Context: an optimization exercise on an open-source flow, tuned for small area and a short achievable clock period. The choices shown serve that exercise and are no tape-out recipe.
Where RTL was checked, it was by simulation tests only, not by an equivalence proof against the original.
The series may have gaps, and a smaller design here may also do less where the tests do not look.
Function not checked in runs 1 to 5: the RTL went through the layout flow alone.

### PDN straps and rails, run 1

Pins as bars on the die edge.
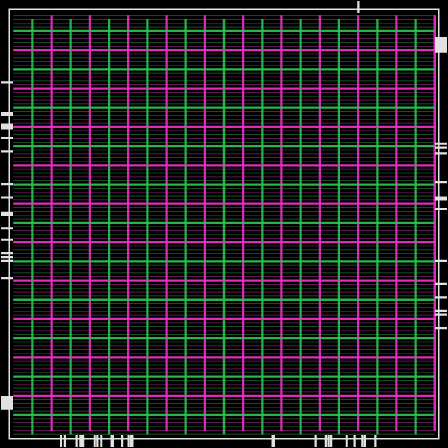
### Placement by cell class, run 1

Scale bar: 100 um.
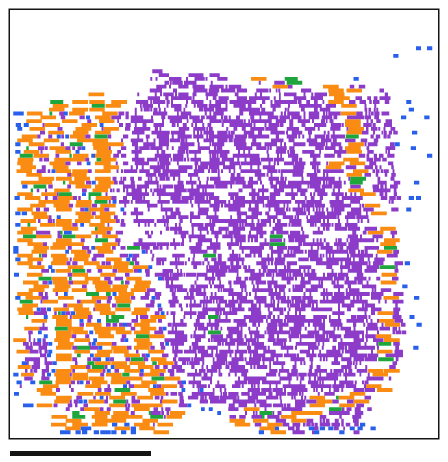
### Clock distribution, run 1

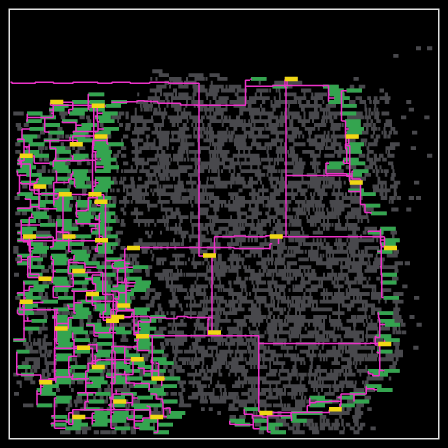
### Metal layers overlaid, run 1

Scale bar: 100 um.
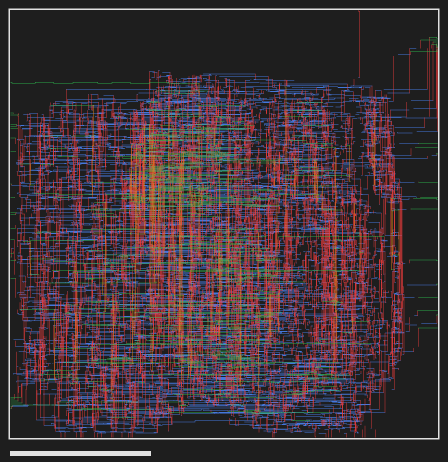
## flow/design.v in outline (module list and top-level ports)
// module Multiplier: 2279 lines
// module Adder: 5 lines
// module Register: 10 lines
// module FSM: 14 lines
// module Dot_product: 53 lines
module Dot_product(in, clk, reset, en, out, sel, done, ready);
  // ...
==> flow/run.sh <==
#!/bin/bash
# synth_recipe.tcl (not shown) runs the flow's synth.tcl, then flattens the netlist and writes it again
# the make line also repeats each setting of config.mk as NAME=value (left out here)
make -C /OpenROAD-flow-scripts/flow DESIGN_CONFIG=/design/flow/config.mk WORK_HOME=/design/flow/orfs CLKGATE_MAP_FILE= SYNTH_SCRIPT=/design/flow/synth_recipe.tcl finish
==> flow/config.mk <==
export PLATFORM = sky130hd
export DESIGN_NAME = Dot_product
export DESIGN_NICKNAME = Dot_product
export VERILOG_FILES = /design/flow/design.v
export SDC_FILE = /design/flow/constraint.sdc
export NUM_CORES = 4
export LEC_CHECK = 0
export CAP_MARGIN = 20
export CORE_MARGIN = 2
export CORE_UTILIZATION = 40
export SLEW_MARGIN = 20
==> flow/constraint.sdc <==
create_clock -name core_clock -period 27.0 [get_ports {clk}]
set_input_delay 5.4000 -clock core_clock [delete_from_list [all_inputs] [get_ports {clk}]]
set_output_delay 5.4000 -clock core_clock [all_outputs]
set_load 0.01 [all_outputs]
==> flow_summary.toml, run 1 <==
[cells_and_area]
largest_reg_flops = 288
regArea_mm2 = 0.01070
num-nets-final = 4206
drive_above_1_share_pct = 7.028
area_growth_pct = 10.17

[sta]
tightest_slew_ps = 1148
finalSetupViolCount = 0
hold_violations = 0
slew_violations = 0
post-route-period-util_pct = 40.02
setup_tns_ps = 0
relSlewSlack_pct = 23.48
setup_ws_ps = 16190
skew_ps = 28.40
rsz0062_at_grt = "false"

[yosys]
ys_seq_area_share_pct = 29.88
synth_area_leaders = "fa_1 39%, edfxtp_1 30%, inv_1 7.8%"
syn_area_mm2 = 0.03580
yosysMostFrequentCell = "inv_1"
ys_seq_elements = 357
avgSynthCellArea_um2 = 10.72
ys.flop_type = "edfxtp_1"
synth_edf_count = 352
yosys.cell_types.count = 56
synth_cells = 3339
synthTopCellsByCount = "748 x inv_1, 703 x fa_1, 512 x nor2_1, 352 x edfxtp_1, 290 x nand2_1"
synth_top_area_share_pct = 39.32
ys_async_sr_fraction_pct = 1.401
yosysTopAreaCell = "fa_1"

[global_routing]
grt_usage_pct = 22.92
grt_pass1_wl_um = 156100
grt_max_degree = 82
antenna_found_initial = 2
grt_pass1_vias = 25410

[place]
postPlaceCellArea_mm2 = 0.03806
place_congestion = 1.010
dp_hpwl_um = 79580
place_ws_ps = 16220
port_buffers = 72

[clock_tree]
clkSinkCount = 357
holdBufCountCts = 0
cts_setup_buffers = 0
clock_latency_ps = 600
h-tree-depth = 2
clockRootBuffer = "clkbuf_16"
cts_buffers = 40

[route]
drtPass1Iterations = 5
drt-total-wl_um = 101900
wl_per_cell_um = 22.17
vias = 23900
drt_iter0_drc = 2106
detail-route-antenna-nets = 0
viasPerCell = 5.201
drc = 0

[floorplanning]
die_h_um = 303.1
dieWidth_um = 303.1
dieArea_mm2 = 0.09190
fp-row-count = 109
io-pin-count = 73

[critical_path]
worst_setup_path_start_kind = "flop"
critPathMaxFanout = 49
rrSetupSlack_ps = 16190
critical_path_arrival_ps = 11120
crit_slowest_cell = "nor2_4"
slowest_delay_ps = 580
ff2ff_path_depth = 31
cp_common_cell = "fa_1"
cp.required_ps = 27320
critPathCaptureType = "flop"

[worst_hold_path]
holdPathStages = 2

[status]
status = "complete, no violations"
-- 'PDN straps and rails' (at the start) --
Magenta marks VDD. Green marks VSS.
21 straps on met5. 73 signal pins sit on the boundary.

-- 'Placement by cell class' (at the start) --
Orange marks flip-flops, cells 357, share of their area 28%. Blue marks other buffers and delay cells, cells 151, share of their area 3.5%. Green marks clock drivers and dummy loads, cells 73, share of their area 3.6%. Purple marks all other logic, cells 2848, share of their area 65%.

-- 'Clock distribution' (at the start) --
Yellow marks cells driving clock nets, count 40. Green marks flip-flops, count 357. Magenta marks clock wires, length 5000 um.
Position of the flops: spread over the die. There are 41 routed clock nets.

-- 'Metal layers overlaid' (at the start) --
Green marks met3, wire length 9360 um. Red marks met2, wire length 45.2 mm. Blue marks met1, wire length 43.3 mm. Orange marks met4, wire length 4000 um.

[run 1: through the flow]
stage	util [%]	hold WS, ps
after CTS	44.54	694.2
after floorplan	-	666.7
after global routing	44.55	740.4
after detailed placement	43.00	679.3
final	44.55	685.6
after global placement	43.00	672.8
[run 1: layer usage]
layer  GRT usage, %  vias to the layer above  routed length [um]
li1               -                    10310                   -
met1          32.30                    12290               43290
met3          4.348                      211                9359
met5              0                        -                   0
met4          8.023                        0                3995
met2          35.68                     1090               45240
[run 1: cells by family after synthesis]
group	share of synthesized area (%)
DFF	29.88
and+or+nand+nor	11.69
xor gates and xnor gates	0.7830
adders and majority gates	41.76
muxes	0.06990
buffers and inverters	9.466
AOI/OAI and AO/OA	6.355
[run 1: critical path: cells and delay by family (launching register included)]
kind | cells | cell delay [ps]
compound gates | 2 | 430
fa+ha+maj | 15 | 7030
buf+inv | 10 | 1230
flops | 1 | 420
simple gates | 4 | 1340
[run 1: area by class of cell]
| cell class | instances | area share, % |
|---|---|---|
| clock buffer | 47 | 2.681 |
| inverter | 748 | 7.120 |
| tap | 1165 | 3.696 |
| multi-input combinational | 2100 | 55.26 |
| clock inverter | 26 | 0.7805 |
| timing repair buffer | 151 | 3.325 |
| sequential | 357 | 27.13 |
| antenna | 1 | 0.006346 |
[run 1: layout by cell type, fill, tap and decap left out, types with 34 or more instances in the layout]
| cell type | count |
|---|---|
| inv_1 | 748 |
| fa_1 | 703 |
| nor2_1 | 510 |
| edfxtp_1 | 352 |
| nand2_1 | 290 |
| buf_4 | 80 |
| clkdlybuf4s50_1 | 71 |
| ha_1 | 70 |
| a22o_1 | 65 |
| a22oi_1 | 63 |
| or2_2 | 62 |
| clkbuf_16 | 40 |
| a21oi_1 | 35 |
| nand2b_1 | 34 |
### Finished layout with every layer on, run 1

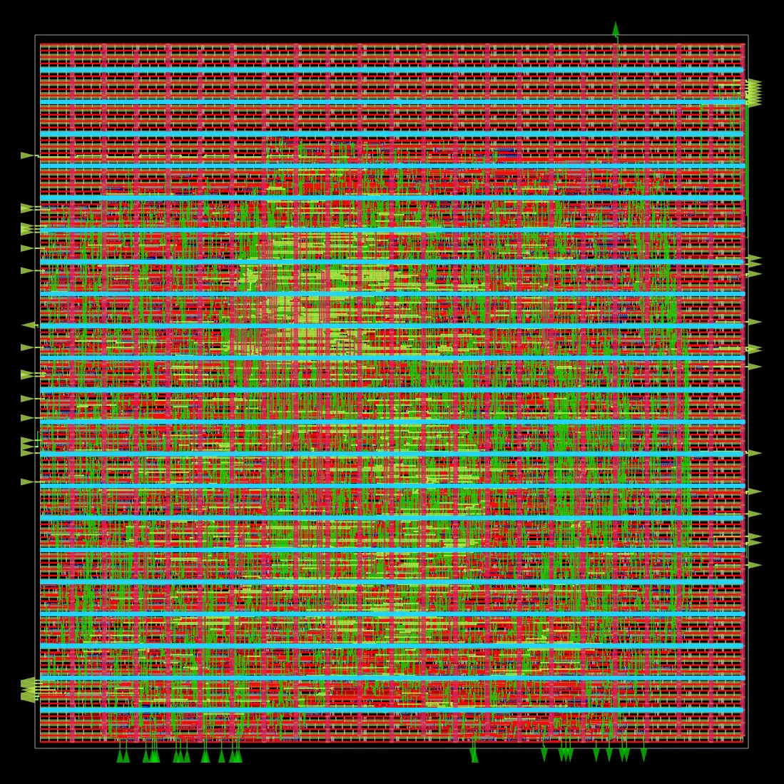

--- run 2: outline of the changes from run 1 ---
flow/design.v: 2361 -> 3107 lines; modules unchanged: 0
  Multiplier: edited, 2279 -> 2993 lines
  Adder: edited, 5 -> 7 lines
  FA: new, 6 lines
  HA: new, 6 lines
  PP: new, 5 lines
  FSM: edited, 14 -> 24 lines
  Dot_product: edited, 53 -> 66 lines
  removed: Register
==> module FA as of run 2 <==
module FA(a, b, c, s, co);
  input  a, b, c;
  output s, co;
  assign s  = a ^ b ^ c;
  assign co = (a & b) | (a & c) | (b & c);
endmodule
==> module FSM as of run 2 <==
module FSM(sel, ph, nsel, nph, nrs, ncs);
  input      [3:0] sel;
  input            ph;
  output     [3:0] nsel;
  output           nph;
  output reg [2:0] nrs, ncs;
  wire last = (sel == 4'd8);
  assign nsel = last ? 4'd0 : sel + 4'd1;
  assign nph  = last ? ~ph : ph;
  always @* begin
    nrs = 3'b100; ncs = 3'b100;
    if (nph)
      case (nsel)
        4'd0: begin nrs = 3'b100; ncs = 3'b010; end
        4'd1: begin nrs = 3'b100; ncs = 3'b001; end
        4'd2: begin nrs = 3'b010; ncs = 3'b100; end
        4'd3: begin nrs = 3'b010; ncs = 3'b010; end
        4'd4: begin nrs = 3'b010; ncs = 3'b001; end
        4'd5: begin nrs = 3'b001; ncs = 3'b100; end
        4'd6: begin nrs = 3'b001; ncs = 3'b010; end
        default: begin nrs = 3'b001; ncs = 3'b001; end
      endcase
  end
endmodule
==> module HA as of run 2 <==
module HA(a, b, s, co);
  input  a, b;
  output s, co;
  assign s  = a ^ b;
  assign co = a & b;
endmodule
==> module Dot_product as of run 2 <==
module Dot_product(in, clk, reset, en, out, sel, done, ready);
  input         clk, reset, en;
  input  [31:0] in;
  output [31:0] out;
  output [3:0]  sel;
  output        done, ready;
  reg  [3:0] cnt;
  reg        ph;
  reg  [2:0] rs, cs;
  wire [3:0] nsel;
  wire       nph;
  wire [2:0] nrs, ncs;
  FSM fsm(.sel(cnt), .ph(ph), .nsel(nsel), .nph(nph), .nrs(nrs), .ncs(ncs));
  always @(posedge clk or posedge reset)
    if (reset) begin
      cnt <= 4'd0;
      ph  <= 1'b0;
      rs  <= 3'b100;
      cs  <= 3'b100;
    end else if (en) begin
      cnt <= nsel;
      ph  <= nph;
      rs  <= nrs;
      cs  <= ncs;
    end
  assign sel   = cnt;
  assign ready = ~ph;
  assign done  = ph;
  reg [8:0][31:0] w;
  integer k;
  always @(posedge clk)
    for (k = 0; k < 9; k = k + 1)
      if (!ph && cnt == k) w[k] <= in;
  wire from_in = ~ph;    
  localparam K = 4;    
  wire [2:0][15:0] an, bn;    
  genvar m;
  generate
    for (m = 0; m < 3; m = m + 1) begin : lane
      wire [15:0] l = ({16{rs[0]}} & w[m][15:0])      | ({16{rs[1]}} & w[3+m][15:0])  | ({16{rs[2]}} & w[6+m][15:0]);
      wire [15:0] h = ({16{cs[0]}} & w[3*m][31:16])   | ({16{cs[1]}} & w[3*m+1][31:16]) | ({16{cs[2]}} & w[3*m+2][31:16]);
      if (m == 2) begin : late
        assign an[m] = ~(from_in ? in[15:0]  : l);
        assign bn[m] = ~(from_in ? in[31:16] : h);
      end else begin : early
        assign an[m] = ~l;
        assign bn[m] = ~h;
      end
    end
  endgenerate
  wire [31:0]  s;
  wire [31:K+1] c;
  wire        ci;
  Multiplier mul(.a0n(an[0]), .b0n(bn[0]), .a1n(an[1]), .b1n(bn[1]), .a2n(an[2]), .b2n(bn[2]), .s(s), .c(c), .ci(ci));
  reg [31:0]  rsum;
  reg [31:K+1] rcar;
  reg         rci;
  always @(posedge clk)
    if (en) begin
      rsum <= s;
      rcar <= c;
      rci  <= ci;
    end
  assign out[K:0] = rsum[K:0];
  Adder #(.N(31 - K)) add(.a(rsum[31:K+1]), .b(rcar), .ci(rci), .sum(out[31:K+1]));
endmodule
==> module PP as of run 2 <==
module PP(an, bn, p);
  input  an, bn;
  output p;
  assign p = ~(an | bn);
endmodule
==> module Adder as of run 2 <==
module Adder(a, b, ci, sum);
  parameter N = 32;
  input  [N-1:0] a, b;
  input          ci;
  output [N-1:0] sum;
  assign sum = a + b + ci;
endmodule
--- a/flow/config.mk
+++ b/flow/config.mk
@@ -10,2 +10,4 @@
 export CORE_UTILIZATION = 40
 export SLEW_MARGIN = 20
+export SYNTH_HIERARCHICAL = 1
+export SYNTH_MINIMUM_KEEP_SIZE = 0
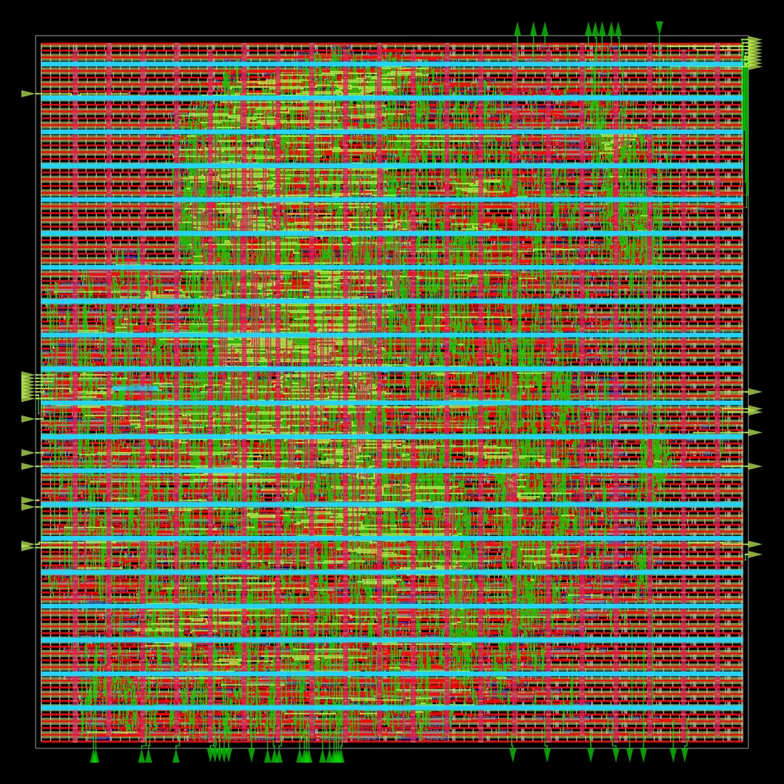
*Finished layout with every layer on, run 2*
DIE WIDTH: 286.1 um
die area: 0.08188 mm2
std cell rows: 103
non-filler cells, final: 3597

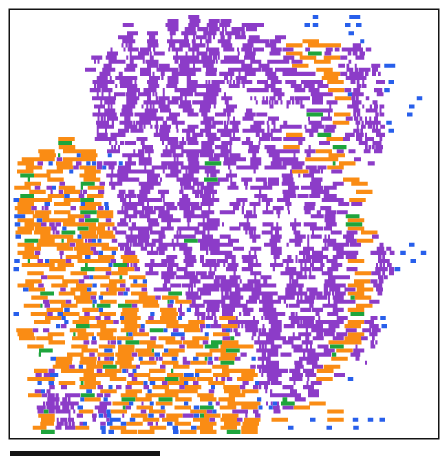
*Placement by cell class, run 2*
Scale bar: 100 um.
Blue marks other buffers and delay cells, cells 159, share of their area 4.0%. Purple marks all other logic, cells 1958, share of their area 61%. Orange marks flip-flops, cells 359, share of their area 31%. Green marks clock drivers and dummy loads, cells 69, share of their area 3.6%.
Core Region: 0.07887 mm2
Seq/total area: 30.21%
Finished Cell Area: 0.03554 mm2

==> run 2 against run 1 <==
Against the previous run: first-iteration DRC count is 29% higher; sequential cell count rose by 2; global-route usage rose by 1.6 points; cell area shrank 9.9%; clock skew is 1.9 ps lower; synthesized cell count shrank 29%; fmax increased by 13%; largest cell class unchanged; die area is 11% lower; cell count shrank 22%; hold slack worse by 180 ps.
==> flow_summary.toml, run 2 <==
[status]
status = "complete, no violations"

[worst_hold_path]
holdPathStages = 1

[clock_tree]
cts_setup_buffers = 0
cts_buffers = 38
clock_latency_ps = 590
holdBufCountCts = 0
cts_resized = 0
clockBufferDepth = 3
h-tree-depth = 2
clockRootBuffer = "clkbuf_16"
clkSinkCount = 359

[yosys]
ys_seq_elements = 359
synth_edf_count = 348
ys_seq_area_share_pct = 33.69
synth_area_leaders = "fa_1 45%, edfxtp_1 33%, nor2_1 9.7%"
synthTopCellsByCount = "826 x nor2_1, 709 x fa_1, 348 x edfxtp_1, 96 x a222oi_1, 64 x ha_1"
ys.flop_type = "edfxtp_1"
avgSynthCellArea_um2 = 13.45
yosysTopAreaCell = "fa_1"
synth_top_area_share_pct = 44.58
synth_cells = 2368
yosys.cell_types.count = 66
syn_area_mm2 = 0.03184
yosysMostFrequentCell = "nor2_1"
ys_async_sr_fraction_pct = 3.064

[floorplanning]
initial_core_util_pct = 40.37
io-pin-count = 73

[place]
place_congestion = 0.9239
dp_hpwl_um = 68810
port_buffers = 72
postPlaceCellArea_mm2 = 0.03429

[route]
drtPass1Iterations = 9
drc = 0
detail-route-antenna-nets = 0
drt_iter0_drc = 2720
viasPerCell = 5.906

[sta]
finalSetupViolCount = 0
setup_tns_ps = 0
relSlewSlack_pct = 31.53
period_needed_ps = 9564
tightest_slew_ps = 1027
slew_violations = 0
post-route-period-util_pct = 35.42
rsz0062_at_grt = "false"
skew_ps = 26.55
hold_violations = 0

[cells_and_area]
largest_reg_flops = 288
area_growth_pct = 11.62
num-nets-final = 3324
final_cell_mix = "820 x nor2_1, 709 x fa_1, 348 x edfxtp_1"
drive_above_1_share_pct = 7.033
layout_commonest_cell = "nor2_1"

[global_routing]
grt_pass1_vias = 23570
grt_pass1_wl_um = 149300
grt_max_degree = 67
antenna_found_initial = 3

[critical_path]
critPathMaxFanout = 16
rrSetupSlack_ps = 18600
critPathCaptureType = "flop"
ff2ff_path_depth = 18
cp.required_ps = 27300
worst_setup_path_start_kind = "input pin"
critical_path_arrival_ps = 9870
path_class = "in -> reg"
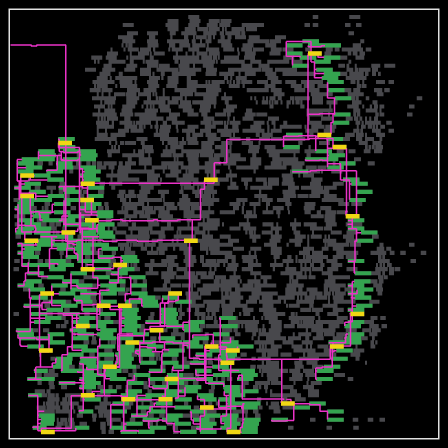
*Clock distribution, run 2*
Magenta marks clock wires, length 4690 um. Yellow marks cells driving clock nets, count 38. Green marks flip-flops, count 359.
There are 39 routed clock nets.

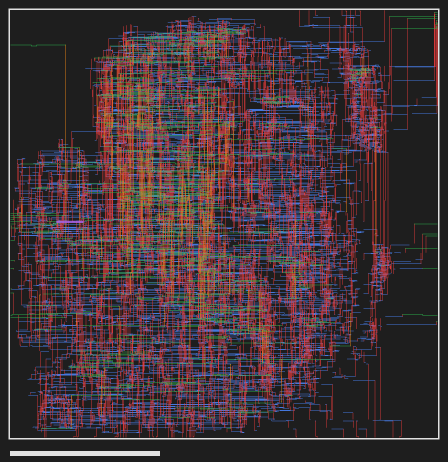
*Metal layers overlaid, run 2*
Scale bar: 100 um.
Purple marks met5, wire length 16.6 um. Red marks met2, wire length 46.2 mm. Orange marks met4, wire length 4010 um. Blue marks met1, wire length 39.0 mm. Green marks met3, wire length 9590 um.
gr usage total: 24.51%
via count: 21240
routed length per placed instance: 27.48 um
WL final: 98830 um

run 2: layer usage:
layer	up-vias	global-route usage, %	share of wire, %
li1	8417	-	-
met1	11230	32.98	40
met2	1294	39.64	47
met3	305	5.008	9.7
met4	2	8.874	4.1
met5	-	0	0.016
run 2: kinds of logic (layout without fill, tap and decap cells):
kind of cell    Yosys count  in the layout  share of synthesized area, %
fa+ha+maj               773            773                         47.09
mux                      11             11                        0.3851
buf+inv                  68            245                         1.116
simple gates            907            907                         11.12
xor+xnor                 25             25                        0.7466
flops                   359            359                         33.69
other cells               0              2                             0
compound gates          225            225                         5.851
run 2: final cells by class:
cell class | instances | area [um2]
Fill cell | 7082 | 43330
Multi-Input combinational cell | 1941 | 20810
Sequential cell | 359 | 10740
Timing Repair Buffer | 159 | 1371
Tap cell | 1050 | 1314
Clock buffer | 46 | 980.9
Clock inverter | 23 | 256.5
Inverter | 17 | 63.81
Antenna cell | 2 | 5.005
run 2: worst max-delay path, stage by stage:
cell and delay [ps]:
clkdlybuf4s50_1 560, nor2_1 350, a21o_1 570, nor2_1 130, fa_1 580, fa_1 440
fa_1 470, fa_1 400, fa_1 540, fa_1 410
run 2: per-stage QoR:
step           std cells  utilization, %  worst slack (ps)  hold WS [ps]
2_1_floorplan       2368               -             18070         633.1
3_3_place_gp        3526           43.48             16900         492.8
3_5_place_dp        3526           43.48             16880         496.1
4_1_cts             3595           45.05             17480         509.2
5_1_grt             3597           45.06             17290         526.1
6_report            3597           45.06             17440         505.7
### PDN straps and rails, run 2

Pins as bars on the die edge.
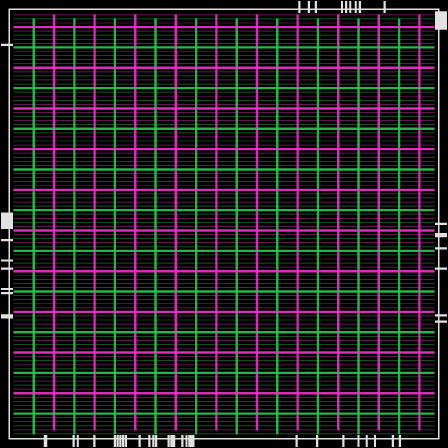

==> run 2 -> run 3 <==
--- a/flow/config.mk
+++ b/flow/config.mk
@@ -7,7 +7,7 @@
 export LEC_CHECK = 0
 export CAP_MARGIN = 20
 export CORE_MARGIN = 2
-export CORE_UTILIZATION = 40
+export CORE_UTILIZATION = 65
 export SLEW_MARGIN = 20
 export SYNTH_HIERARCHICAL = 1
 export SYNTH_MINIMUM_KEEP_SIZE = 0
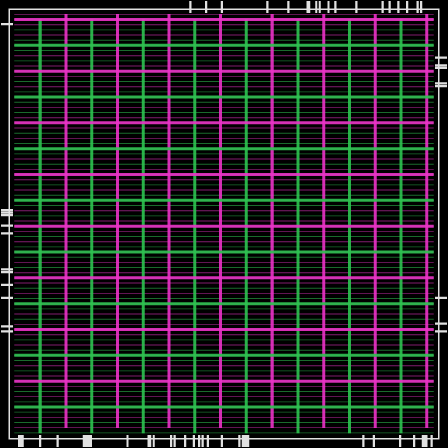
*PDN straps and rails, run 3*
Pins as bars on the die edge.
Green marks VSS. Magenta marks VDD.
82 met1 rails follow the rows. The core has 81 rows.

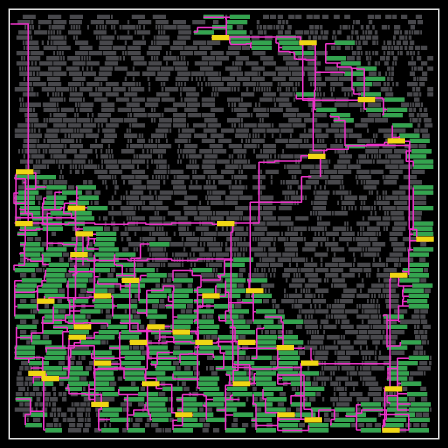
*Clock distribution, run 3*
Green marks flip-flops, count 359. Magenta marks clock wires, length 4340 um. Yellow marks cells driving clock nets, count 38.
There are 39 routed clock nets.
Worst-Skew Late Latency: 590 ps
clock skew: 29.47 ps

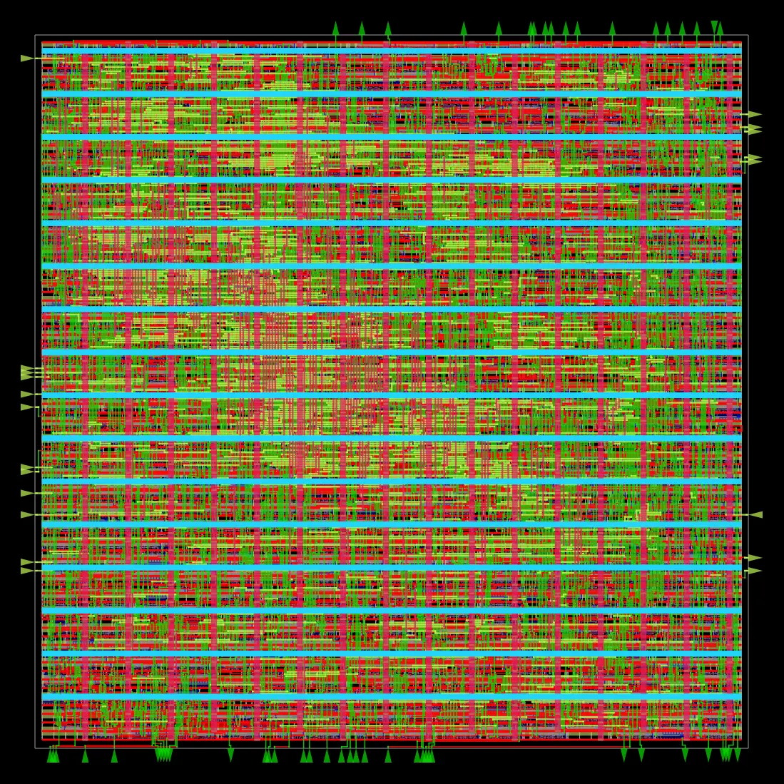
*Finished layout with every layer on, run 3*
DIE WIDTH: 225.3 um
non-filler cells, final: 3167
Finished Cell Area: 0.03504 mm2

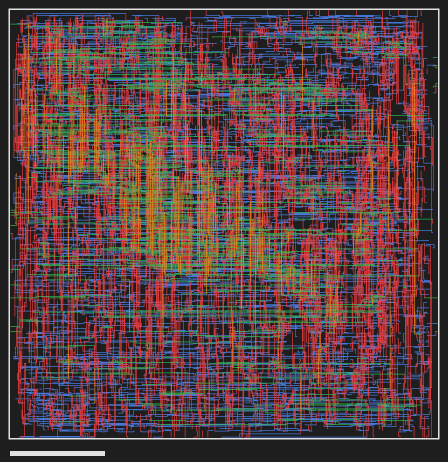
*Metal layers overlaid, run 3*
Scale bar: 50 um.
Orange marks met4, wire length 5020 um. Red marks met2, wire length 43.3 mm. Green marks met3, wire length 13200 um. Blue marks met1, wire length 34.1 mm.
gr usage total: 39.98%
WL final: 95530 um
via count: 21790

==> run 3 against run 2 <==
Against the previous run: still clean on timing, DRC and antenna; synthesized cell count stayed put; critical path depth stayed put; global-route usage is 15 points higher; synthesized area stayed put; count of clock-buffer cells in the layout is 3 lower; cell area is 1.4% lower; critical endpoint is now rcar[17]; largest cell class unchanged; highest routed layer is now met4.
==> flow_summary.toml, run 3 <==
[critical_path]
cp.required_ps = 27330
critical_path_arrival_ps = 9910
critPathCaptureType = "flop"
path_class = "in -> reg"
crit_buf_inv = 1
critPathMaxFanout = 16
crit_chain = "clkdlybuf4s50_1 -> nor2_1 -> a21o_1 -> nor2_1 -> fa_1 -> fa_1 -> fa_1 -> fa_1 -> fa_1 -> fa_1"
slowest_delay_ps = 690
crit_slowest_cell = "a21o_1"
ff2ff_path_depth = 16

[place]
place_congestion = 0.9389
dp_hpwl_um = 65490
port_buffers = 72

[yosys]
avgSynthCellArea_um2 = 13.45
synth_area_leaders = "fa_1 45%, edfxtp_1 33%, nor2_1 9.7%"
ys_seq_area_share_pct = 33.69
ys.flop_type = "edfxtp_1"
syn_area_mm2 = 0.03184
ys_seq_elements = 359

[route]
drc = 0
wl_per_cell_um = 30.16
viasPerCell = 6.882
drt_iter0_drc = 3297

[floorplanning]
dieArea_mm2 = 0.05077
initial_core_util_pct = 65.46
fp-row-count = 81

[sta]
period_needed_ps = 9579
setup_ws_ps = 17420
rsz0062_at_grt = "false"
tightest_slew_ps = 1083
finalSetupViolCount = 0
slew_violations = 0
setup_tns_ps = 0
hold_violations = 0

[clock_tree]
cts_resized = 0
clockRootBuffer = "clkbuf_16"
clockBufferDepth = 3

[cells_and_area]
drive_above_1_share_pct = 7.073
multi_input_area_mm2 = 0.02081
final_cell_mix = "820 x nor2_1, 709 x fa_1, 348 x edfxtp_1"
layout_commonest_cell = "nor2_1"
fillCellCount = 3316

[global_routing]
antenna_found_initial = 0

[status]
status = "complete, no violations"
## run 3: worst register-to-register path, stage by stage, from the launching register on
cell	delay, ps
dfstp_2	1240
a222oi_1	280
buf_4	270
nor2_1	200
fa_1	490
fa_1	580
fa_1	430
fa_1	430
fa_1	460
fa_1	490
fa_1	470
fa_1	540
fa_1	580
fa_1	440
fa_1	420
fa_1	540
fa_1	430
## run 3: cell type report
cell class	instances	area share (%)
multi-input cells	1941	59.39
well taps	622	2.221
repair buffers	158	3.892
clock inverters	27	0.9318
clock buffers	43	2.767
flip-flops and latches	359	30.62
inverters	17	0.1821
## run 3: stage by stage
step | std cells | hold slack (ps) | util, % | area, um2
floorplan | 2368 | 633.1 | - | 31840
global placement | 3097 | 606.4 | 69.38 | 33750
detailed placement | 3097 | 611.1 | 69.38 | 33750
CTS | 3167 | 619.9 | 72.04 | 35040
global route | 3167 | 630.4 | 72.04 | 35040
finish | 3167 | 617.3 | 72.04 | 35040
## run 3: metal layers
metal,wire [um],vias up,GRT usage (%)
li1,-,8422,-
met1,34060,11290,53.41
met4,5015,0,16.75
met5,0,-,0
met2,43280,1654,60.85
met3,13180,430,13.74
## run 3: cell families (layout without fill, tap and decap cells)
kind of cell	after synthesis	after routing	share of synthesized area, %
xor gates and xnor gates	25	25	0.7466
muxes	11	11	0.3851
DFF	359	359	33.69
and+or+nand+nor	907	907	11.12
AOI/OAI and AO/OA	225	225	5.851
buffers and inverters	68	245	1.116
adders and majority gates	773	773	47.09
### Placement by cell class, run 3

Scale bar: 50 um.
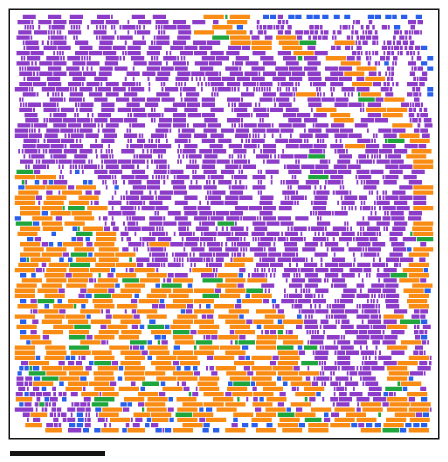

==> run 3 -> run 4 <==
==> flow/flow/run.sh (new file) <==
#!/bin/bash
# Standard ORFS layout, with timing repair aimed below the achieved period
# (repair margin) and fast port buffers.  Each make run logs to its own file
# here; ORFS keeps every tool's log under orfs/logs/.
set -euo pipefail
bash standard.sh finish \
  SETUP_SLACK_MARGIN=18.5 \
  "BUFFER_PORTS_ARGS=-buffer_cell sky130_fd_sc_hd__buf_4" \
  > make_finish.log 2>&1
==> flow/standard.sh (new file) <==
#!/bin/bash
# synth_recipe.tcl (not shown) runs the flow's synth.tcl, then flattens the netlist and writes it again
# the make line also repeats each setting of config.mk as NAME=value (left out here)
make -C /OpenROAD-flow-scripts/flow DESIGN_CONFIG=/design/flow/config.mk WORK_HOME=/design/flow/orfs CLKGATE_MAP_FILE= SYNTH_SCRIPT=/design/flow/synth_recipe.tcl "${@:-finish}"
removed: flow/run.sh
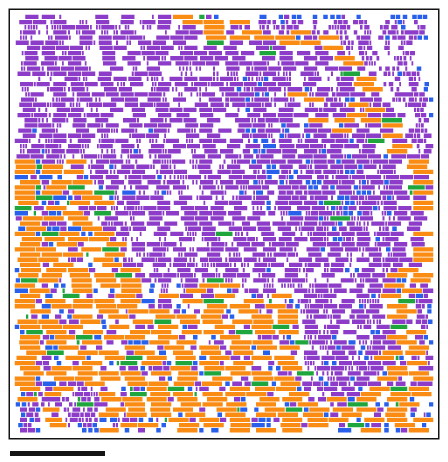
*Placement by cell class, run 4*
Scale bar: 50 um.
Green marks clock drivers and dummy loads, cells 65, share of their area 3.3%. Purple marks all other logic, cells 1964, share of their area 60%. Blue marks other buffers and delay cells, cells 285, share of their area 6.7%. Orange marks flip-flops, cells 359, share of their area 30%.
Core Region: 0.04865 mm2
std cell rows: 81
Finished Core Util: 75.80%
Finished Cell Area: 0.03687 mm2
Seq/total area: 29.13%

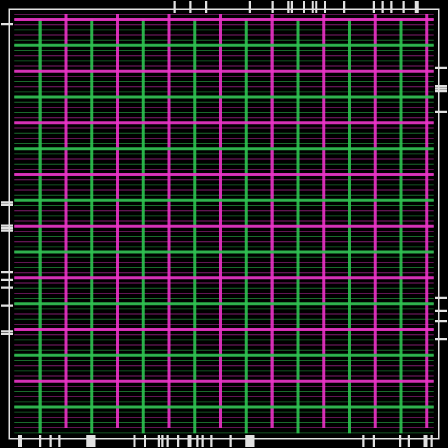
*PDN straps and rails, run 4*
Pins as bars on the die edge.
Green marks VSS. Magenta marks VDD.
16 straps on met5. 16 straps on met4.

==> run 4 against run 3 <==
Against the previous run: synthesized cell count is the same; sequential share of layout area down 1.5 points; count of clock-buffer cells in the layout is 2 lower; die area is the same; global-route usage up 0.84 points; register-to-register slack improved by 150 ps; via count is 4.1% higher.
==> flow_summary.toml, run 4 <==
[yosys]
synth_top_area_share_pct = 44.58
synth-xor-area-share_pct = 0.7466
synth_top_family_by_area = "adder cells"
yosys.area_share.adder_pct = 47.09
ys.flop_type = "edfxtp_1"
syn_nets = 3176
synth-compound-area-share_pct = 5.851
synth-simple-area-share_pct = 11.12
syn_area_mm2 = 0.03184
synth_cells = 2368
avgSynthCellArea_um2 = 13.45
ys_async_sr_fraction_pct = 3.064
synth_edf_count = 348
yosysTopAreaCell = "fa_1"
synth_warnings = 14
synth_area_leaders = "fa_1 45%, edfxtp_1 33%, nor2_1 9.7%"
ys_seq_elements = 359
ys_seq_area_share_pct = 33.69
yosys.cell_types.count = 66
muxShareOfSynthArea_pct = 0.3851
synthTopCellsByCount = "826 x nor2_1, 709 x fa_1, 348 x edfxtp_1, 96 x a222oi_1, 64 x ha_1"
yosysMostFrequentCell = "nor2_1"

[cells_and_area]
layout_commonest_cell = "nor2_1"
drive_above_1_share_pct = 20.05
largest_reg_flops = 288
num-nets-final = 3455
final_cell_mix = "748 x nor2_1, 669 x fa_1, 348 x edfxtp_1"
area_growth_pct = 15.80
antenna_cells = 0

[clock_tree]
clockBufferDepth = 3
clkSinkCount = 359
h-tree-depth = 2
cts_buffers = 37
clockRootBuffer = "clkbuf_16"
cts_tree = "done"
holdBufCountCts = 0
clock_latency_ps = 590
path_clk_slew_ps = 60

[global_routing]
grt_pass1_wl_um = 148400
antenna_found_initial = 0
gr-total-overflow = 0
grt_pass1_vias = 24430
grt_max_degree = 77

[critical_path]
slowest_delay_ps = 560
critPathMaxFanout = 7
critPathCaptureType = "flop"
rrSetupSlack_ps = 18590
crit_slowest_cell = "fa_2"
worst_setup_path_start_kind = "input pin"
critical_path_arrival_ps = 8850
crit_chain = "buf_12 -> nor2_4 -> a21o_4 -> buf_6 -> nor2_4 -> fa_1 -> fa_2 -> fa_1 -> fa_2 -> fa_1 -> fa_2"
cp.required_ps = 27300
ff2ff_path_depth = 18
path_class = "in -> reg"

[sta]
period_needed_ps = 8553
post-route-period-util_pct = 31.68
tightest_slew_ps = 1372
hold_violations = 0
rsz0062_at_grt = "true"
fmax_mhz = 116.9
setup_tns_ps = 0
skew_ps = 31.09
setup_ws_ps = 18450
finalSetupViolCount = 0
relSlewSlack_pct = 8.524
slew_violations = 0

[route]
detail-route-antenna-nets = 0
drc = 0
viasPerCell = 6.885
drtPass1Iterations = 7
drt_iter0_drc = 3140

[place]
dp_hpwl_um = 64660
port_buffers = 72
place_congestion = 0.9288
place_ws_ps = 17540

[worst_hold_path]
holdPathStages = 1
min_path_type = "reg -> reg"

[run]
drv_cap = 0

[floorplanning]
initial_core_util_pct = 65.46
dieWidth_um = 225.3

[status]
status = "complete, no violations"
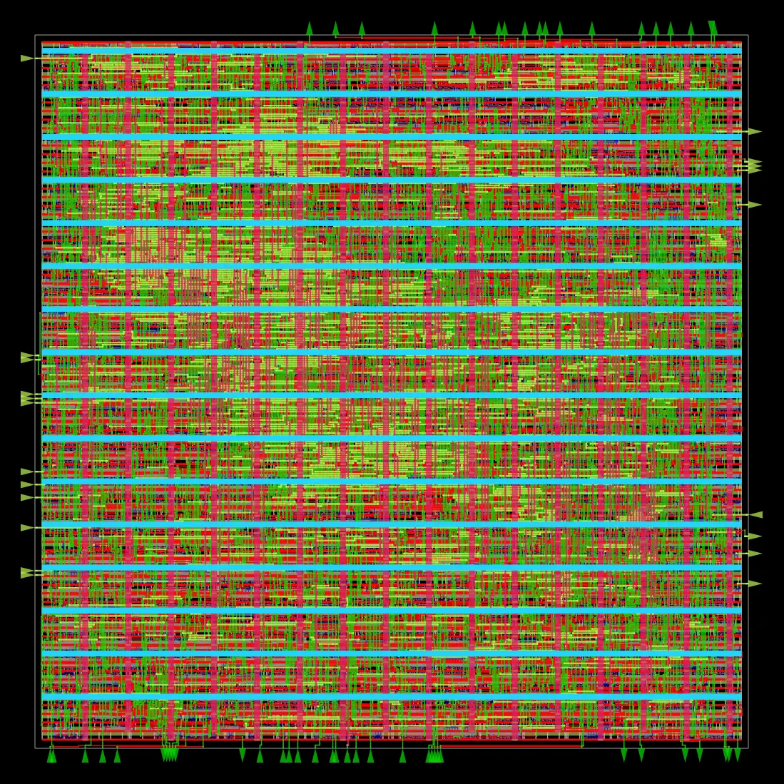
*Finished layout with every layer on, run 4*
non-filler cells, final: 3295
WL final: 100300 um
die area: 0.05077 mm2
Top Ports: 73
Die Ht: 225.3 um

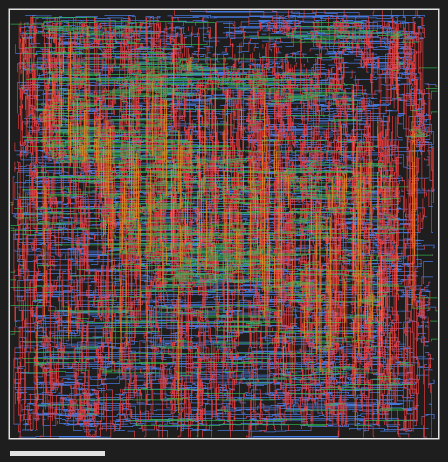
*Metal layers overlaid, run 4*
Scale bar: 50 um.
Orange marks met4, wire length 6260 um. Blue marks met1, wire length 35.0 mm. Green marks met3, wire length 13700 um. Red marks met2, wire length 45.3 mm.
gr usage total: 40.81%
routed length per placed instance: 30.44 um
via count: 22690

==> run 4: repair_timing <==
action | CTS | global route
cloned | 3 | 3
gates resized for setup | 56 | 115
buffers inserted | 60 | 72
setup endpoints to repair | 37 | 29
pin swaps | 25 | 62
==> run 4: per-layer routing <==
metal / routed length, um / track usage, % / up-vias
li1: - / - / 8704
met1: 34960 / 54.00 / 11650
met3: 13730 / 12.65 / 485
met5: 0 / 0 / -
met4: 6260 / 20.42 / 0
met2: 45330 / 62.23 / 1845
==> run 4: cell families after synthesis <==
family	count (synthesis)
adder cells (fa/ha/maj)	773
flip-flops	359
buffers and inverters	68
multiplexers	11
AO/OA/AOI/OAI	225
XOR/XNOR	25
AND/OR/NAND/NOR	907
==> run 4: worst max-delay path, delay by kind of cell <==
family	cells	cell delay, ps
buf+inv	2	230
fa+ha+maj	6	2820
simple gates	2	120
compound gates	1	270
==> run 4: final cells by class <==
cell class | count | area (um2)
Multi-Input combinational cell | 1947 | 21680
Fill cell | 3053 | 11770
Sequential cell | 359 | 10740
Timing Repair Buffer | 285 | 2409
Clock buffer | 41 | 940.9
Tap cell | 622 | 778.2
Clock inverter | 24 | 262.8
Inverter | 17 | 63.81
==> run 4: stage by stage <==
step | hold slack, ps | std cells | instance area [um2] | util [%]
CTS | 768.1 | 3218 | 35780 | 73.55
finish | 774.5 | 3295 | 36870 | 75.80
global route | 806.0 | 3295 | 36870 | 75.80
detailed placement | 755.0 | 3090 | 33840 | 69.57
global placement | 730.6 | 3090 | 33840 | 69.57
floorplan | 633.1 | 2368 | 32160 | -
### Clock distribution, run 4

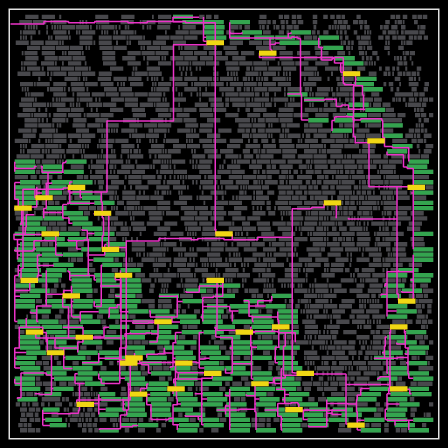

## Run 5: large edit since run 4, in outline
flow/design.v: 3107 -> 3149 lines; modules unchanged: 4
  Multiplier: edited, 2993 -> 2993 lines
  Adder: edited, 7 -> 34 lines
  GN: new, 5 lines
  AND2: new, 5 lines
  XOR2: new, 5 lines
  Dot_product: edited, 66 -> 66 lines
==> module Adder as of run 5 <==
module Adder(a, b, ci, sum);
  parameter N = 32;
  input  [N-1:0] a, b;
  input          ci;
  output [N-1:0] sum;
  localparam L = $clog2(N + 1);
  wire [N:0] g [0:L];
  wire [N:0] p [0:L];
  assign g[0][0] = ci;
  genvar k, i;
  generate
    for (i = 0; i < N; i = i + 1) begin : pg
      HA h(.a(a[i]), .b(b[i]), .s(p[0][i+1]), .co(g[0][i+1]));
    end
    for (k = 0; k < L; k = k + 1) begin : lvl
      for (i = 0; i <= N; i = i + 1) begin : node
        if (i < (1 << k)) begin : pass
          assign g[k+1][i] = g[k][i];
          if (i > 0) begin : pp
            assign p[k+1][i] = p[k][i];
          end
        end else if (i < (2 << k)) begin : gonly    
          GN n(.gh(g[k][i]), .ph(p[k][i]), .gl(g[k][i - (1 << k)]), .g(g[k+1][i]));
        end else begin : full
          GN n(.gh(g[k][i]), .ph(p[k][i]), .gl(g[k][i - (1 << k)]), .g(g[k+1][i]));
          AND2 m(.a(p[k][i]), .b(p[k][i - (1 << k)]), .y(p[k+1][i]));
        end
      end
    end
    for (i = 0; i < N; i = i + 1) begin : sm
      XOR2 x(.a(p[0][i+1]), .b(g[L][i]), .y(sum[i]));
    end
  endgenerate
endmodule
==> module XOR2 as of run 5 <==
module XOR2(a, b, y);
  input  a, b;
  output y;
  assign y = a ^ b;
endmodule
==> module Dot_product as of run 5 <==
module Dot_product(in, clk, reset, en, out, sel, done, ready);
  input         clk, reset, en;
  input  [31:0] in;
  output [31:0] out;
  output [3:0]  sel;
  output        done, ready;
  reg  [3:0] cnt;
  reg        ph;
  reg  [2:0] rs, cs;
  wire [3:0] nsel;
  wire       nph;
  wire [2:0] nrs, ncs;
  FSM fsm(.sel(cnt), .ph(ph), .nsel(nsel), .nph(nph), .nrs(nrs), .ncs(ncs));
  always @(posedge clk or posedge reset)
    if (reset) begin
      cnt <= 4'd0;
      ph  <= 1'b0;
      rs  <= 3'b100;
      cs  <= 3'b100;
    end else if (en) begin
      cnt <= nsel;
      ph  <= nph;
      rs  <= nrs;
      cs  <= ncs;
    end
  assign sel   = cnt;
  assign ready = ~ph;
  assign done  = ph;
  reg [8:0][31:0] w;
  integer k;
  always @(posedge clk)
    for (k = 0; k < 9; k = k + 1)
      if (!ph && cnt == k) w[k] <= in;
  wire from_in = ~ph;    
  localparam K = 5;    
  wire [2:0][15:0] an, bn;    
  genvar m;
  generate
    for (m = 0; m < 3; m = m + 1) begin : lane
      wire [15:0] l = ({16{rs[0]}} & w[m][15:0])      | ({16{rs[1]}} & w[3+m][15:0])  | ({16{rs[2]}} & w[6+m][15:0]);
      wire [15:0] h = ({16{cs[0]}} & w[3*m][31:16])   | ({16{cs[1]}} & w[3*m+1][31:16]) | ({16{cs[2]}} & w[3*m+2][31:16]);
      if (m == 2) begin : late
        assign an[m] = ~(from_in ? in[15:0]  : l);
        assign bn[m] = ~(from_in ? in[31:16] : h);
      end else begin : early
        assign an[m] = ~l;
        assign bn[m] = ~h;
      end
    end
  endgenerate
  wire [31:0]  s;
  wire [31:K+1] c;
  wire        ci;
  Multiplier mul(.a0n(an[0]), .b0n(bn[0]), .a1n(an[1]), .b1n(bn[1]), .a2n(an[2]), .b2n(bn[2]), .s(s), .c(c), .ci(ci));
  reg [31:0]  rsum;
  reg [31:K+1] rcar;
  reg         rci;
  always @(posedge clk)
    if (en) begin
      rsum <= s;
      rcar <= c;
      rci  <= ci;
    end
  assign out[K:0] = rsum[K:0];
  Adder #(.N(31 - K)) add(.a(rsum[31:K+1]), .b(rcar), .ci(rci), .sum(out[31:K+1]));
endmodule
==> module GN as of run 5 <==
module GN(gh, ph, gl, g);
  input  gh, ph, gl;
  output g;
  assign g = gh | (ph & gl);
endmodule
==> module AND2 as of run 5 <==
module AND2(a, b, y);
  input  a, b;
  output y;
  assign y = a & b;
endmodule
--- a/flow/config.mk
+++ b/flow/config.mk
@@ -9,4 +9,5 @@
 export CORE_MARGIN = 2
 export CORE_UTILIZATION = 65
+export CTS_BUF_LIST = sky130_fd_sc_hd__clkbuf_8
 export SLEW_MARGIN = 20
 export SYNTH_HIERARCHICAL = 1
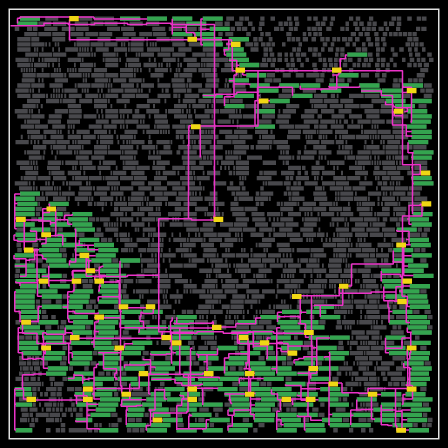
*Clock distribution, run 5*
Magenta marks clock wires, length 4530 um. Green marks flip-flops, count 358. Yellow marks cells driving clock nets, count 59.
Position of the flops: spread over the die.

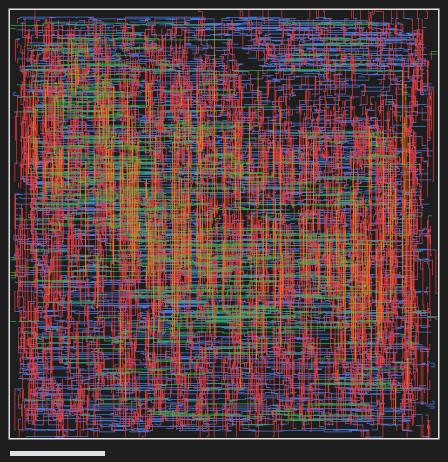
*Metal layers overlaid, run 5*
Scale bar: 50 um.
Green marks met3, wire length 11500 um. Blue marks met1, wire length 33.6 mm. Red marks met2, wire length 44.1 mm. Orange marks met4, wire length 5840 um.
WL final: 95080 um
via count: 21850
gr usage total: 39.25%
routed length per placed instance: 28.94 um

==> run 5 against run 4 <==
Against the previous run: synthesized cell count grew 0.34%; routed wire length down 5.2%; critical path depth is 1 lower; clock skew up 25 ps; core utilization fell by 2.6 points; count of clock-buffer cells in the layout is 20 higher; non-clock buffer count fell by 110; via count shrank 3.7%; largest cell class unchanged; die area rose by 0.82%; sequential cell count decreased by 1; hold slack improved by 87 ps.
==> flow_summary.toml, run 5 <==
[status]
status = "complete, no violations"

[critical_path]
crit_family = "adder cells"
worst_setup_path_start_kind = "input pin"
ff2ff_path_depth = 16
crit_cells = 10
slowest_delay_ps = 580
rrSetupSlack_ps = 19220
critical_path_arrival_ps = 8880
critPathCaptureType = "flop"
crit_buf_inv = 1

[global_routing]
grt_max_degree = 72
grt_pass1_wl_um = 145100
antenna_found_initial = 1
gr-total-overflow = 0
grt_pass1_vias = 24510
busiest_layer = "met2"
grtUsageMet2_pct = 61.06

[place]
postPlaceCellArea_mm2 = 0.03426
place_congestion = 0.9388
port_buffers = 72
dp_hpwl_um = 66080

[yosys]
synth_top_area_share_pct = 44.14
syn_nets = 3183
syn_area_mm2 = 0.03211
synth_edf_count = 347
synth_area_leaders = "fa_1 44%, edfxtp_1 32%, nor2_1 9.4%"
yosys.cell_types.count = 45
synthTopCellsByCount = "808 x nor2_1, 708 x fa_1, 347 x edfxtp_1, 133 x a21o_1, 96 x a222oi_1"
synth_warnings = 16
ys_async_sr_fraction_pct = 3.073
avgSynthCellArea_um2 = 13.51
ys_seq_elements = 358
yosysMostFrequentCell = "nor2_1"

[sta]
fmax_mhz = 118.2
post-route-period-util_pct = 31.33
finalSetupViolCount = 0
skew_ps = 55.70
tightest_slew_ps = 1158
relSlewSlack_pct = 22.80
setup_tns_ps = 0

[clock_tree]
cts_tree = "done"
clockRootBuffer = "clkbuf_8"
clockBufferDepth = 3
path_clk_slew_ps = 60
clkSinkCount = 358

[cells_and_area]
layout_commonest_cell = "nor2_1"
fillCellCount = 3384
area_growth_pct = 11.33
largest_reg_flops = 288

[route]
viasPerCell = 6.651
drt_iter0_drc = 3107
drtPass1Iterations = 7
drc = 0

[floorplanning]
io-pin-count = 73

[worst_hold_path]
min_path_type = "reg -> reg"
holdPathStages = 1
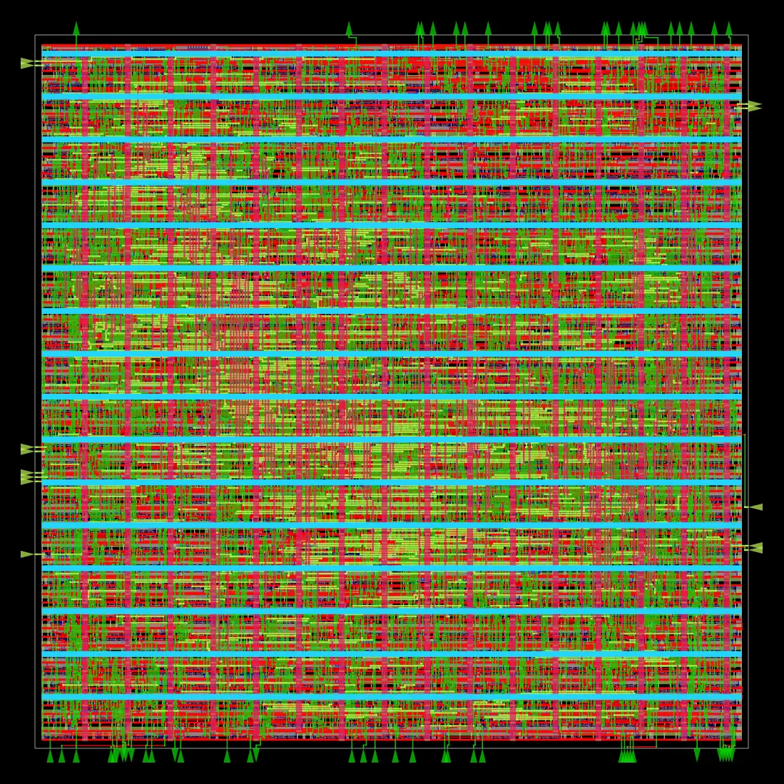
*Finished layout with every layer on, run 5*
die area: 0.05119 mm2
Die Ht: 226.3 um
Finished Core Util: 73.18%
non-filler cells, final: 3285
Finished Cell Area: 0.03575 mm2

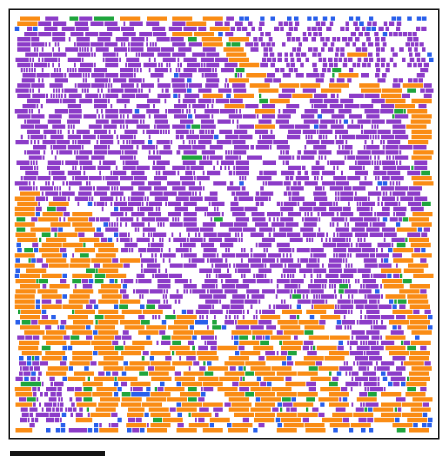
*Placement by cell class, run 5*
Scale bar: 50 um.
Blue marks other buffers and delay cells, cells 175, share of their area 3.9%. Orange marks flip-flops, cells 358, share of their area 31%. Purple marks all other logic, cells 1975, share of their area 62%. Green marks clock drivers and dummy loads, cells 112, share of their area 3.3%.

-- run 5: worst register-to-register path, delay by kind of cell (launching register included) --
kind                       cells  cell delay, ps
buffers and inverters          2             660
DFF                            1             620
adders and majority gates     12            5650
and+or+nand+nor                1              80
AOI/OAI and AO/OA              1             530
-- run 5: area by class of cell --
cell class	count	share of cell area, %
Antenna cell	1	0.007001
Clock buffer	61	2.349
Clock inverter	51	0.9066
Inverter	8	0.09101
Multi-Input combinational cell	1967	60.61
Sequential cell	358	29.95
Tap cell	664	2.324
Timing Repair Buffer	175	3.766
-- run 5: stage by stage --
step                setup slack [ps]  cells
finish                         18540   3285
detailed placement             17720   3145
floorplan                      18240   2376
global route                   18490   3284
CTS                            18500   3257
global placement               17710   3145
-- run 5: cells by family after synthesis --
logic type	share of synthesized area, %
AOI/OAI and AO/OA	6.574
xor gates and xnor gates	0.8223
adders and majority gates	46.64
buffers and inverters	0.9236
DFF	33.32
muxes	0.3507
and+or+nand+nor	11.37
-- run 5: routing by layer --
metal / share of wire, % / vias to the layer above
met5: 0 / -
met4: 6.1 / 0
met3: 12 / 430
met2: 46 / 1616
met1: 35 / 11280
li1: - / 8519
-- run 5: what timing repair did --
item | 4_1_cts | 5_1_grt
endpoints found under the setup margin | 6 | 22
gates resized for setup | 7 | 9
buffers inserted | 0 | 23
gates cloned | 0 | 3
### PDN straps and rails, run 5

Pins as bars on the die edge.
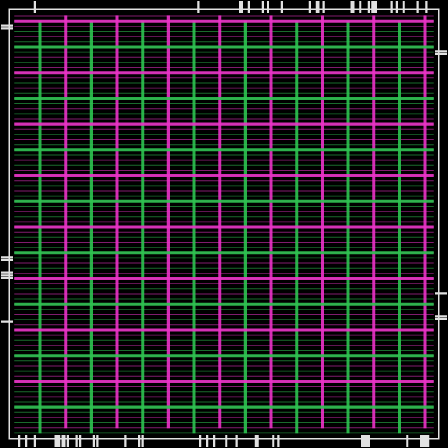

==> run 5 -> run 6 <==
--- a/flow/design.v
+++ b/flow/design.v
@@ -2996,7 +2996,7 @@
   input  [N-1:0] a, b;
   input          ci;
   output [N-1:0] sum;
-  localparam L = $clog2(N + 1);
+  localparam L = (N < 2) ? 1 : (N < 4) ? 2 : (N < 8) ? 3 : (N < 16) ? 4 : (N < 32) ? 5 : 6;    
   wire [N:0] g [0:L];
   wire [N:0] p [0:L];
   assign g[0][0] = ci;
--- a/flow/flow/run.sh
+++ b/flow/flow/run.sh
@@ -4,6 +4,6 @@
 # here; ORFS keeps every tool's log under orfs/logs/.
 set -euo pipefail
 bash standard.sh finish \
-  SETUP_SLACK_MARGIN=18.5 \
+  SETUP_SLACK_MARGIN=18 \
   "BUFFER_PORTS_ARGS=-buffer_cell sky130_fd_sc_hd__buf_4" \
   > make_finish.log 2>&1
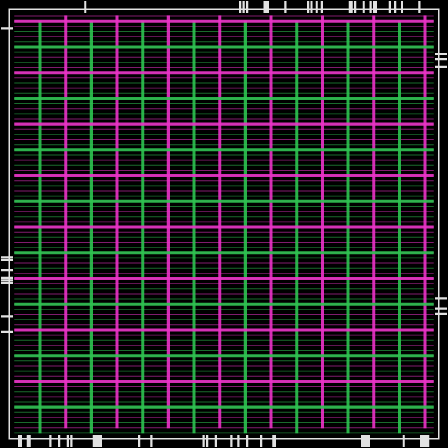
*PDN straps and rails, run 6*
Pins as bars on the die edge.
Magenta marks VDD. Green marks VSS.
The core has 81 rows. 73 signal pins sit on the boundary. 82 met1 rails follow the rows.

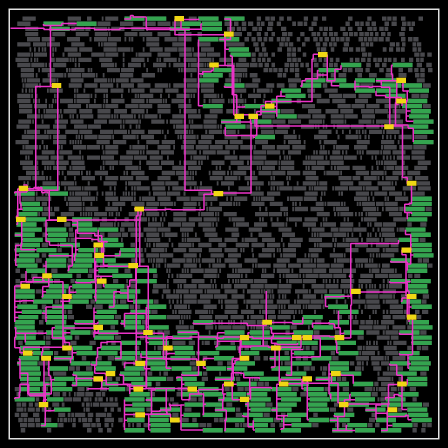
*Clock distribution, run 6*
Yellow marks cells driving clock nets, count 58. Magenta marks clock wires, length 4600 um. Green marks flip-flops, count 358.
Position of the flops: spread over the die. There are 59 routed clock nets.

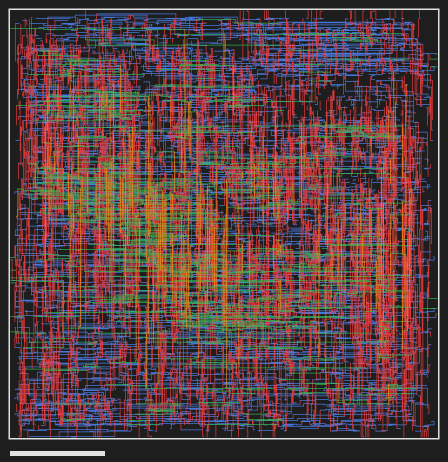
*Metal layers overlaid, run 6*
Scale bar: 50 um.
Blue marks met1, wire length 33.1 mm. Green marks met3, wire length 11400 um. Red marks met2, wire length 43.4 mm. Orange marks met4, wire length 5860 um.

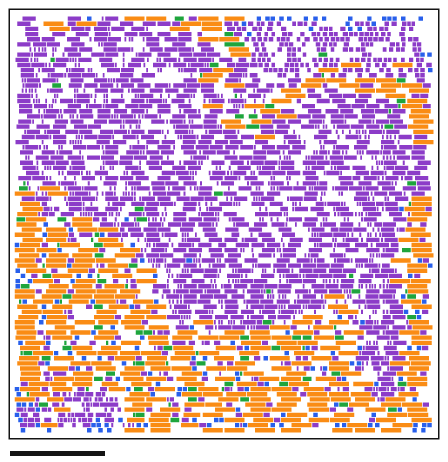
*Placement by cell class, run 6*
Scale bar: 50 um.
Green marks clock drivers and dummy loads, cells 97, share of their area 3.1%. Purple marks all other logic, cells 1972, share of their area 62%. Blue marks other buffers and delay cells, cells 160, share of their area 3.5%. Orange marks flip-flops, cells 358, share of their area 31%.
Seq/total area: 30.56%
Core Region: 0.04885 mm2

==> run 6 against run 5 <==
Against the previous run: setup slack worse by 520 ps; core utilization shrank 1.5 points; hold slack better by 21 ps; synthesized area stayed put; first-iteration DRC count fell by 5.1%; count of clock-buffer cells in the layout shrank 1; non-clock buffer count is 15 lower; sequential cell count is the same; routed wire length is 1.4% lower.
==> flow_summary.toml, run 6 <==
[yosys]
synth_warnings = 16
syn_nets = 3183
yosysMostFrequentCell = "nor2_1"
avgSynthCellArea_um2 = 13.51
synth_cells = 2376
synthTopCellsByCount = "808 x nor2_1, 708 x fa_1, 347 x edfxtp_1, 133 x a21o_1, 96 x a222oi_1"
ys_async_sr_fraction_pct = 3.073
synth_area_leaders = "fa_1 44%, edfxtp_1 32%, nor2_1 9.4%"
synth_top_area_share_pct = 44.14
yosysTopAreaCell = "fa_1"
ys_seq_elements = 358
synth_edf_count = 347
yosys.cell_types.count = 45
syn_area_mm2 = 0.03211

[critical_path]
critical_path_arrival_ps = 9390
cp_common_cell = "fa_1"
crit_buf_inv = 1
rrSetupSlack_ps = 19140
critPathCaptureType = "flop"
slowest_delay_ps = 700
crit_cells = 10
ff2ff_path_depth = 15
worst_setup_path_start_kind = "input pin"
crit_family = "adder cells"
cp.required_ps = 27410

[clock_tree]
cts_tree = "done"
clkSinkCount = 358
clockBufferDepth = 3
clockRootBuffer = "clkbuf_8"
cts_setup_buffers = 0
path_clk_slew_ps = 60

[worst_hold_path]
min_path_type = "reg -> reg"
holdPathStages = 1

[cells_and_area]
layout_commonest_cell = "nor2_1"
area_growth_pct = 9.025
antenna_cells = 0
largest_reg_flops = 288

[global_routing]
grt_pass1_vias = 24570
gr-total-overflow = 0
grt_usage_pct = 39.29
antenna_found_initial = 0
grt_pass1_wl_um = 144600
grt_max_degree = 71

[route]
drtPass1Iterations = 7
viasPerCell = 6.674
drc = 0
vias = 21700
drt-total-wl_um = 93730
drt_iter0_drc = 2949
detail-route-antenna-nets = 0
wl_per_cell_um = 28.83

[sta]
skew_ps = 32.28
post-route-period-util_pct = 33.24
finalSetupViolCount = 0
relSlewSlack_pct = 26.67
setup_tns_ps = 0
fmax_mhz = 111.4
tightest_slew_ps = 1100

[floorplanning]
dieArea_mm2 = 0.05119
die_h_um = 226.3
fp-row-count = 81
io-pin-count = 73

[place]
dp_hpwl_um = 65320
port_buffers = 72
place_congestion = 0.9161

[status]
status = "complete, no violations"
run 6: cell count changes in the layout (fill, tap and decap cells not counted), moves of 2 or more:
cell and delta:
buf_4 -14, clkinv_2 -6, nor2_1 +51, a21o_1 +14, fa_2 -27, clkinvlp_4 +2
inv_1 -4, a21o_4 -31, nor2_4 -8, a21o_2 +14, fa_1 +27, clkinv_1 -3
nor2_2 -43
run 6: cell type report:
type	instances	area [um2]
tap	664	830.8
clock buffer	60	825.8
clock inverter	37	220.2
inverter	8	32.53
multi-input combinational	1964	21190
timing repair buffer	160	1204
fill	3445	13840
sequential	358	10700
run 6: kinds of logic after synthesis:
family	Yosys count	synth area share, %
AND/OR/NAND/NOR	907	11.37
adder cells (fa/ha/maj)	772	46.64
flip-flops	358	33.32
AO/OA/AOI/OAI	247	6.574
buffers and inverters	54	0.9236
XOR/XNOR	28	0.8223
multiplexers	10	0.3507
run 6: metrics by stage:
stage | utilization (%) | setup slack, ps | hold slack [ps] | cells | instance area, um2
after floorplan | - | 18080 | 633.1 | 2376 | 32110
after global placement | 69.45 | 17350 | 846.5 | 3153 | 33930
after detailed placement | 69.47 | 17350 | 859.6 | 3154 | 33940
after CTS | 71.61 | 18070 | 879.3 | 3251 | 34980
after global routing | 71.66 | 17990 | 943.2 | 3251 | 35000
final | 71.66 | 18020 | 882.4 | 3251 | 35000
run 6: metal layers:
metal | share of wire, % | global-route usage [%] | wire length [um] | vias up
met4 | 6.3 | 20.88 | 5862 | 0
met5 | 0 | 0 | 0 | -
met3 | 12 | 11.38 | 11390 | 454
met2 | 46 | 60.35 | 43400 | 1616
li1 | - | - | - | 8448
met1 | 35 | 51.56 | 33070 | 11180
run 6: timing repair:
item	4_1_cts	5_1_grt
setup endpoints to repair	0	18
gates resized for setup	0	18
hold buffers	0	0
### Finished layout with every layer on, run 6

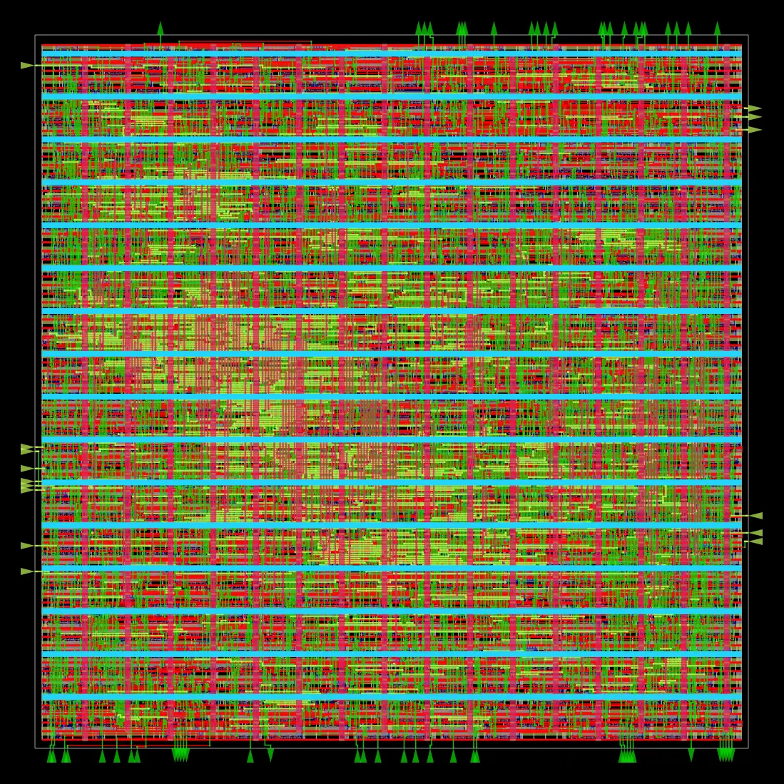

==> run 6 -> run 7 <==
--- a/flow/flow/run.sh
+++ b/flow/flow/run.sh
@@ -4,6 +4,6 @@
 # here; ORFS keeps every tool's log under orfs/logs/.
 set -euo pipefail
 bash standard.sh finish \
-  SETUP_SLACK_MARGIN=18 \
+  SETUP_SLACK_MARGIN=18.7 \
   "BUFFER_PORTS_ARGS=-buffer_cell sky130_fd_sc_hd__buf_4" \
   > make_finish.log 2>&1
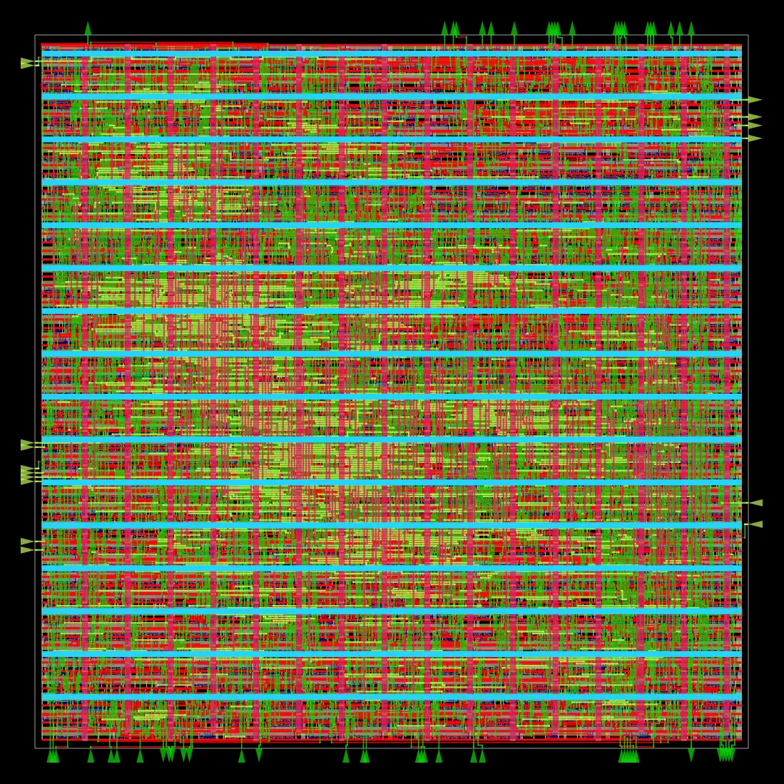
*Finished layout with every layer on, run 7*
Finished Core Util: 75.46%
DIE WIDTH: 226.3 um
Finished Cell Area: 0.03686 mm2

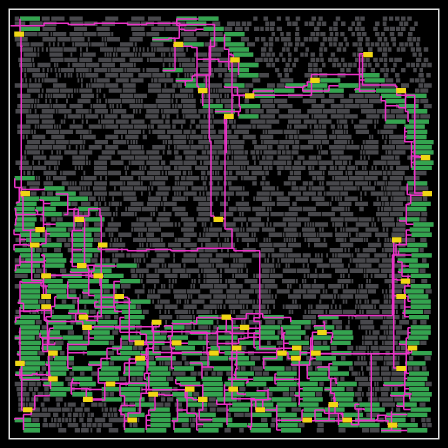
*Clock distribution, run 7*
Yellow marks cells driving clock nets, count 59. Magenta marks clock wires, length 4580 um. Green marks flip-flops, count 358.
Position of the flops: spread over the die. There are 60 routed clock nets.
clock skew: 58.70 ps
Worst-Skew Late Latency: 700 ps

==> run 7 against run 6 <==
Against the previous run: register-to-register slack lost 40 ps; global-route usage grew 0.37 points; critical path depth grew 2; routed wire length grew 3.0%; largest cell class unchanged; critical path type unchanged; still clean on timing, DRC and antenna; cell count grew 3.3%; sequential share of layout area shrank 1.5 points; fmax grew 6.0%; setup slack gained 500 ps.
==> flow_summary.toml, run 7 <==
[cells_and_area]
regArea_mm2 = 0.01070
multi_input_area_mm2 = 0.02194
final_cells = 3357
fillCellCount = 3252
area_growth_pct = 14.81

[yosys]
yosys.cell_types.count = 45
avgSynthCellArea_um2 = 13.51
syn_area_mm2 = 0.03211
syn_nets = 3183
yosysMostFrequentCell = "nor2_1"
ys_seq_elements = 358
yosysTopAreaCell = "fa_1"
synth_edf_count = 347
synth_area_leaders = "fa_1 44%, edfxtp_1 32%, nor2_1 9.4%"
ys_async_sr_fraction_pct = 3.073

[clock_tree]
clkSinkCount = 358
clockBufferDepth = 3
path_clk_slew_ps = 60

[sta]
holdWs_ps = 510.4
fmax_mhz = 118.0
relSlewSlack_pct = 20.83
finalSetupViolCount = 0
post-route-period-util_pct = 31.37

[critical_path]
ff2ff_path_depth = 16
rrSetupSlack_ps = 19100
cp.required_ps = 27400
worst_setup_path_start_kind = "input pin"
critPathCaptureType = "flop"

[floorplanning]
core_mm2 = 0.04885
fp-row-count = 81
dieArea_mm2 = 0.05119

[status]
status = "complete, no violations"

[route]
drtPass1Iterations = 10
drt-total-wl_um = 96530
vias = 22300
wl_per_cell_um = 28.75

[place]
dp_cells = 3146
port_buffers = 72

[global_routing]
antenna_found_initial = 1
grt_pass1_vias = 25060
busiest_layer = "met2"

[worst_hold_path]
holdPathStages = 1

[power_and_ir_drop]
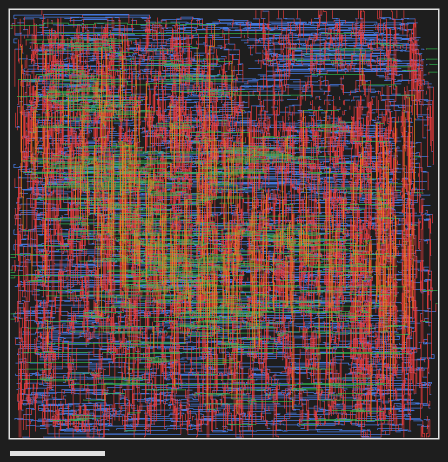
*Metal layers overlaid, run 7*
Scale bar: 50 um.
Red marks met2, wire length 44.4 mm. Green marks met3, wire length 11600 um. Orange marks met4, wire length 6890 um. Blue marks met1, wire length 33.6 mm.

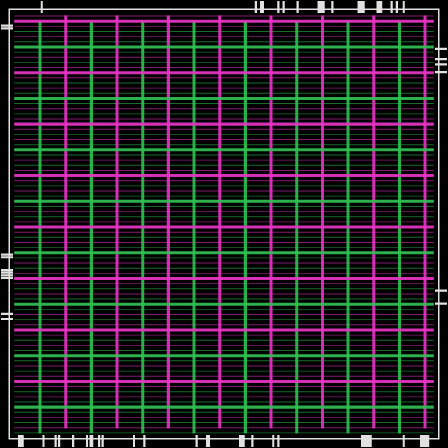
*PDN straps and rails, run 7*
Pins as bars on the die edge.
Green marks VSS. Magenta marks VDD.
82 met1 rails follow the rows. 16 straps on met4. 16 straps on met5.

run 7: cell counts after synthesis:
Identical to the previous run, type by type.
run 7: area by class of cell:
cell class                 count  area share, %
antenna                        1       0.006788
inverter                       8        0.08825
timing repair buffer         246          5.719
clock buffer                  63          2.352
multi-input combinational   1968          59.53
sequential                   358          29.03
clock inverter                49          1.018
tap                          664          2.254
run 7: kinds of logic (layout without fill, tap and decap cells):
kind of cell / count (synthesis) / count (layout) / share of synthesized area, %
and+or+nand+nor: 907 / 907 / 11.37
xor gates and xnor gates: 28 / 28 / 0.8223
AOI/OAI and AO/OA: 247 / 251 / 6.574
muxes: 10 / 10 / 0.3507
other: 0 / 1 / 0
DFF: 358 / 358 / 33.32
buffers and inverters: 54 / 366 / 0.9236
adders and majority gates: 772 / 772 / 46.64
run 7: repair_timing:
| action | 4_1_cts | 5_1_grt |
|---|---|---|
| pin swaps | 22 | 29 |
| setup endpoints to repair | 28 | 33 |
| resized for setup | 60 | 67 |
| buffers inserted | 73 | 20 |
| gates cloned | 3 | 1 |
run 7: critical path, stage by stage:
cell and delay [ps]:
buf_12 80, nor2_4 40, buf_12 140, a21o_4 230
buf_12 140, nor2_4 90, fa_2 450, fa_1 520
fa_2 450, fa_2 360, fa_2 540, fa_2 420
run 7: metrics by stage:
stage	utilization (%)	worst slack, ps	cell area (um2)
after floorplan	-	18240	32530
after global placement	70.21	17700	34300
after detailed placement	70.21	17620	34300
after CTS	74.54	18580	36410
after global routing	75.46	18500	36860
final	75.46	18530	36860
run 7: routing by layer:
layer / up-vias / part of all wire (%) / wire, um
met4: 0 / 7.1 / 6894
met1: 11520 / 35 / 33640
met2: 1626 / 46 / 44380
met5: - / 0 / 0
li1: 8669 / - / -
met3: 491 / 12 / 11610
==> run 7 -> run 8 <==
--- a/flow/flow/run.sh
+++ b/flow/flow/run.sh
@@ -4,6 +4,6 @@
 # here; ORFS keeps every tool's log under orfs/logs/.
 set -euo pipefail
 bash standard.sh finish \
-  SETUP_SLACK_MARGIN=18.7 \
+  SETUP_SLACK_MARGIN=18.5 \
   "BUFFER_PORTS_ARGS=-buffer_cell sky130_fd_sc_hd__buf_4" \
   > make_finish.log 2>&1
==> run 8 against run 7 <==
Against the previous run: count of clock-buffer cells in the layout fell by 2; largest cell class unchanged; via count down 2.0%; cell count shrank 2.1%; critical endpoint is now rcar[15]; synthesized area unchanged; routed wire length down 1.5%.
==> flow_summary.toml, run 8 <==
[cells_and_area]
fillCellCount = 3384
final_cell_mix = "751 x nor2_1, 681 x fa_1, 347 x edfxtp_1"
multi_input_area_mm2 = 0.02166
area_growth_pct = 11.33
num-nets-final = 3376
layout_commonest_cell = "nor2_1"
final_util_pct = 73.18

[yosys]
syn_area_mm2 = 0.03211
ys_seq_elements = 358
synth-compound-area-share_pct = 6.574
synth_top_family_by_area = "adder cells"
yosys.area_share.adder_pct = 46.64
yosysMostFrequentCell = "nor2_1"
syn_nets = 3183
ys_async_sr_fraction_pct = 3.073
synth-xor-area-share_pct = 0.8223
synth-simple-area-share_pct = 11.37
muxShareOfSynthArea_pct = 0.3507
yosysTopAreaCell = "fa_1"
synth_area_leaders = "fa_1 44%, edfxtp_1 32%, nor2_1 9.4%"
synth_edf_count = 347
yosys.cell_types.count = 45
avgSynthCellArea_um2 = 13.51
synthTopCellsByCount = "808 x nor2_1, 708 x fa_1, 347 x edfxtp_1, 133 x a21o_1, 96 x a222oi_1"

[status]
status = "complete, no violations"

[global_routing]
antenna_found_initial = 1
busiest_layer = "met2"
grt_max_degree = 72
grt_pass1_vias = 24510
grt_use_met3_pct = 9.758

[critical_path]
worst_setup_path_start_kind = "input pin"
critPathCaptureType = "flop"
ff2ff_path_depth = 16
cp.required_ps = 27420
rrSetupSlack_ps = 19220

[sta]
post-route-period-util_pct = 31.33
setup_tns_ps = 0
tightest_slew_ps = 1158
relSlewSlack_pct = 22.80
fmax_mhz = 118.2
finalSetupViolCount = 0
skew_ps = 55.70

[worst_hold_path]
holdPathStages = 1

[clock_tree]
cts_tree = "done"
clockBufferDepth = 3
clockRootBuffer = "clkbuf_8"
path_clk_slew_ps = 60
clock_latency_ps = 690
clkSinkCount = 358

[floorplanning]
dieArea_mm2 = 0.05119
fp-row-count = 81
dieWidth_um = 226.3

[route]
wl_per_cell_um = 28.94
drtPass1Iterations = 7
vias = 21850
drt-total-wl_um = 95080

[place]
port_buffers = 72
==> run 8: cell type report <==
class / instances / share of cell area (%)
diodes: 1 / 0.007001
well taps: 664 / 2.324
repair buffers: 175 / 3.766
flip-flops and latches: 358 / 29.95
clock buffers: 61 / 2.349
multi-input cells: 1967 / 60.61
clock inverters: 51 / 0.9066
inverters: 8 / 0.09101
==> run 8: through the flow <==
stage          cells  setup WS [ps]  cell area, um2  hold slack [ps]
4_1_cts         3257          18500           35460            873.0
2_1_floorplan   2376          18240           32490            633.1
6_report        3285          18540           35750            861.5
5_1_grt         3284          18490           35740            897.1
3_3_place_gp    3145          17710           34260            814.2
3_5_place_dp    3145          17720           34260            842.1
==> run 8: logic make-up (layout without fill, tap and decap cells) <==
family	after synthesis	in the layout
buffers and inverters	54	295
AO/OA/AOI/OAI	247	250
AND/OR/NAND/NOR	907	907
flip-flops	358	358
other	0	1
multiplexers	10	10
XOR/XNOR	28	28
adder cells (fa/ha/maj)	772	772
==> run 8: repair_timing <==
item                       CTS  global route
setup endpoints to repair    6            22
cloned                       0             3
gates resized for setup      7             9
setup buffers                0            23
==> run 8: worst max-delay path: stages <==
cell	delay (ps)
buf_4	140
nor2_1	130
a21o_4	280
nor2_2	90
fa_1	480
fa_1	580
fa_1	450
fa_2	360
fa_1	510
fa_2	430
==> run 8: metal layers <==
metal	vias up	share of wire (%)
met4	0	6.1
met1	11280	35
met2	1616	46
met5	-	0
met3	430	12
li1	8519	-
==> run 8 -> run 9 <==
--- a/flow/flow/run.sh
+++ b/flow/flow/run.sh
@@ -4,6 +4,6 @@
 # here; ORFS keeps every tool's log under orfs/logs/.
 set -euo pipefail
 bash standard.sh finish \
-  SETUP_SLACK_MARGIN=18.5 \
+  SETUP_SLACK_MARGIN=19 \
   "BUFFER_PORTS_ARGS=-buffer_cell sky130_fd_sc_hd__buf_4" \
   > make_finish.log 2>&1
--- a/flow/config.mk
+++ b/flow/config.mk
@@ -8,7 +8,7 @@
 export CAP_MARGIN = 20
 export CORE_MARGIN = 2
 export CORE_UTILIZATION = 65
-export CTS_BUF_LIST = sky130_fd_sc_hd__clkbuf_8
+export CTS_BUF_LIST = sky130_fd_sc_hd__clkbuf_4
 export SLEW_MARGIN = 20
 export SYNTH_HIERARCHICAL = 1
 export SYNTH_MINIMUM_KEEP_SIZE = 0
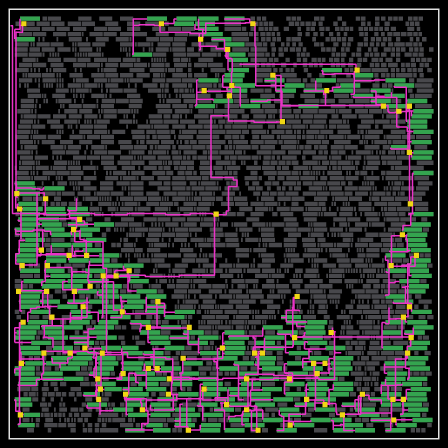
*Clock distribution, run 9*
Magenta marks clock wires, length 4870 um. Green marks flip-flops, count 358. Yellow marks cells driving clock nets, count 90.
There are 91 routed clock nets.
Worst-Skew Late Latency: 900 ps
clock skew: 64.56 ps

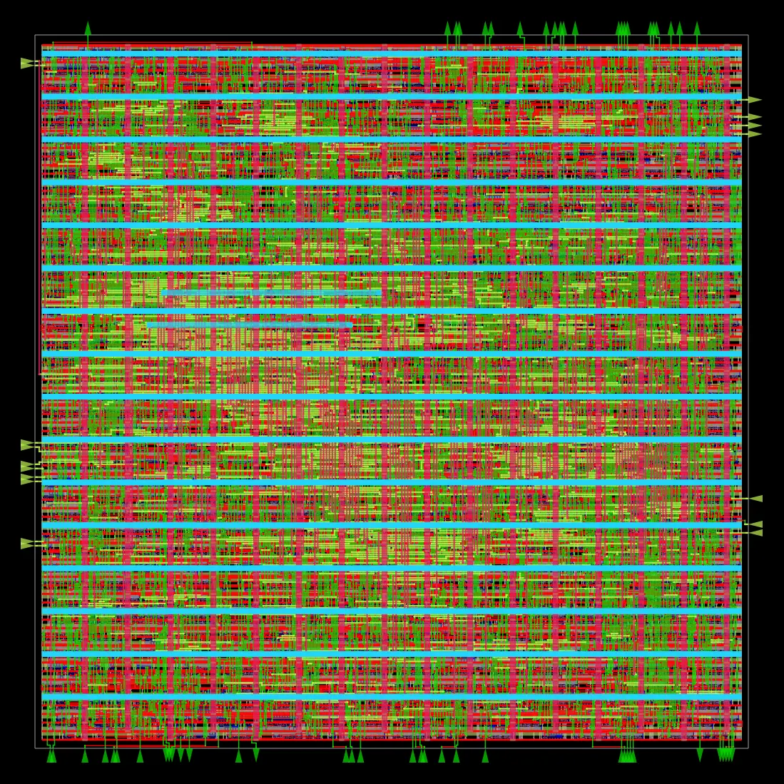
*Finished layout with every layer on, run 9*
Finished Core Util: 79.47%
Finished Cell Area: 0.03882 mm2
WL final: 101200 um
non-filler cells, final: 3492

==> run 9 against run 8 <==
Against the previous run: core utilization grew 6.3 points; synthesized area did not move; sequential share of layout area down 2.4 points; first-iteration DRC count shrank 9.9%; critical path type unchanged; highest routed layer is now met5.
==> flow_summary.toml, run 9 <==
[floorplanning]
fp-row-count = 81
dieWidth_um = 226.3

[route]
wl_met2_um = 46810
wl_per_cell_um = 28.97
top_layer = "met5"
met1_length_um = 34460
wl_met3_um = 11930
drtPass1Iterations = 10
vias = 23090

[yosys]
yosys.cell_types.count = 45
synth_edf_count = 347
syn_area_mm2 = 0.03211
syn_nets = 3183
yosysMostFrequentCell = "nor2_1"
ys_seq_elements = 358
yosysTopAreaCell = "fa_1"
synthTopCellsByCount = "808 x nor2_1, 708 x fa_1, 347 x edfxtp_1, 133 x a21o_1, 96 x a222oi_1"
synth_area_leaders = "fa_1 44%, edfxtp_1 32%, nor2_1 9.4%"

[sta]
fmax_mhz = 119.9
tightest_slew_ps = 1140
setup_tns_ps = 0
finalSetupViolCount = 0

[cells_and_area]
area_growth_pct = 20.91
final_cell_mix = "678 x nor2_1, 600 x fa_1, 347 x edfxtp_1"
layout_commonest_cell = "nor2_1"
num-nets-final = 3561

[global_routing]
grt_max_degree = 77
antenna_found_initial = 2
grt_pass1_vias = 25770

[status]
status = "complete, no violations"

[worst_hold_path]
holdPathStages = 1

[clock_tree]
path_clk_slew_ps = 70
clkSinkCount = 358
cts_tree = "done"
clockBufferDepth = 3
clockRootBuffer = "clkbuf_4"

[place]
postPlaceCellArea_mm2 = 0.03433
port_buffers = 72

[critical_path]
ff2ff_path_depth = 16
rrSetupSlack_ps = 19010
critPathCaptureType = "flop"
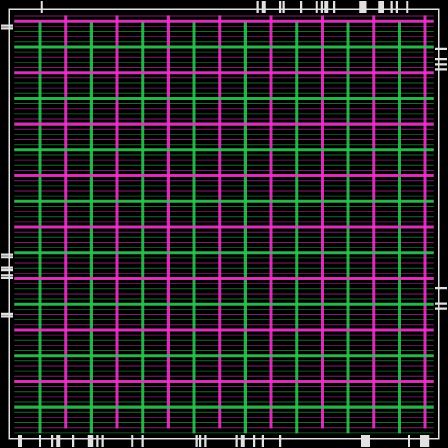
*PDN straps and rails, run 9*
Pins as bars on the die edge.
Green marks VSS. Magenta marks VDD.
82 met1 rails follow the rows. The core has 81 rows. 16 straps on met4.

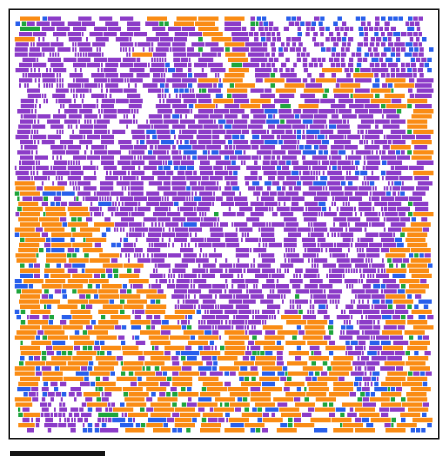
*Placement by cell class, run 9*
Scale bar: 50 um.
Purple marks all other logic, cells 1978, share of their area 60%. Orange marks flip-flops, cells 358, share of their area 28%. Green marks clock drivers and dummy loads, cells 162, share of their area 3.1%. Blue marks other buffers and delay cells, cells 326, share of their area 8.4%.

[run 9: kinds of logic (layout without fill, tap and decap cells)]
kind of cell / after synthesis / in the layout / synth area share [%]
flops: 358 / 358 / 33.32
compound gates: 247 / 253 / 6.574
simple gates: 907 / 907 / 11.37
other cells: 0 / 4 / 0
buf+inv: 54 / 496 / 0.9236
xor+xnor: 28 / 28 / 0.8223
mux: 10 / 10 / 0.3507
fa+ha+maj: 772 / 772 / 46.64
[run 9: area by class of cell]
cell class                      count  area [um2]  share of cell area, %
Clock inverter                     33       222.7                 0.5737
Clock buffer                      129       968.4                  2.495
Inverter                            8       32.53                0.08380
Sequential cell                   358       10700                  27.57
Tap cell                          664       830.8                  2.140
Antenna cell                        4       10.01                0.02578
Timing Repair Buffer              326        3179                  8.189
Multi-Input combinational cell   1970       22880                  58.93
[run 9: metrics by stage]
| step | std cells | hold slack (ps) | setup slack [ps] |
|---|---|---|---|
| 2_1_floorplan | 2376 | 633.1 | 18240 |
| 3_3_place_gp | 3147 | 492.8 | 17740 |
| 3_5_place_dp | 3147 | 507.4 | 17630 |
| 4_1_cts | 3424 | 521.4 | 18690 |
| 5_1_grt | 3489 | 551.6 | 18630 |
| 6_report | 3492 | 529.2 | 18660 |
[run 9: worst max-delay path: stages]
cell and delay, ps:
buf_12 80, nor2_4 40, buf_12 130, a21o_4 240, buf_12 150, nor2_4 100
fa_2 450, fa_2 550, fa_2 440, fa_2 380, fa_2 550, fa_2 420
[run 9: routing by layer]
metal | GRT usage, % | vias to the layer above
met5 | 0.9775 | -
met4 | 28.20 | 4
met3 | 13.30 | 533
met2 | 62.76 | 1751
met1 | 51.56 | 11850
li1 | - | 8952
[run 9: timing repair]
item | 4_1_cts | 5_1_grt
setup buffers | 109 | 61
pin swaps | 110 | 85
hold buffers | 0 | 0
endpoints found under the setup margin | 50 | 60
resized for setup | 269 | 136
cloned | 6 | 0
### Metal layers overlaid, run 9

Scale bar: 50 um.
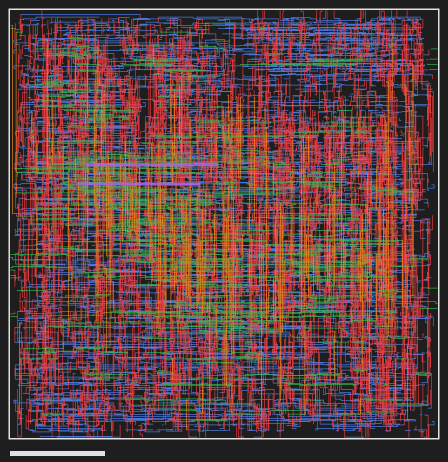

==> run 9 -> run 10 <==
--- a/flow/design.v
+++ b/flow/design.v
@@ -3007,16 +3007,17 @@
     end
     for (k = 0; k < L; k = k + 1) begin : lvl
       for (i = 0; i <= N; i = i + 1) begin : node
-        if (i < (1 << k)) begin : pass
+        localparam integer J = ((i >> k) << k) - 1;
+        if (((i >> k) & 1) == 0) begin : pass
           assign g[k+1][i] = g[k][i];
           if (i > 0) begin : pp
             assign p[k+1][i] = p[k][i];
           end
         end else if (i < (2 << k)) begin : gonly    
-          GN n(.gh(g[k][i]), .ph(p[k][i]), .gl(g[k][i - (1 << k)]), .g(g[k+1][i]));
+          GN n(.gh(g[k][i]), .ph(p[k][i]), .gl(g[k][J]), .g(g[k+1][i]));
         end else begin : full
-          GN n(.gh(g[k][i]), .ph(p[k][i]), .gl(g[k][i - (1 << k)]), .g(g[k+1][i]));
-          AND2 m(.a(p[k][i]), .b(p[k][i - (1 << k)]), .y(p[k+1][i]));
+          GN n(.gh(g[k][i]), .ph(p[k][i]), .gl(g[k][J]), .g(g[k+1][i]));
+          AND2 m(.a(p[k][i]), .b(p[k][J]), .y(p[k+1][i]));
         end
       end
     end
--- a/flow/flow/run.sh
+++ b/flow/flow/run.sh
@@ -4,6 +4,6 @@
 # here; ORFS keeps every tool's log under orfs/logs/.
 set -euo pipefail
 bash standard.sh finish \
-  SETUP_SLACK_MARGIN=19 \
+  SETUP_SLACK_MARGIN=18.5 \
   "BUFFER_PORTS_ARGS=-buffer_cell sky130_fd_sc_hd__buf_4" \
   > make_finish.log 2>&1
--- a/flow/config.mk
+++ b/flow/config.mk
@@ -8,7 +8,9 @@
 export CAP_MARGIN = 20
 export CORE_MARGIN = 2
 export CORE_UTILIZATION = 65
-export CTS_BUF_LIST = sky130_fd_sc_hd__clkbuf_4
+export CTS_BUF_LIST = sky130_fd_sc_hd__clkbuf_8
+export CTS_CLUSTER_DIAMETER = 60
+export CTS_CLUSTER_SIZE = 16
 export SLEW_MARGIN = 20
 export SYNTH_HIERARCHICAL = 1
 export SYNTH_MINIMUM_KEEP_SIZE = 0
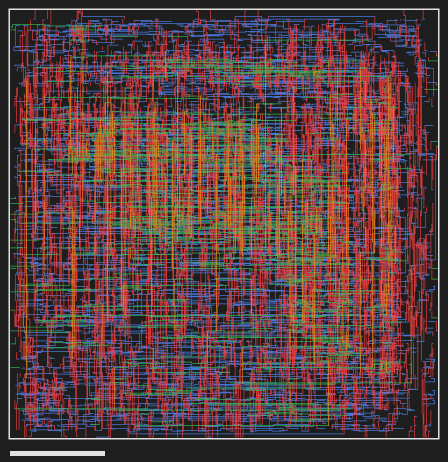
*Metal layers overlaid, run 10*
Scale bar: 50 um.
Green marks met3, wire length 11100 um. Blue marks met1, wire length 31.2 mm. Red marks met2, wire length 42.3 mm. Orange marks met4, wire length 6360 um.

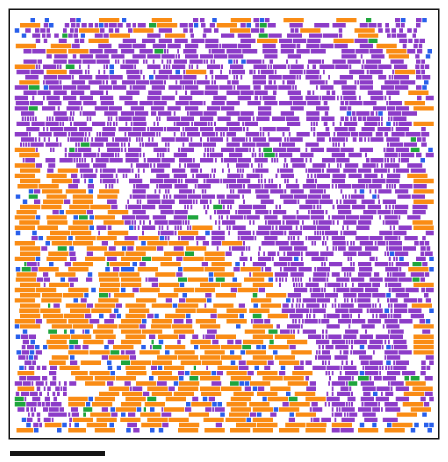
*Placement by cell class, run 10*
Scale bar: 50 um.
Green marks clock drivers and dummy loads, cells 58, share of their area 2.0%. Orange marks flip-flops, cells 358, share of their area 32%. Purple marks all other logic, cells 1894, share of their area 62%. Blue marks other buffers and delay cells, cells 176, share of their area 3.9%.
Seq/total area: 30.85%
Finished Core Util: 72.51%
Finished Cell Area: 0.03469 mm2
std cell rows: 80

==> run 10 against run 9 <==
Against the previous run: still clean on timing, DRC and antenna; count of clock-buffer cells in the layout is 94 lower; die area is 1.8% lower; via count is 8.7% lower; synthesized area is 1.8% lower; non-clock buffer count is 150 lower; routed wire length is 10% lower; fmax is 2.6% lower; cell count is 11% lower; critical path depth is 2 lower.
==> flow_summary.toml, run 10 <==
[yosys]
yosysMostFrequentCell = "nor2_1"
yosysTopAreaCell = "fa_1"
synth_area_leaders = "fa_1 45%, edfxtp_1 33%, nor2_1 9.6%"
ys_async_sr_fraction_pct = 3.073
ys_seq_elements = 358
syn_area_mm2 = 0.03153
ys_seq_area_share_pct = 33.93
synthTopCellsByCount = "808 x nor2_1, 708 x fa_1, 347 x edfxtp_1, 96 x a222oi_1, 91 x a21o_1"
synth_edf_count = 347
syn_nets = 3099
yosys.cell_types.count = 45

[global_routing]
grtUsageMet2_pct = 59.06
busiest_layer = "met2"
antenna_found_initial = 0
grt_max_degree = 71
use_met1_pct = 48.68
grt_pass1_vias = 23450
grt_use_met3_pct = 8.779

[sta]
skew_ps = 31.65
finalSetupViolCount = 0
tightest_slew_ps = 1363
setup_ws_ps = 18440
period_needed_ps = 8558
fmax_mhz = 116.8
setup_tns_ps = 0

[route]
drt-total-wl_um = 90910
drt_iter0_drc = 2782
vias = 21090
wl_per_cell_um = 29.31
drtPass1Iterations = 9

[place]
place_ws_ps = 17690
postPlaceCellArea_mm2 = 0.03362
port_buffers = 72

[critical_path]
critPathCaptureType = "flop"
cp.required_ps = 27380
rrSetupSlack_ps = 18860
ff2ff_path_depth = 16

[clock_tree]
clockRootBuffer = "clkbuf_8"
path_clk_slew_ps = 90
clockBufferDepth = 3
holdBufCountCts = 0
cts_tree = "done"
clkSinkCount = 358

[cells_and_area]
layout_commonest_cell = "nor2_1"
final_cell_mix = "749 x nor2_1, 678 x fa_1, 347 x edfxtp_1"
num-nets-final = 3272
area_growth_pct = 10.04

[status]
status = "complete, no violations"

[floorplanning]
dieWidth_um = 224.2

[worst_hold_path]
holdPathStages = 1
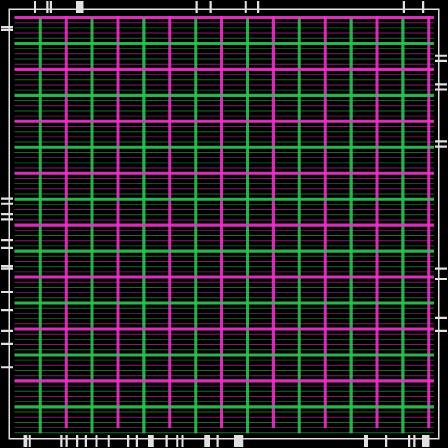
*PDN straps and rails, run 10*
Pins as bars on the die edge.
Green marks VSS. Magenta marks VDD.
81 met1 rails follow the rows. 16 straps on met4. 16 straps on met5.
Die Ht: 224.2 um
Core Region: 0.04785 mm2

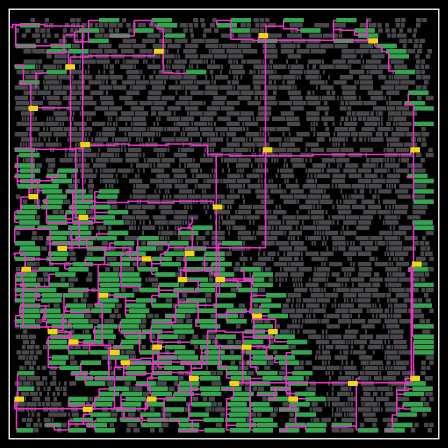
*Clock distribution, run 10*
Green marks flip-flops, count 358. Magenta marks clock wires, length 4470 um. Yellow marks cells driving clock nets, count 35.
There are 36 routed clock nets.
Worst-Skew Late Latency: 650 ps

==> run 10: cell type report <==
type | count | area (um2)
diodes | 1 | 2.502
clock buffers | 35 | 481.7
clock inverters | 23 | 205.2
fillers | 3261 | 13150
inverters | 8 | 32.53
multi-input cells | 1886 | 21170
flip-flops and latches | 358 | 10700
well taps | 615 | 769.5
repair buffers | 176 | 1334
==> run 10: metrics by stage <==
| step | hold slack, ps | util (%) | instances |
|---|---|---|---|
| after floorplan | 633.1 | - | 2292 |
| after global placement | 622.4 | 70.26 | 3012 |
| after detailed placement | 638.0 | 70.26 | 3012 |
| after CTS | 650.0 | 71.85 | 3073 |
| after global routing | 696.4 | 72.51 | 3101 |
| final | 658.6 | 72.51 | 3102 |
==> run 10: critical path: stages <==
cell and delay, ps:
buf_4 150, nor2_2 230, a21o_4 240, nor2_1 110
fa_1 580, fa_1 450, fa_1 480, fa_2 350
fa_1 510, fa_2 430
==> run 10: cells by family after synthesis <==
kind of cell / count (synthesis) / synth area share, %
fa+ha+maj: 772 / 47.49
mux: 10 / 0.3572
simple gates: 865 / 10.75
xor+xnor: 28 / 0.8374
buf+inv: 54 / 0.9405
compound gates: 205 / 5.695
flops: 358 / 33.93
==> run 10: timing repair <==
item | 4_1_cts | 5_1_grt
gates cloned | 0 | 6
setup endpoints to repair | 23 | 20
resized for setup | 11 | 19
setup buffers | 3 | 22
pin swaps | 0 | 5
==> run 10: layer usage <==
layer / routed length (um) / vias up
met4: 6356 / 0
met1: 31170 / 10950
li1: - / 8156
met2: 42270 / 1535
met3: 11120 / 454
met5: 0 / -
### Finished layout with every layer on, run 10

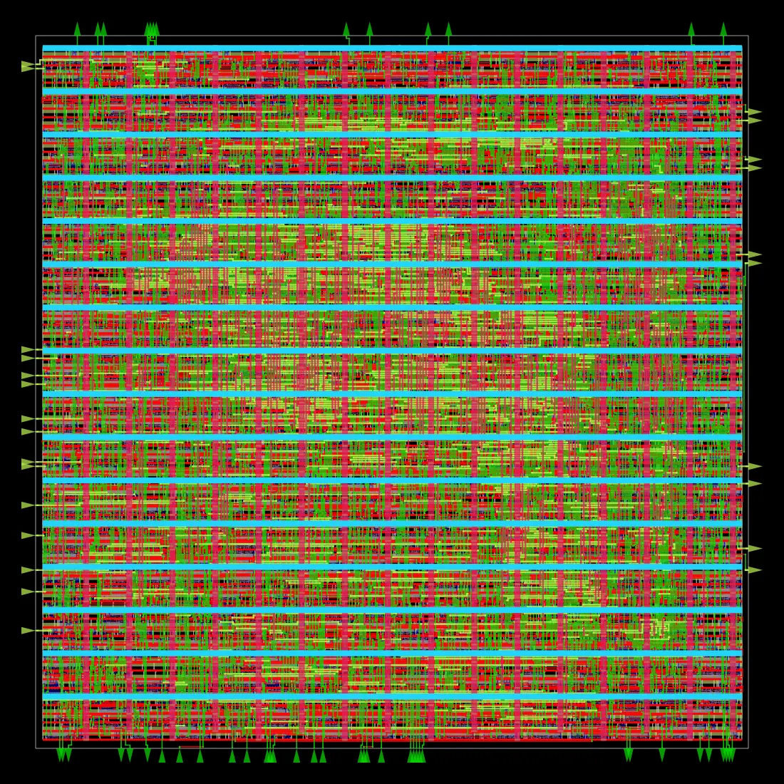

==> run 10 -> run 11 <==
--- a/flow/config.mk
+++ b/flow/config.mk
@@ -9,8 +9,6 @@
 export CORE_MARGIN = 2
 export CORE_UTILIZATION = 65
 export CTS_BUF_LIST = sky130_fd_sc_hd__clkbuf_8
-export CTS_CLUSTER_DIAMETER = 60
-export CTS_CLUSTER_SIZE = 16
 export SLEW_MARGIN = 20
 export SYNTH_HIERARCHICAL = 1
 export SYNTH_MINIMUM_KEEP_SIZE = 0
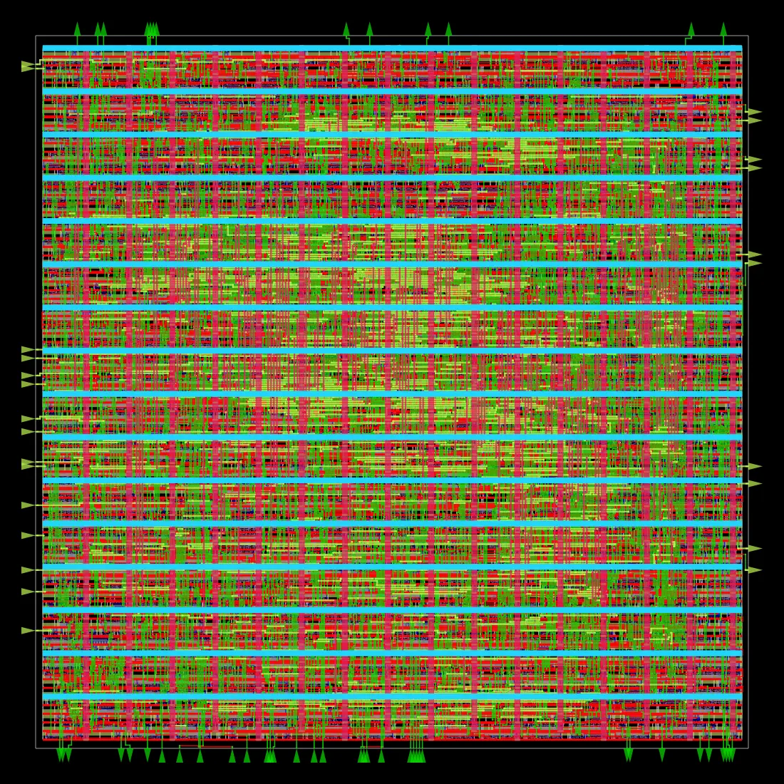
*Finished layout with every layer on, run 11*
die area: 0.05028 mm2
Finished Cell Area: 0.03493 mm2
Finished Core Util: 73.00%
DIE WIDTH: 224.2 um

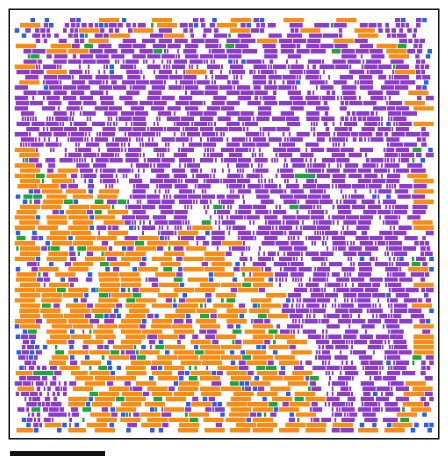
*Placement by cell class, run 11*
Scale bar: 50 um.
Orange marks flip-flops, cells 358, share of their area 31%. Green marks clock drivers and dummy loads, cells 107, share of their area 3.1%. Purple marks all other logic, cells 1891, share of their area 62%. Blue marks other buffers and delay cells, cells 166, share of their area 3.6%.

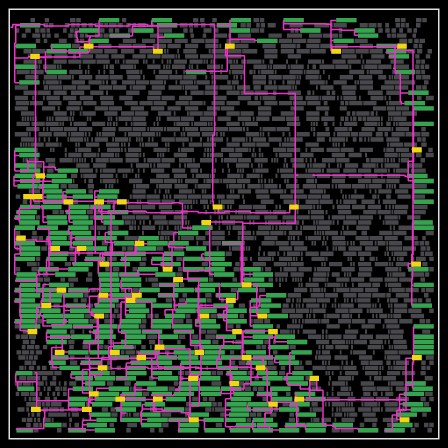
*Clock distribution, run 11*
Magenta marks clock wires, length 4820 um. Green marks flip-flops, count 358. Yellow marks cells driving clock nets, count 58.
There are 59 routed clock nets.
Worst-Skew Late Latency: 720 ps
clock skew: 59.11 ps

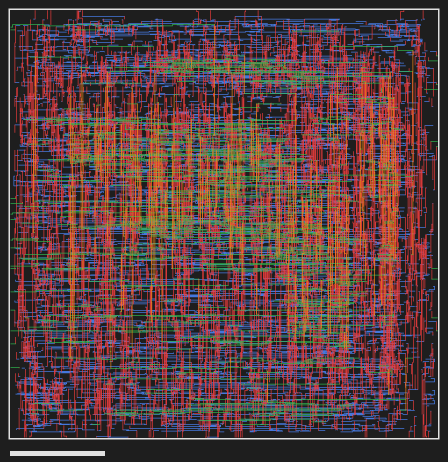
*Metal layers overlaid, run 11*
Scale bar: 50 um.
Red marks met2, wire length 42.2 mm. Orange marks met4, wire length 5980 um. Green marks met3, wire length 10900 um. Blue marks met1, wire length 30.7 mm.
gr usage total: 37.36%
WL final: 89810 um
routed length per placed instance: 28.63 um
via count: 21060

==> run 11 against run 10 <==
Against the previous run: still clean; hold slack got worse by 4.4 ps; die area unchanged; fmax up 1.2%; setup slack improved by 98 ps; highest routed layer unchanged.
==> flow_summary.toml, run 11 <==
[status]
status = "complete, no violations"

[yosys]
ys_seq_area_share_pct = 33.93
synth_cells = 2292
ys_seq_elements = 358
yosysMostFrequentCell = "nor2_1"
syn_area_mm2 = 0.03153
syn_nets = 3099
synth_edf_count = 347
yosys.cell_types.count = 45
synth_top_area_share_pct = 44.95
synthTopCellsByCount = "808 x nor2_1, 708 x fa_1, 347 x edfxtp_1, 96 x a222oi_1, 91 x a21o_1"
ys.flop_type = "edfxtp_1"
ys_async_sr_fraction_pct = 3.073
avgSynthCellArea_um2 = 13.76
synth_area_leaders = "fa_1 45%, edfxtp_1 33%, nor2_1 9.6%"
synth_warnings = 16
yosysTopAreaCell = "fa_1"

[critical_path]
ff2ff_path_depth = 16
critPathMaxFanout = 15
path_class = "in -> reg"
rrSetupSlack_ps = 18970
critPathCaptureType = "flop"
worst_setup_path_start_kind = "input pin"
critical_path_arrival_ps = 8920
cp.required_ps = 27460

[cells_and_area]
largest_reg_flops = 288
drive_above_1_share_pct = 15.50
final_cell_mix = "751 x nor2_1, 681 x fa_1, 347 x edfxtp_1"
layout_commonest_cell = "nor2_1"
antenna_cells = 0
num-nets-final = 3282
area_growth_pct = 10.79

[global_routing]
antenna_found_initial = 0
gr-total-overflow = 0
grt_pass1_wl_um = 136800
grt_pass1_vias = 23650
grt_max_degree = 71

[clock_tree]
clkSinkCount = 358
clockRootBuffer = "clkbuf_8"
h-tree-depth = 2
cts_buffers = 58
cts_tree = "done"
path_clk_slew_ps = 60
holdBufCountCts = 0
clockBufferDepth = 3

[floorplanning]
core_mm2 = 0.04785
io-pin-count = 73
initial_core_util_pct = 65.90
fp-row-count = 80

[sta]
rsz0062_at_grt = "true"
hold_violations = 0
setup_tns_ps = 0
slew_violations = 0
tightest_slew_ps = 1311
finalSetupViolCount = 0
period_needed_ps = 8461
post-route-period-util_pct = 31.34
relSlewSlack_pct = 12.62
fmax_mhz = 118.2
setup_ws_ps = 18540

[route]
detail-route-antenna-nets = 0
drt_iter0_drc = 2787
drc = 0
drtPass1Iterations = 9
viasPerCell = 6.713

[place]
place_congestion = 0.9461
dp_hpwl_um = 59880
place_ws_ps = 17690
port_buffers = 72

[run]
drv_cap = 0

[worst_hold_path]
holdPathStages = 1
min_path_type = "reg -> reg"
[run 11: cell counts after synthesis]
No cell type changed its count.
[run 11: critical path: stages]
cell,delay [ps]
buf_4,140
nor2_2,50
a21o_4,340
nor2_2,170
fa_1,470
fa_1,590
fa_1,450
fa_2,360
fa_1,510
fa_2,430
[run 11: what timing repair did]
action                     CTS  global route
buffers inserted             0            15
pin swaps                    0             2
gates cloned                 0             3
setup endpoints to repair   17            24
resized for setup            8            13
[run 11: routing by layer]
layer / wire length, um / GRT usage [%] / vias up
li1: - / - / 8199
met1: 30670 / 48.51 / 10870
met2: 42230 / 59.21 / 1558
met3: 10930 / 9.040 / 429
met4: 5977 / 20.59 / 0
met5: 0 / 0 / -
[run 11: logic make-up (layout without fill, tap and decap cells)]
group,after synthesis,after routing,share of synthesized area (%)
fa+ha+maj,772,772,47.49
mux,10,10,0.3572
flops,358,358,33.93
buf+inv,54,281,0.9405
xor+xnor,28,28,0.8374
compound gates,205,208,5.695
simple gates,865,865,10.75
[run 11: through the flow]
stage / cell area, um2 / hold slack (ps) / instances / util [%]
3_3_place_gp: 33620 / 622.4 / 3012 / 70.26
2_1_floorplan: 31920 / 633.1 / 2292 / -
3_5_place_dp: 33620 / 638.0 / 3012 / 70.26
5_1_grt: 34930 / 692.8 / 3137 / 73.00
6_report: 34930 / 654.2 / 3137 / 73.00
4_1_cts: 34720 / 650.9 / 3119 / 72.58
[run 11: area by class of cell]
| class | instances | area [um2] |
|---|---|---|
| well taps | 615 | 769.5 |
| clock buffers | 58 | 798.3 |
| inverters | 8 | 32.53 |
| repair buffers | 166 | 1246 |
| clock inverters | 49 | 275.3 |
| flip-flops and latches | 358 | 10700 |
| fillers | 3244 | 12920 |
| multi-input cells | 1883 | 21110 |
==> run 11 -> run 12 <==
--- a/flow/config.mk
+++ b/flow/config.mk
@@ -7,7 +7,7 @@
 export LEC_CHECK = 0
 export CAP_MARGIN = 20
 export CORE_MARGIN = 2
-export CORE_UTILIZATION = 65
+export CORE_UTILIZATION = 78
 export CTS_BUF_LIST = sky130_fd_sc_hd__clkbuf_8
 export SLEW_MARGIN = 20
 export SYNTH_HIERARCHICAL = 1
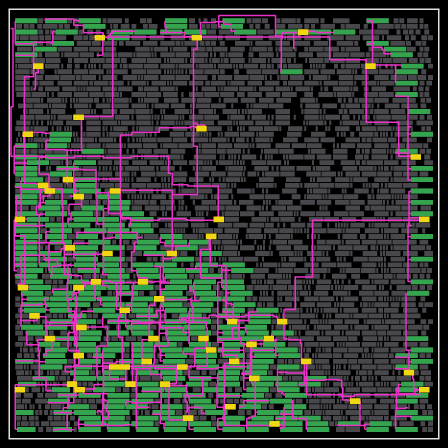
*Clock distribution, run 12*
Magenta marks clock wires, length 5080 um. Yellow marks cells driving clock nets, count 56. Green marks flip-flops, count 358.
Position of the flops: spread over the die.
Worst-Skew Late Latency: 740 ps
clock skew: 69.30 ps

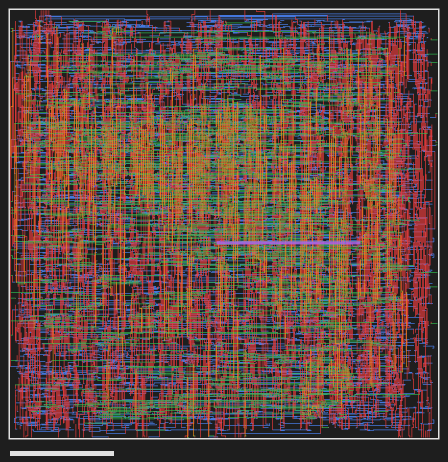
*Metal layers overlaid, run 12*
Scale bar: 50 um.
Red marks met2, wire length 45.5 mm. Orange marks met4, wire length 9210 um. Blue marks met1, wire length 29.7 mm. Green marks met3, wire length 17600 um. Purple marks met5, wire length 67.2 um.

==> run 12 against run 11 <==
Against the previous run: setup slack got worse by 100 ps; die area decreased by 16%; register-to-register slack improved by 150 ps; hold slack improved by 210 ps; non-clock buffer count increased by 33; first-iteration DRC count increased by 53%; synthesized cell count unchanged; routed wire length increased by 14%; count of clock-buffer cells in the layout decreased by 2; via count increased by 10%; critical path type unchanged.
==> flow_summary.toml, run 12 <==
[status]
status = "complete, no violations"

[cells_and_area]
final_cells = 3083
drive_above_1_share_pct = 16.87
multi_input_area_mm2 = 0.02119
final_util_pct = 88.37
regArea_mm2 = 0.01070
largest_reg_flops = 288
layout_commonest_cell = "nor2_1"
num-nets-final = 3315
final_cell_mix = "745 x nor2_1, 679 x fa_1, 347 x edfxtp_1"
fillCellCount = 1649
area_growth_pct = 11.62

[global_routing]
antenna_found_initial = 3
grt_pass1_vias = 25430
gr-total-overflow = 0
grt_usage_pct = 50.26
grt_pass1_wl_um = 149500

[place]
place_congestion = 1.005
place_ws_ps = 17580
dp_hpwl_um = 62900
dp_cells = 2925
port_buffers = 72

[critical_path]
rrSetupSlack_ps = 19120
critical_path_arrival_ps = 9040
critPathCaptureType = "flop"
crit_slowest_cell = "fa_1"
cp.required_ps = 27480
slowest_delay_ps = 550
path_class = "in -> reg"
ff2ff_path_depth = 16
crit_chain = "buf_4 -> nor2_1 -> a21o_4 -> nor2_1 -> fa_1 -> fa_1 -> fa_2 -> fa_2 -> fa_1 -> fa_1"

[sta]
hold_violations = 0
setup_tns_ps = 0
slew_violations = 0
finalSetupViolCount = 0
tightest_slew_ps = 1385
relSlewSlack_pct = 7.646
post-route-period-util_pct = 31.71
period_needed_ps = 8563
fmax_mhz = 116.8
setup_ws_ps = 18440

[run]
drv_cap = 0

[route]
detail-route-antenna-nets = 0
wl_per_cell_um = 33.13
drt_iter0_drc = 4254
drc = 0
drt-total-wl_um = 102100
drtPass1Iterations = 10
vias = 23200
viasPerCell = 7.524

[floorplanning]
io-pin-count = 73
dieArea_mm2 = 0.04205
fp-row-count = 73
initial_core_util_pct = 79.17

[yosys]
synth_top_area_share_pct = 44.95
yosys.cell_types.count = 45
ys_async_sr_fraction_pct = 3.073
ys.flop_type = "edfxtp_1"
synth_cells = 2292
synth_warnings = 16
ys_seq_elements = 358
syn_nets = 3099
synthTopCellsByCount = "808 x nor2_1, 708 x fa_1, 347 x edfxtp_1, 96 x a222oi_1, 91 x a21o_1"
syn_area_mm2 = 0.03153
yosysMostFrequentCell = "nor2_1"
synth_area_leaders = "fa_1 45%, edfxtp_1 33%, nor2_1 9.6%"
synth_edf_count = 347
yosysTopAreaCell = "fa_1"
ys_seq_area_share_pct = 33.93

[clock_tree]
clkSinkCount = 358
clockRootBuffer = "clkbuf_8"
h-tree-depth = 2
holdBufCountCts = 0
clockBufferDepth = 3
cts_tree = "done"
path_clk_slew_ps = 60
cts_buffers = 56

[worst_hold_path]
min_path_type = "reg -> reg"
holdPathStages = 1
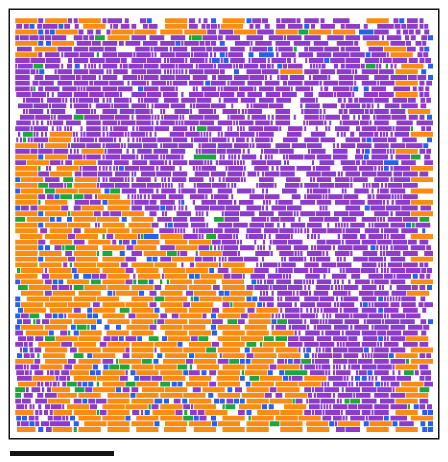
*Placement by cell class, run 12*
Scale bar: 50 um.
Orange marks flip-flops, cells 358, share of their area 31%. Blue marks other buffers and delay cells, cells 199, share of their area 4.5%. Purple marks all other logic, cells 1893, share of their area 61%. Green marks clock drivers and dummy loads, cells 105, share of their area 3.1%.

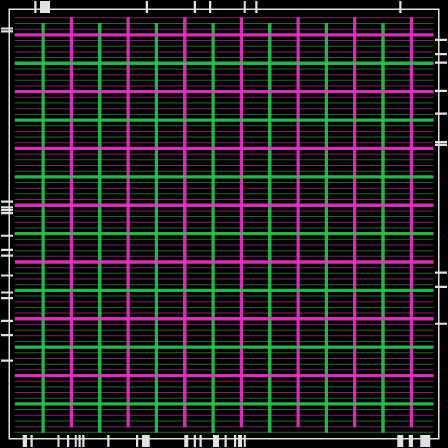
*PDN straps and rails, run 12*
Pins as bars on the die edge.
Magenta marks VDD. Green marks VSS.
14 straps on met4. The core has 73 rows.
Core Region: 0.03982 mm2
Die Ht: 205.1 um
DIE WIDTH: 205.1 um

==> run 12: worst max-delay path: cells and delay by family <==
kind / cells / cell delay, ps
adders and majority gates: 6 / 2850
AOI/OAI and AO/OA: 1 / 370
and+or+nand+nor: 2 / 260
buffers and inverters: 1 / 150
==> run 12: area by class of cell <==
class / count / area share (%)
sequential: 358 / 30.40
inverter: 8 / 0.09244
timing repair buffer: 199 / 4.398
antenna: 3 / 0.02133
multi-input combinational: 1885 / 60.22
clock buffer: 56 / 2.190
clock inverter: 49 / 0.8071
tap: 525 / 1.867
==> run 12: routing by layer <==
| metal | track usage [%] | vias up | wire, um |
|---|---|---|---|
| li1 | - | 8267 | - |
| met1 | 59.69 | 11320 | 29710 |
| met2 | 74.76 | 2723 | 45490 |
| met3 | 22.67 | 883 | 17650 |
| met4 | 33.43 | 2 | 9212 |
| met5 | 0.3571 | - | 67 |
==> run 12: cells by family (layout without fill, tap and decap cells) <==
| logic type | count (synthesis) | count (layout) | share of synthesized area (%) |
|---|---|---|---|
| AND/OR/NAND/NOR | 865 | 865 | 10.75 |
| adder cells (fa/ha/maj) | 772 | 772 | 47.49 |
| flip-flops | 358 | 358 | 33.93 |
| AO/OA/AOI/OAI | 205 | 210 | 5.695 |
| buffers and inverters | 54 | 312 | 0.9405 |
| XOR/XNOR | 28 | 28 | 0.8374 |
| multiplexers | 10 | 10 | 0.3572 |
| other | 0 | 3 | 0 |
==> run 12: metrics by stage <==
step / area, um2 / hold WS (ps)
floorplan: 31920 / 633.1
global placement: 33510 / 832.3
detailed placement: 33520 / 823.9
CTS: 34700 / 862.8
global route: 35190 / 918.8
finish: 35190 / 869.1
==> run 12: what timing repair did <==
item | 4_1_cts | 5_1_grt
endpoints found under the setup margin | 20 | 26
gates cloned | 0 | 5
setup buffers | 6 | 38
pin swaps | 0 | 15
gates resized for setup | 13 | 28

==> what the ideal ports hide <==
In the flow no input, the clock included, has a driving cell. The finished layouts below were timed again as built, in two steps.
Step 1, drivers: a clkbuf_16 drives clk and a buf_2 each remaining input, both assumed.
Step 2 also shifts input and output timing later by t, the mid clock arrival at the registers, as if the neighbouring blocks saw the same clock.
Slacks: ideal / step 1 / step 2; pairs: ideal / step 1.
run	t, ns	setup slack, ns	worst hold slack (ns)	clock arrival spread, ns	cell pins on the clock port's net
run 1	0.647	16.194 / 16.194 / 16.194	0.686 / 0.686 / 0.686	0.029 / 0.028	1
run 2	0.637	17.436 / 17.460 / 16.823	0.506 / 0.506 / 0.506	0.026 / 0.027	1
run 3	0.644	17.421 / 17.456 / 16.812	0.617 / 0.617 / 0.617	0.030 / 0.030	1
run 4	0.631	18.447 / 18.386 / 17.799	0.775 / 0.775 / 0.775	0.031 / 0.032	1
run 5	0.718	18.541 / 18.568 / 17.850	0.861 / 0.861 / 0.861	0.062 / 0.062	1
run 6	0.722	18.024 / 18.036 / 17.314	0.882 / 0.882 / 0.882	0.033 / 0.033	1
run 7	0.732	18.529 / 18.498 / 17.767	0.510 / 0.510 / 0.510	0.058 / 0.059	1
run 8	0.718	18.541 / 18.568 / 17.850	0.861 / 0.861 / 0.861	0.062 / 0.062	1
run 9	0.921	18.661 / 18.636 / 17.715	0.529 / 0.529 / 0.529	0.068 / 0.068	1
run 10	0.685	18.442 / 18.460 / 17.775	0.659 / 0.659 / 0.659	0.032 / 0.032	1
run 11	0.739	18.540 / 18.543 / 17.804	0.654 / 0.654 / 0.654	0.061 / 0.060	1
run 12	0.762	18.437 / 18.453 / 17.692	0.869 / 0.869 / 0.869	0.071 / 0.071	1
After both steps setup and hold are still met in every run listed. The setup slack of run 9, which loses most, moves by -0.025 ns with the drivers and by -0.946 ns with both steps.
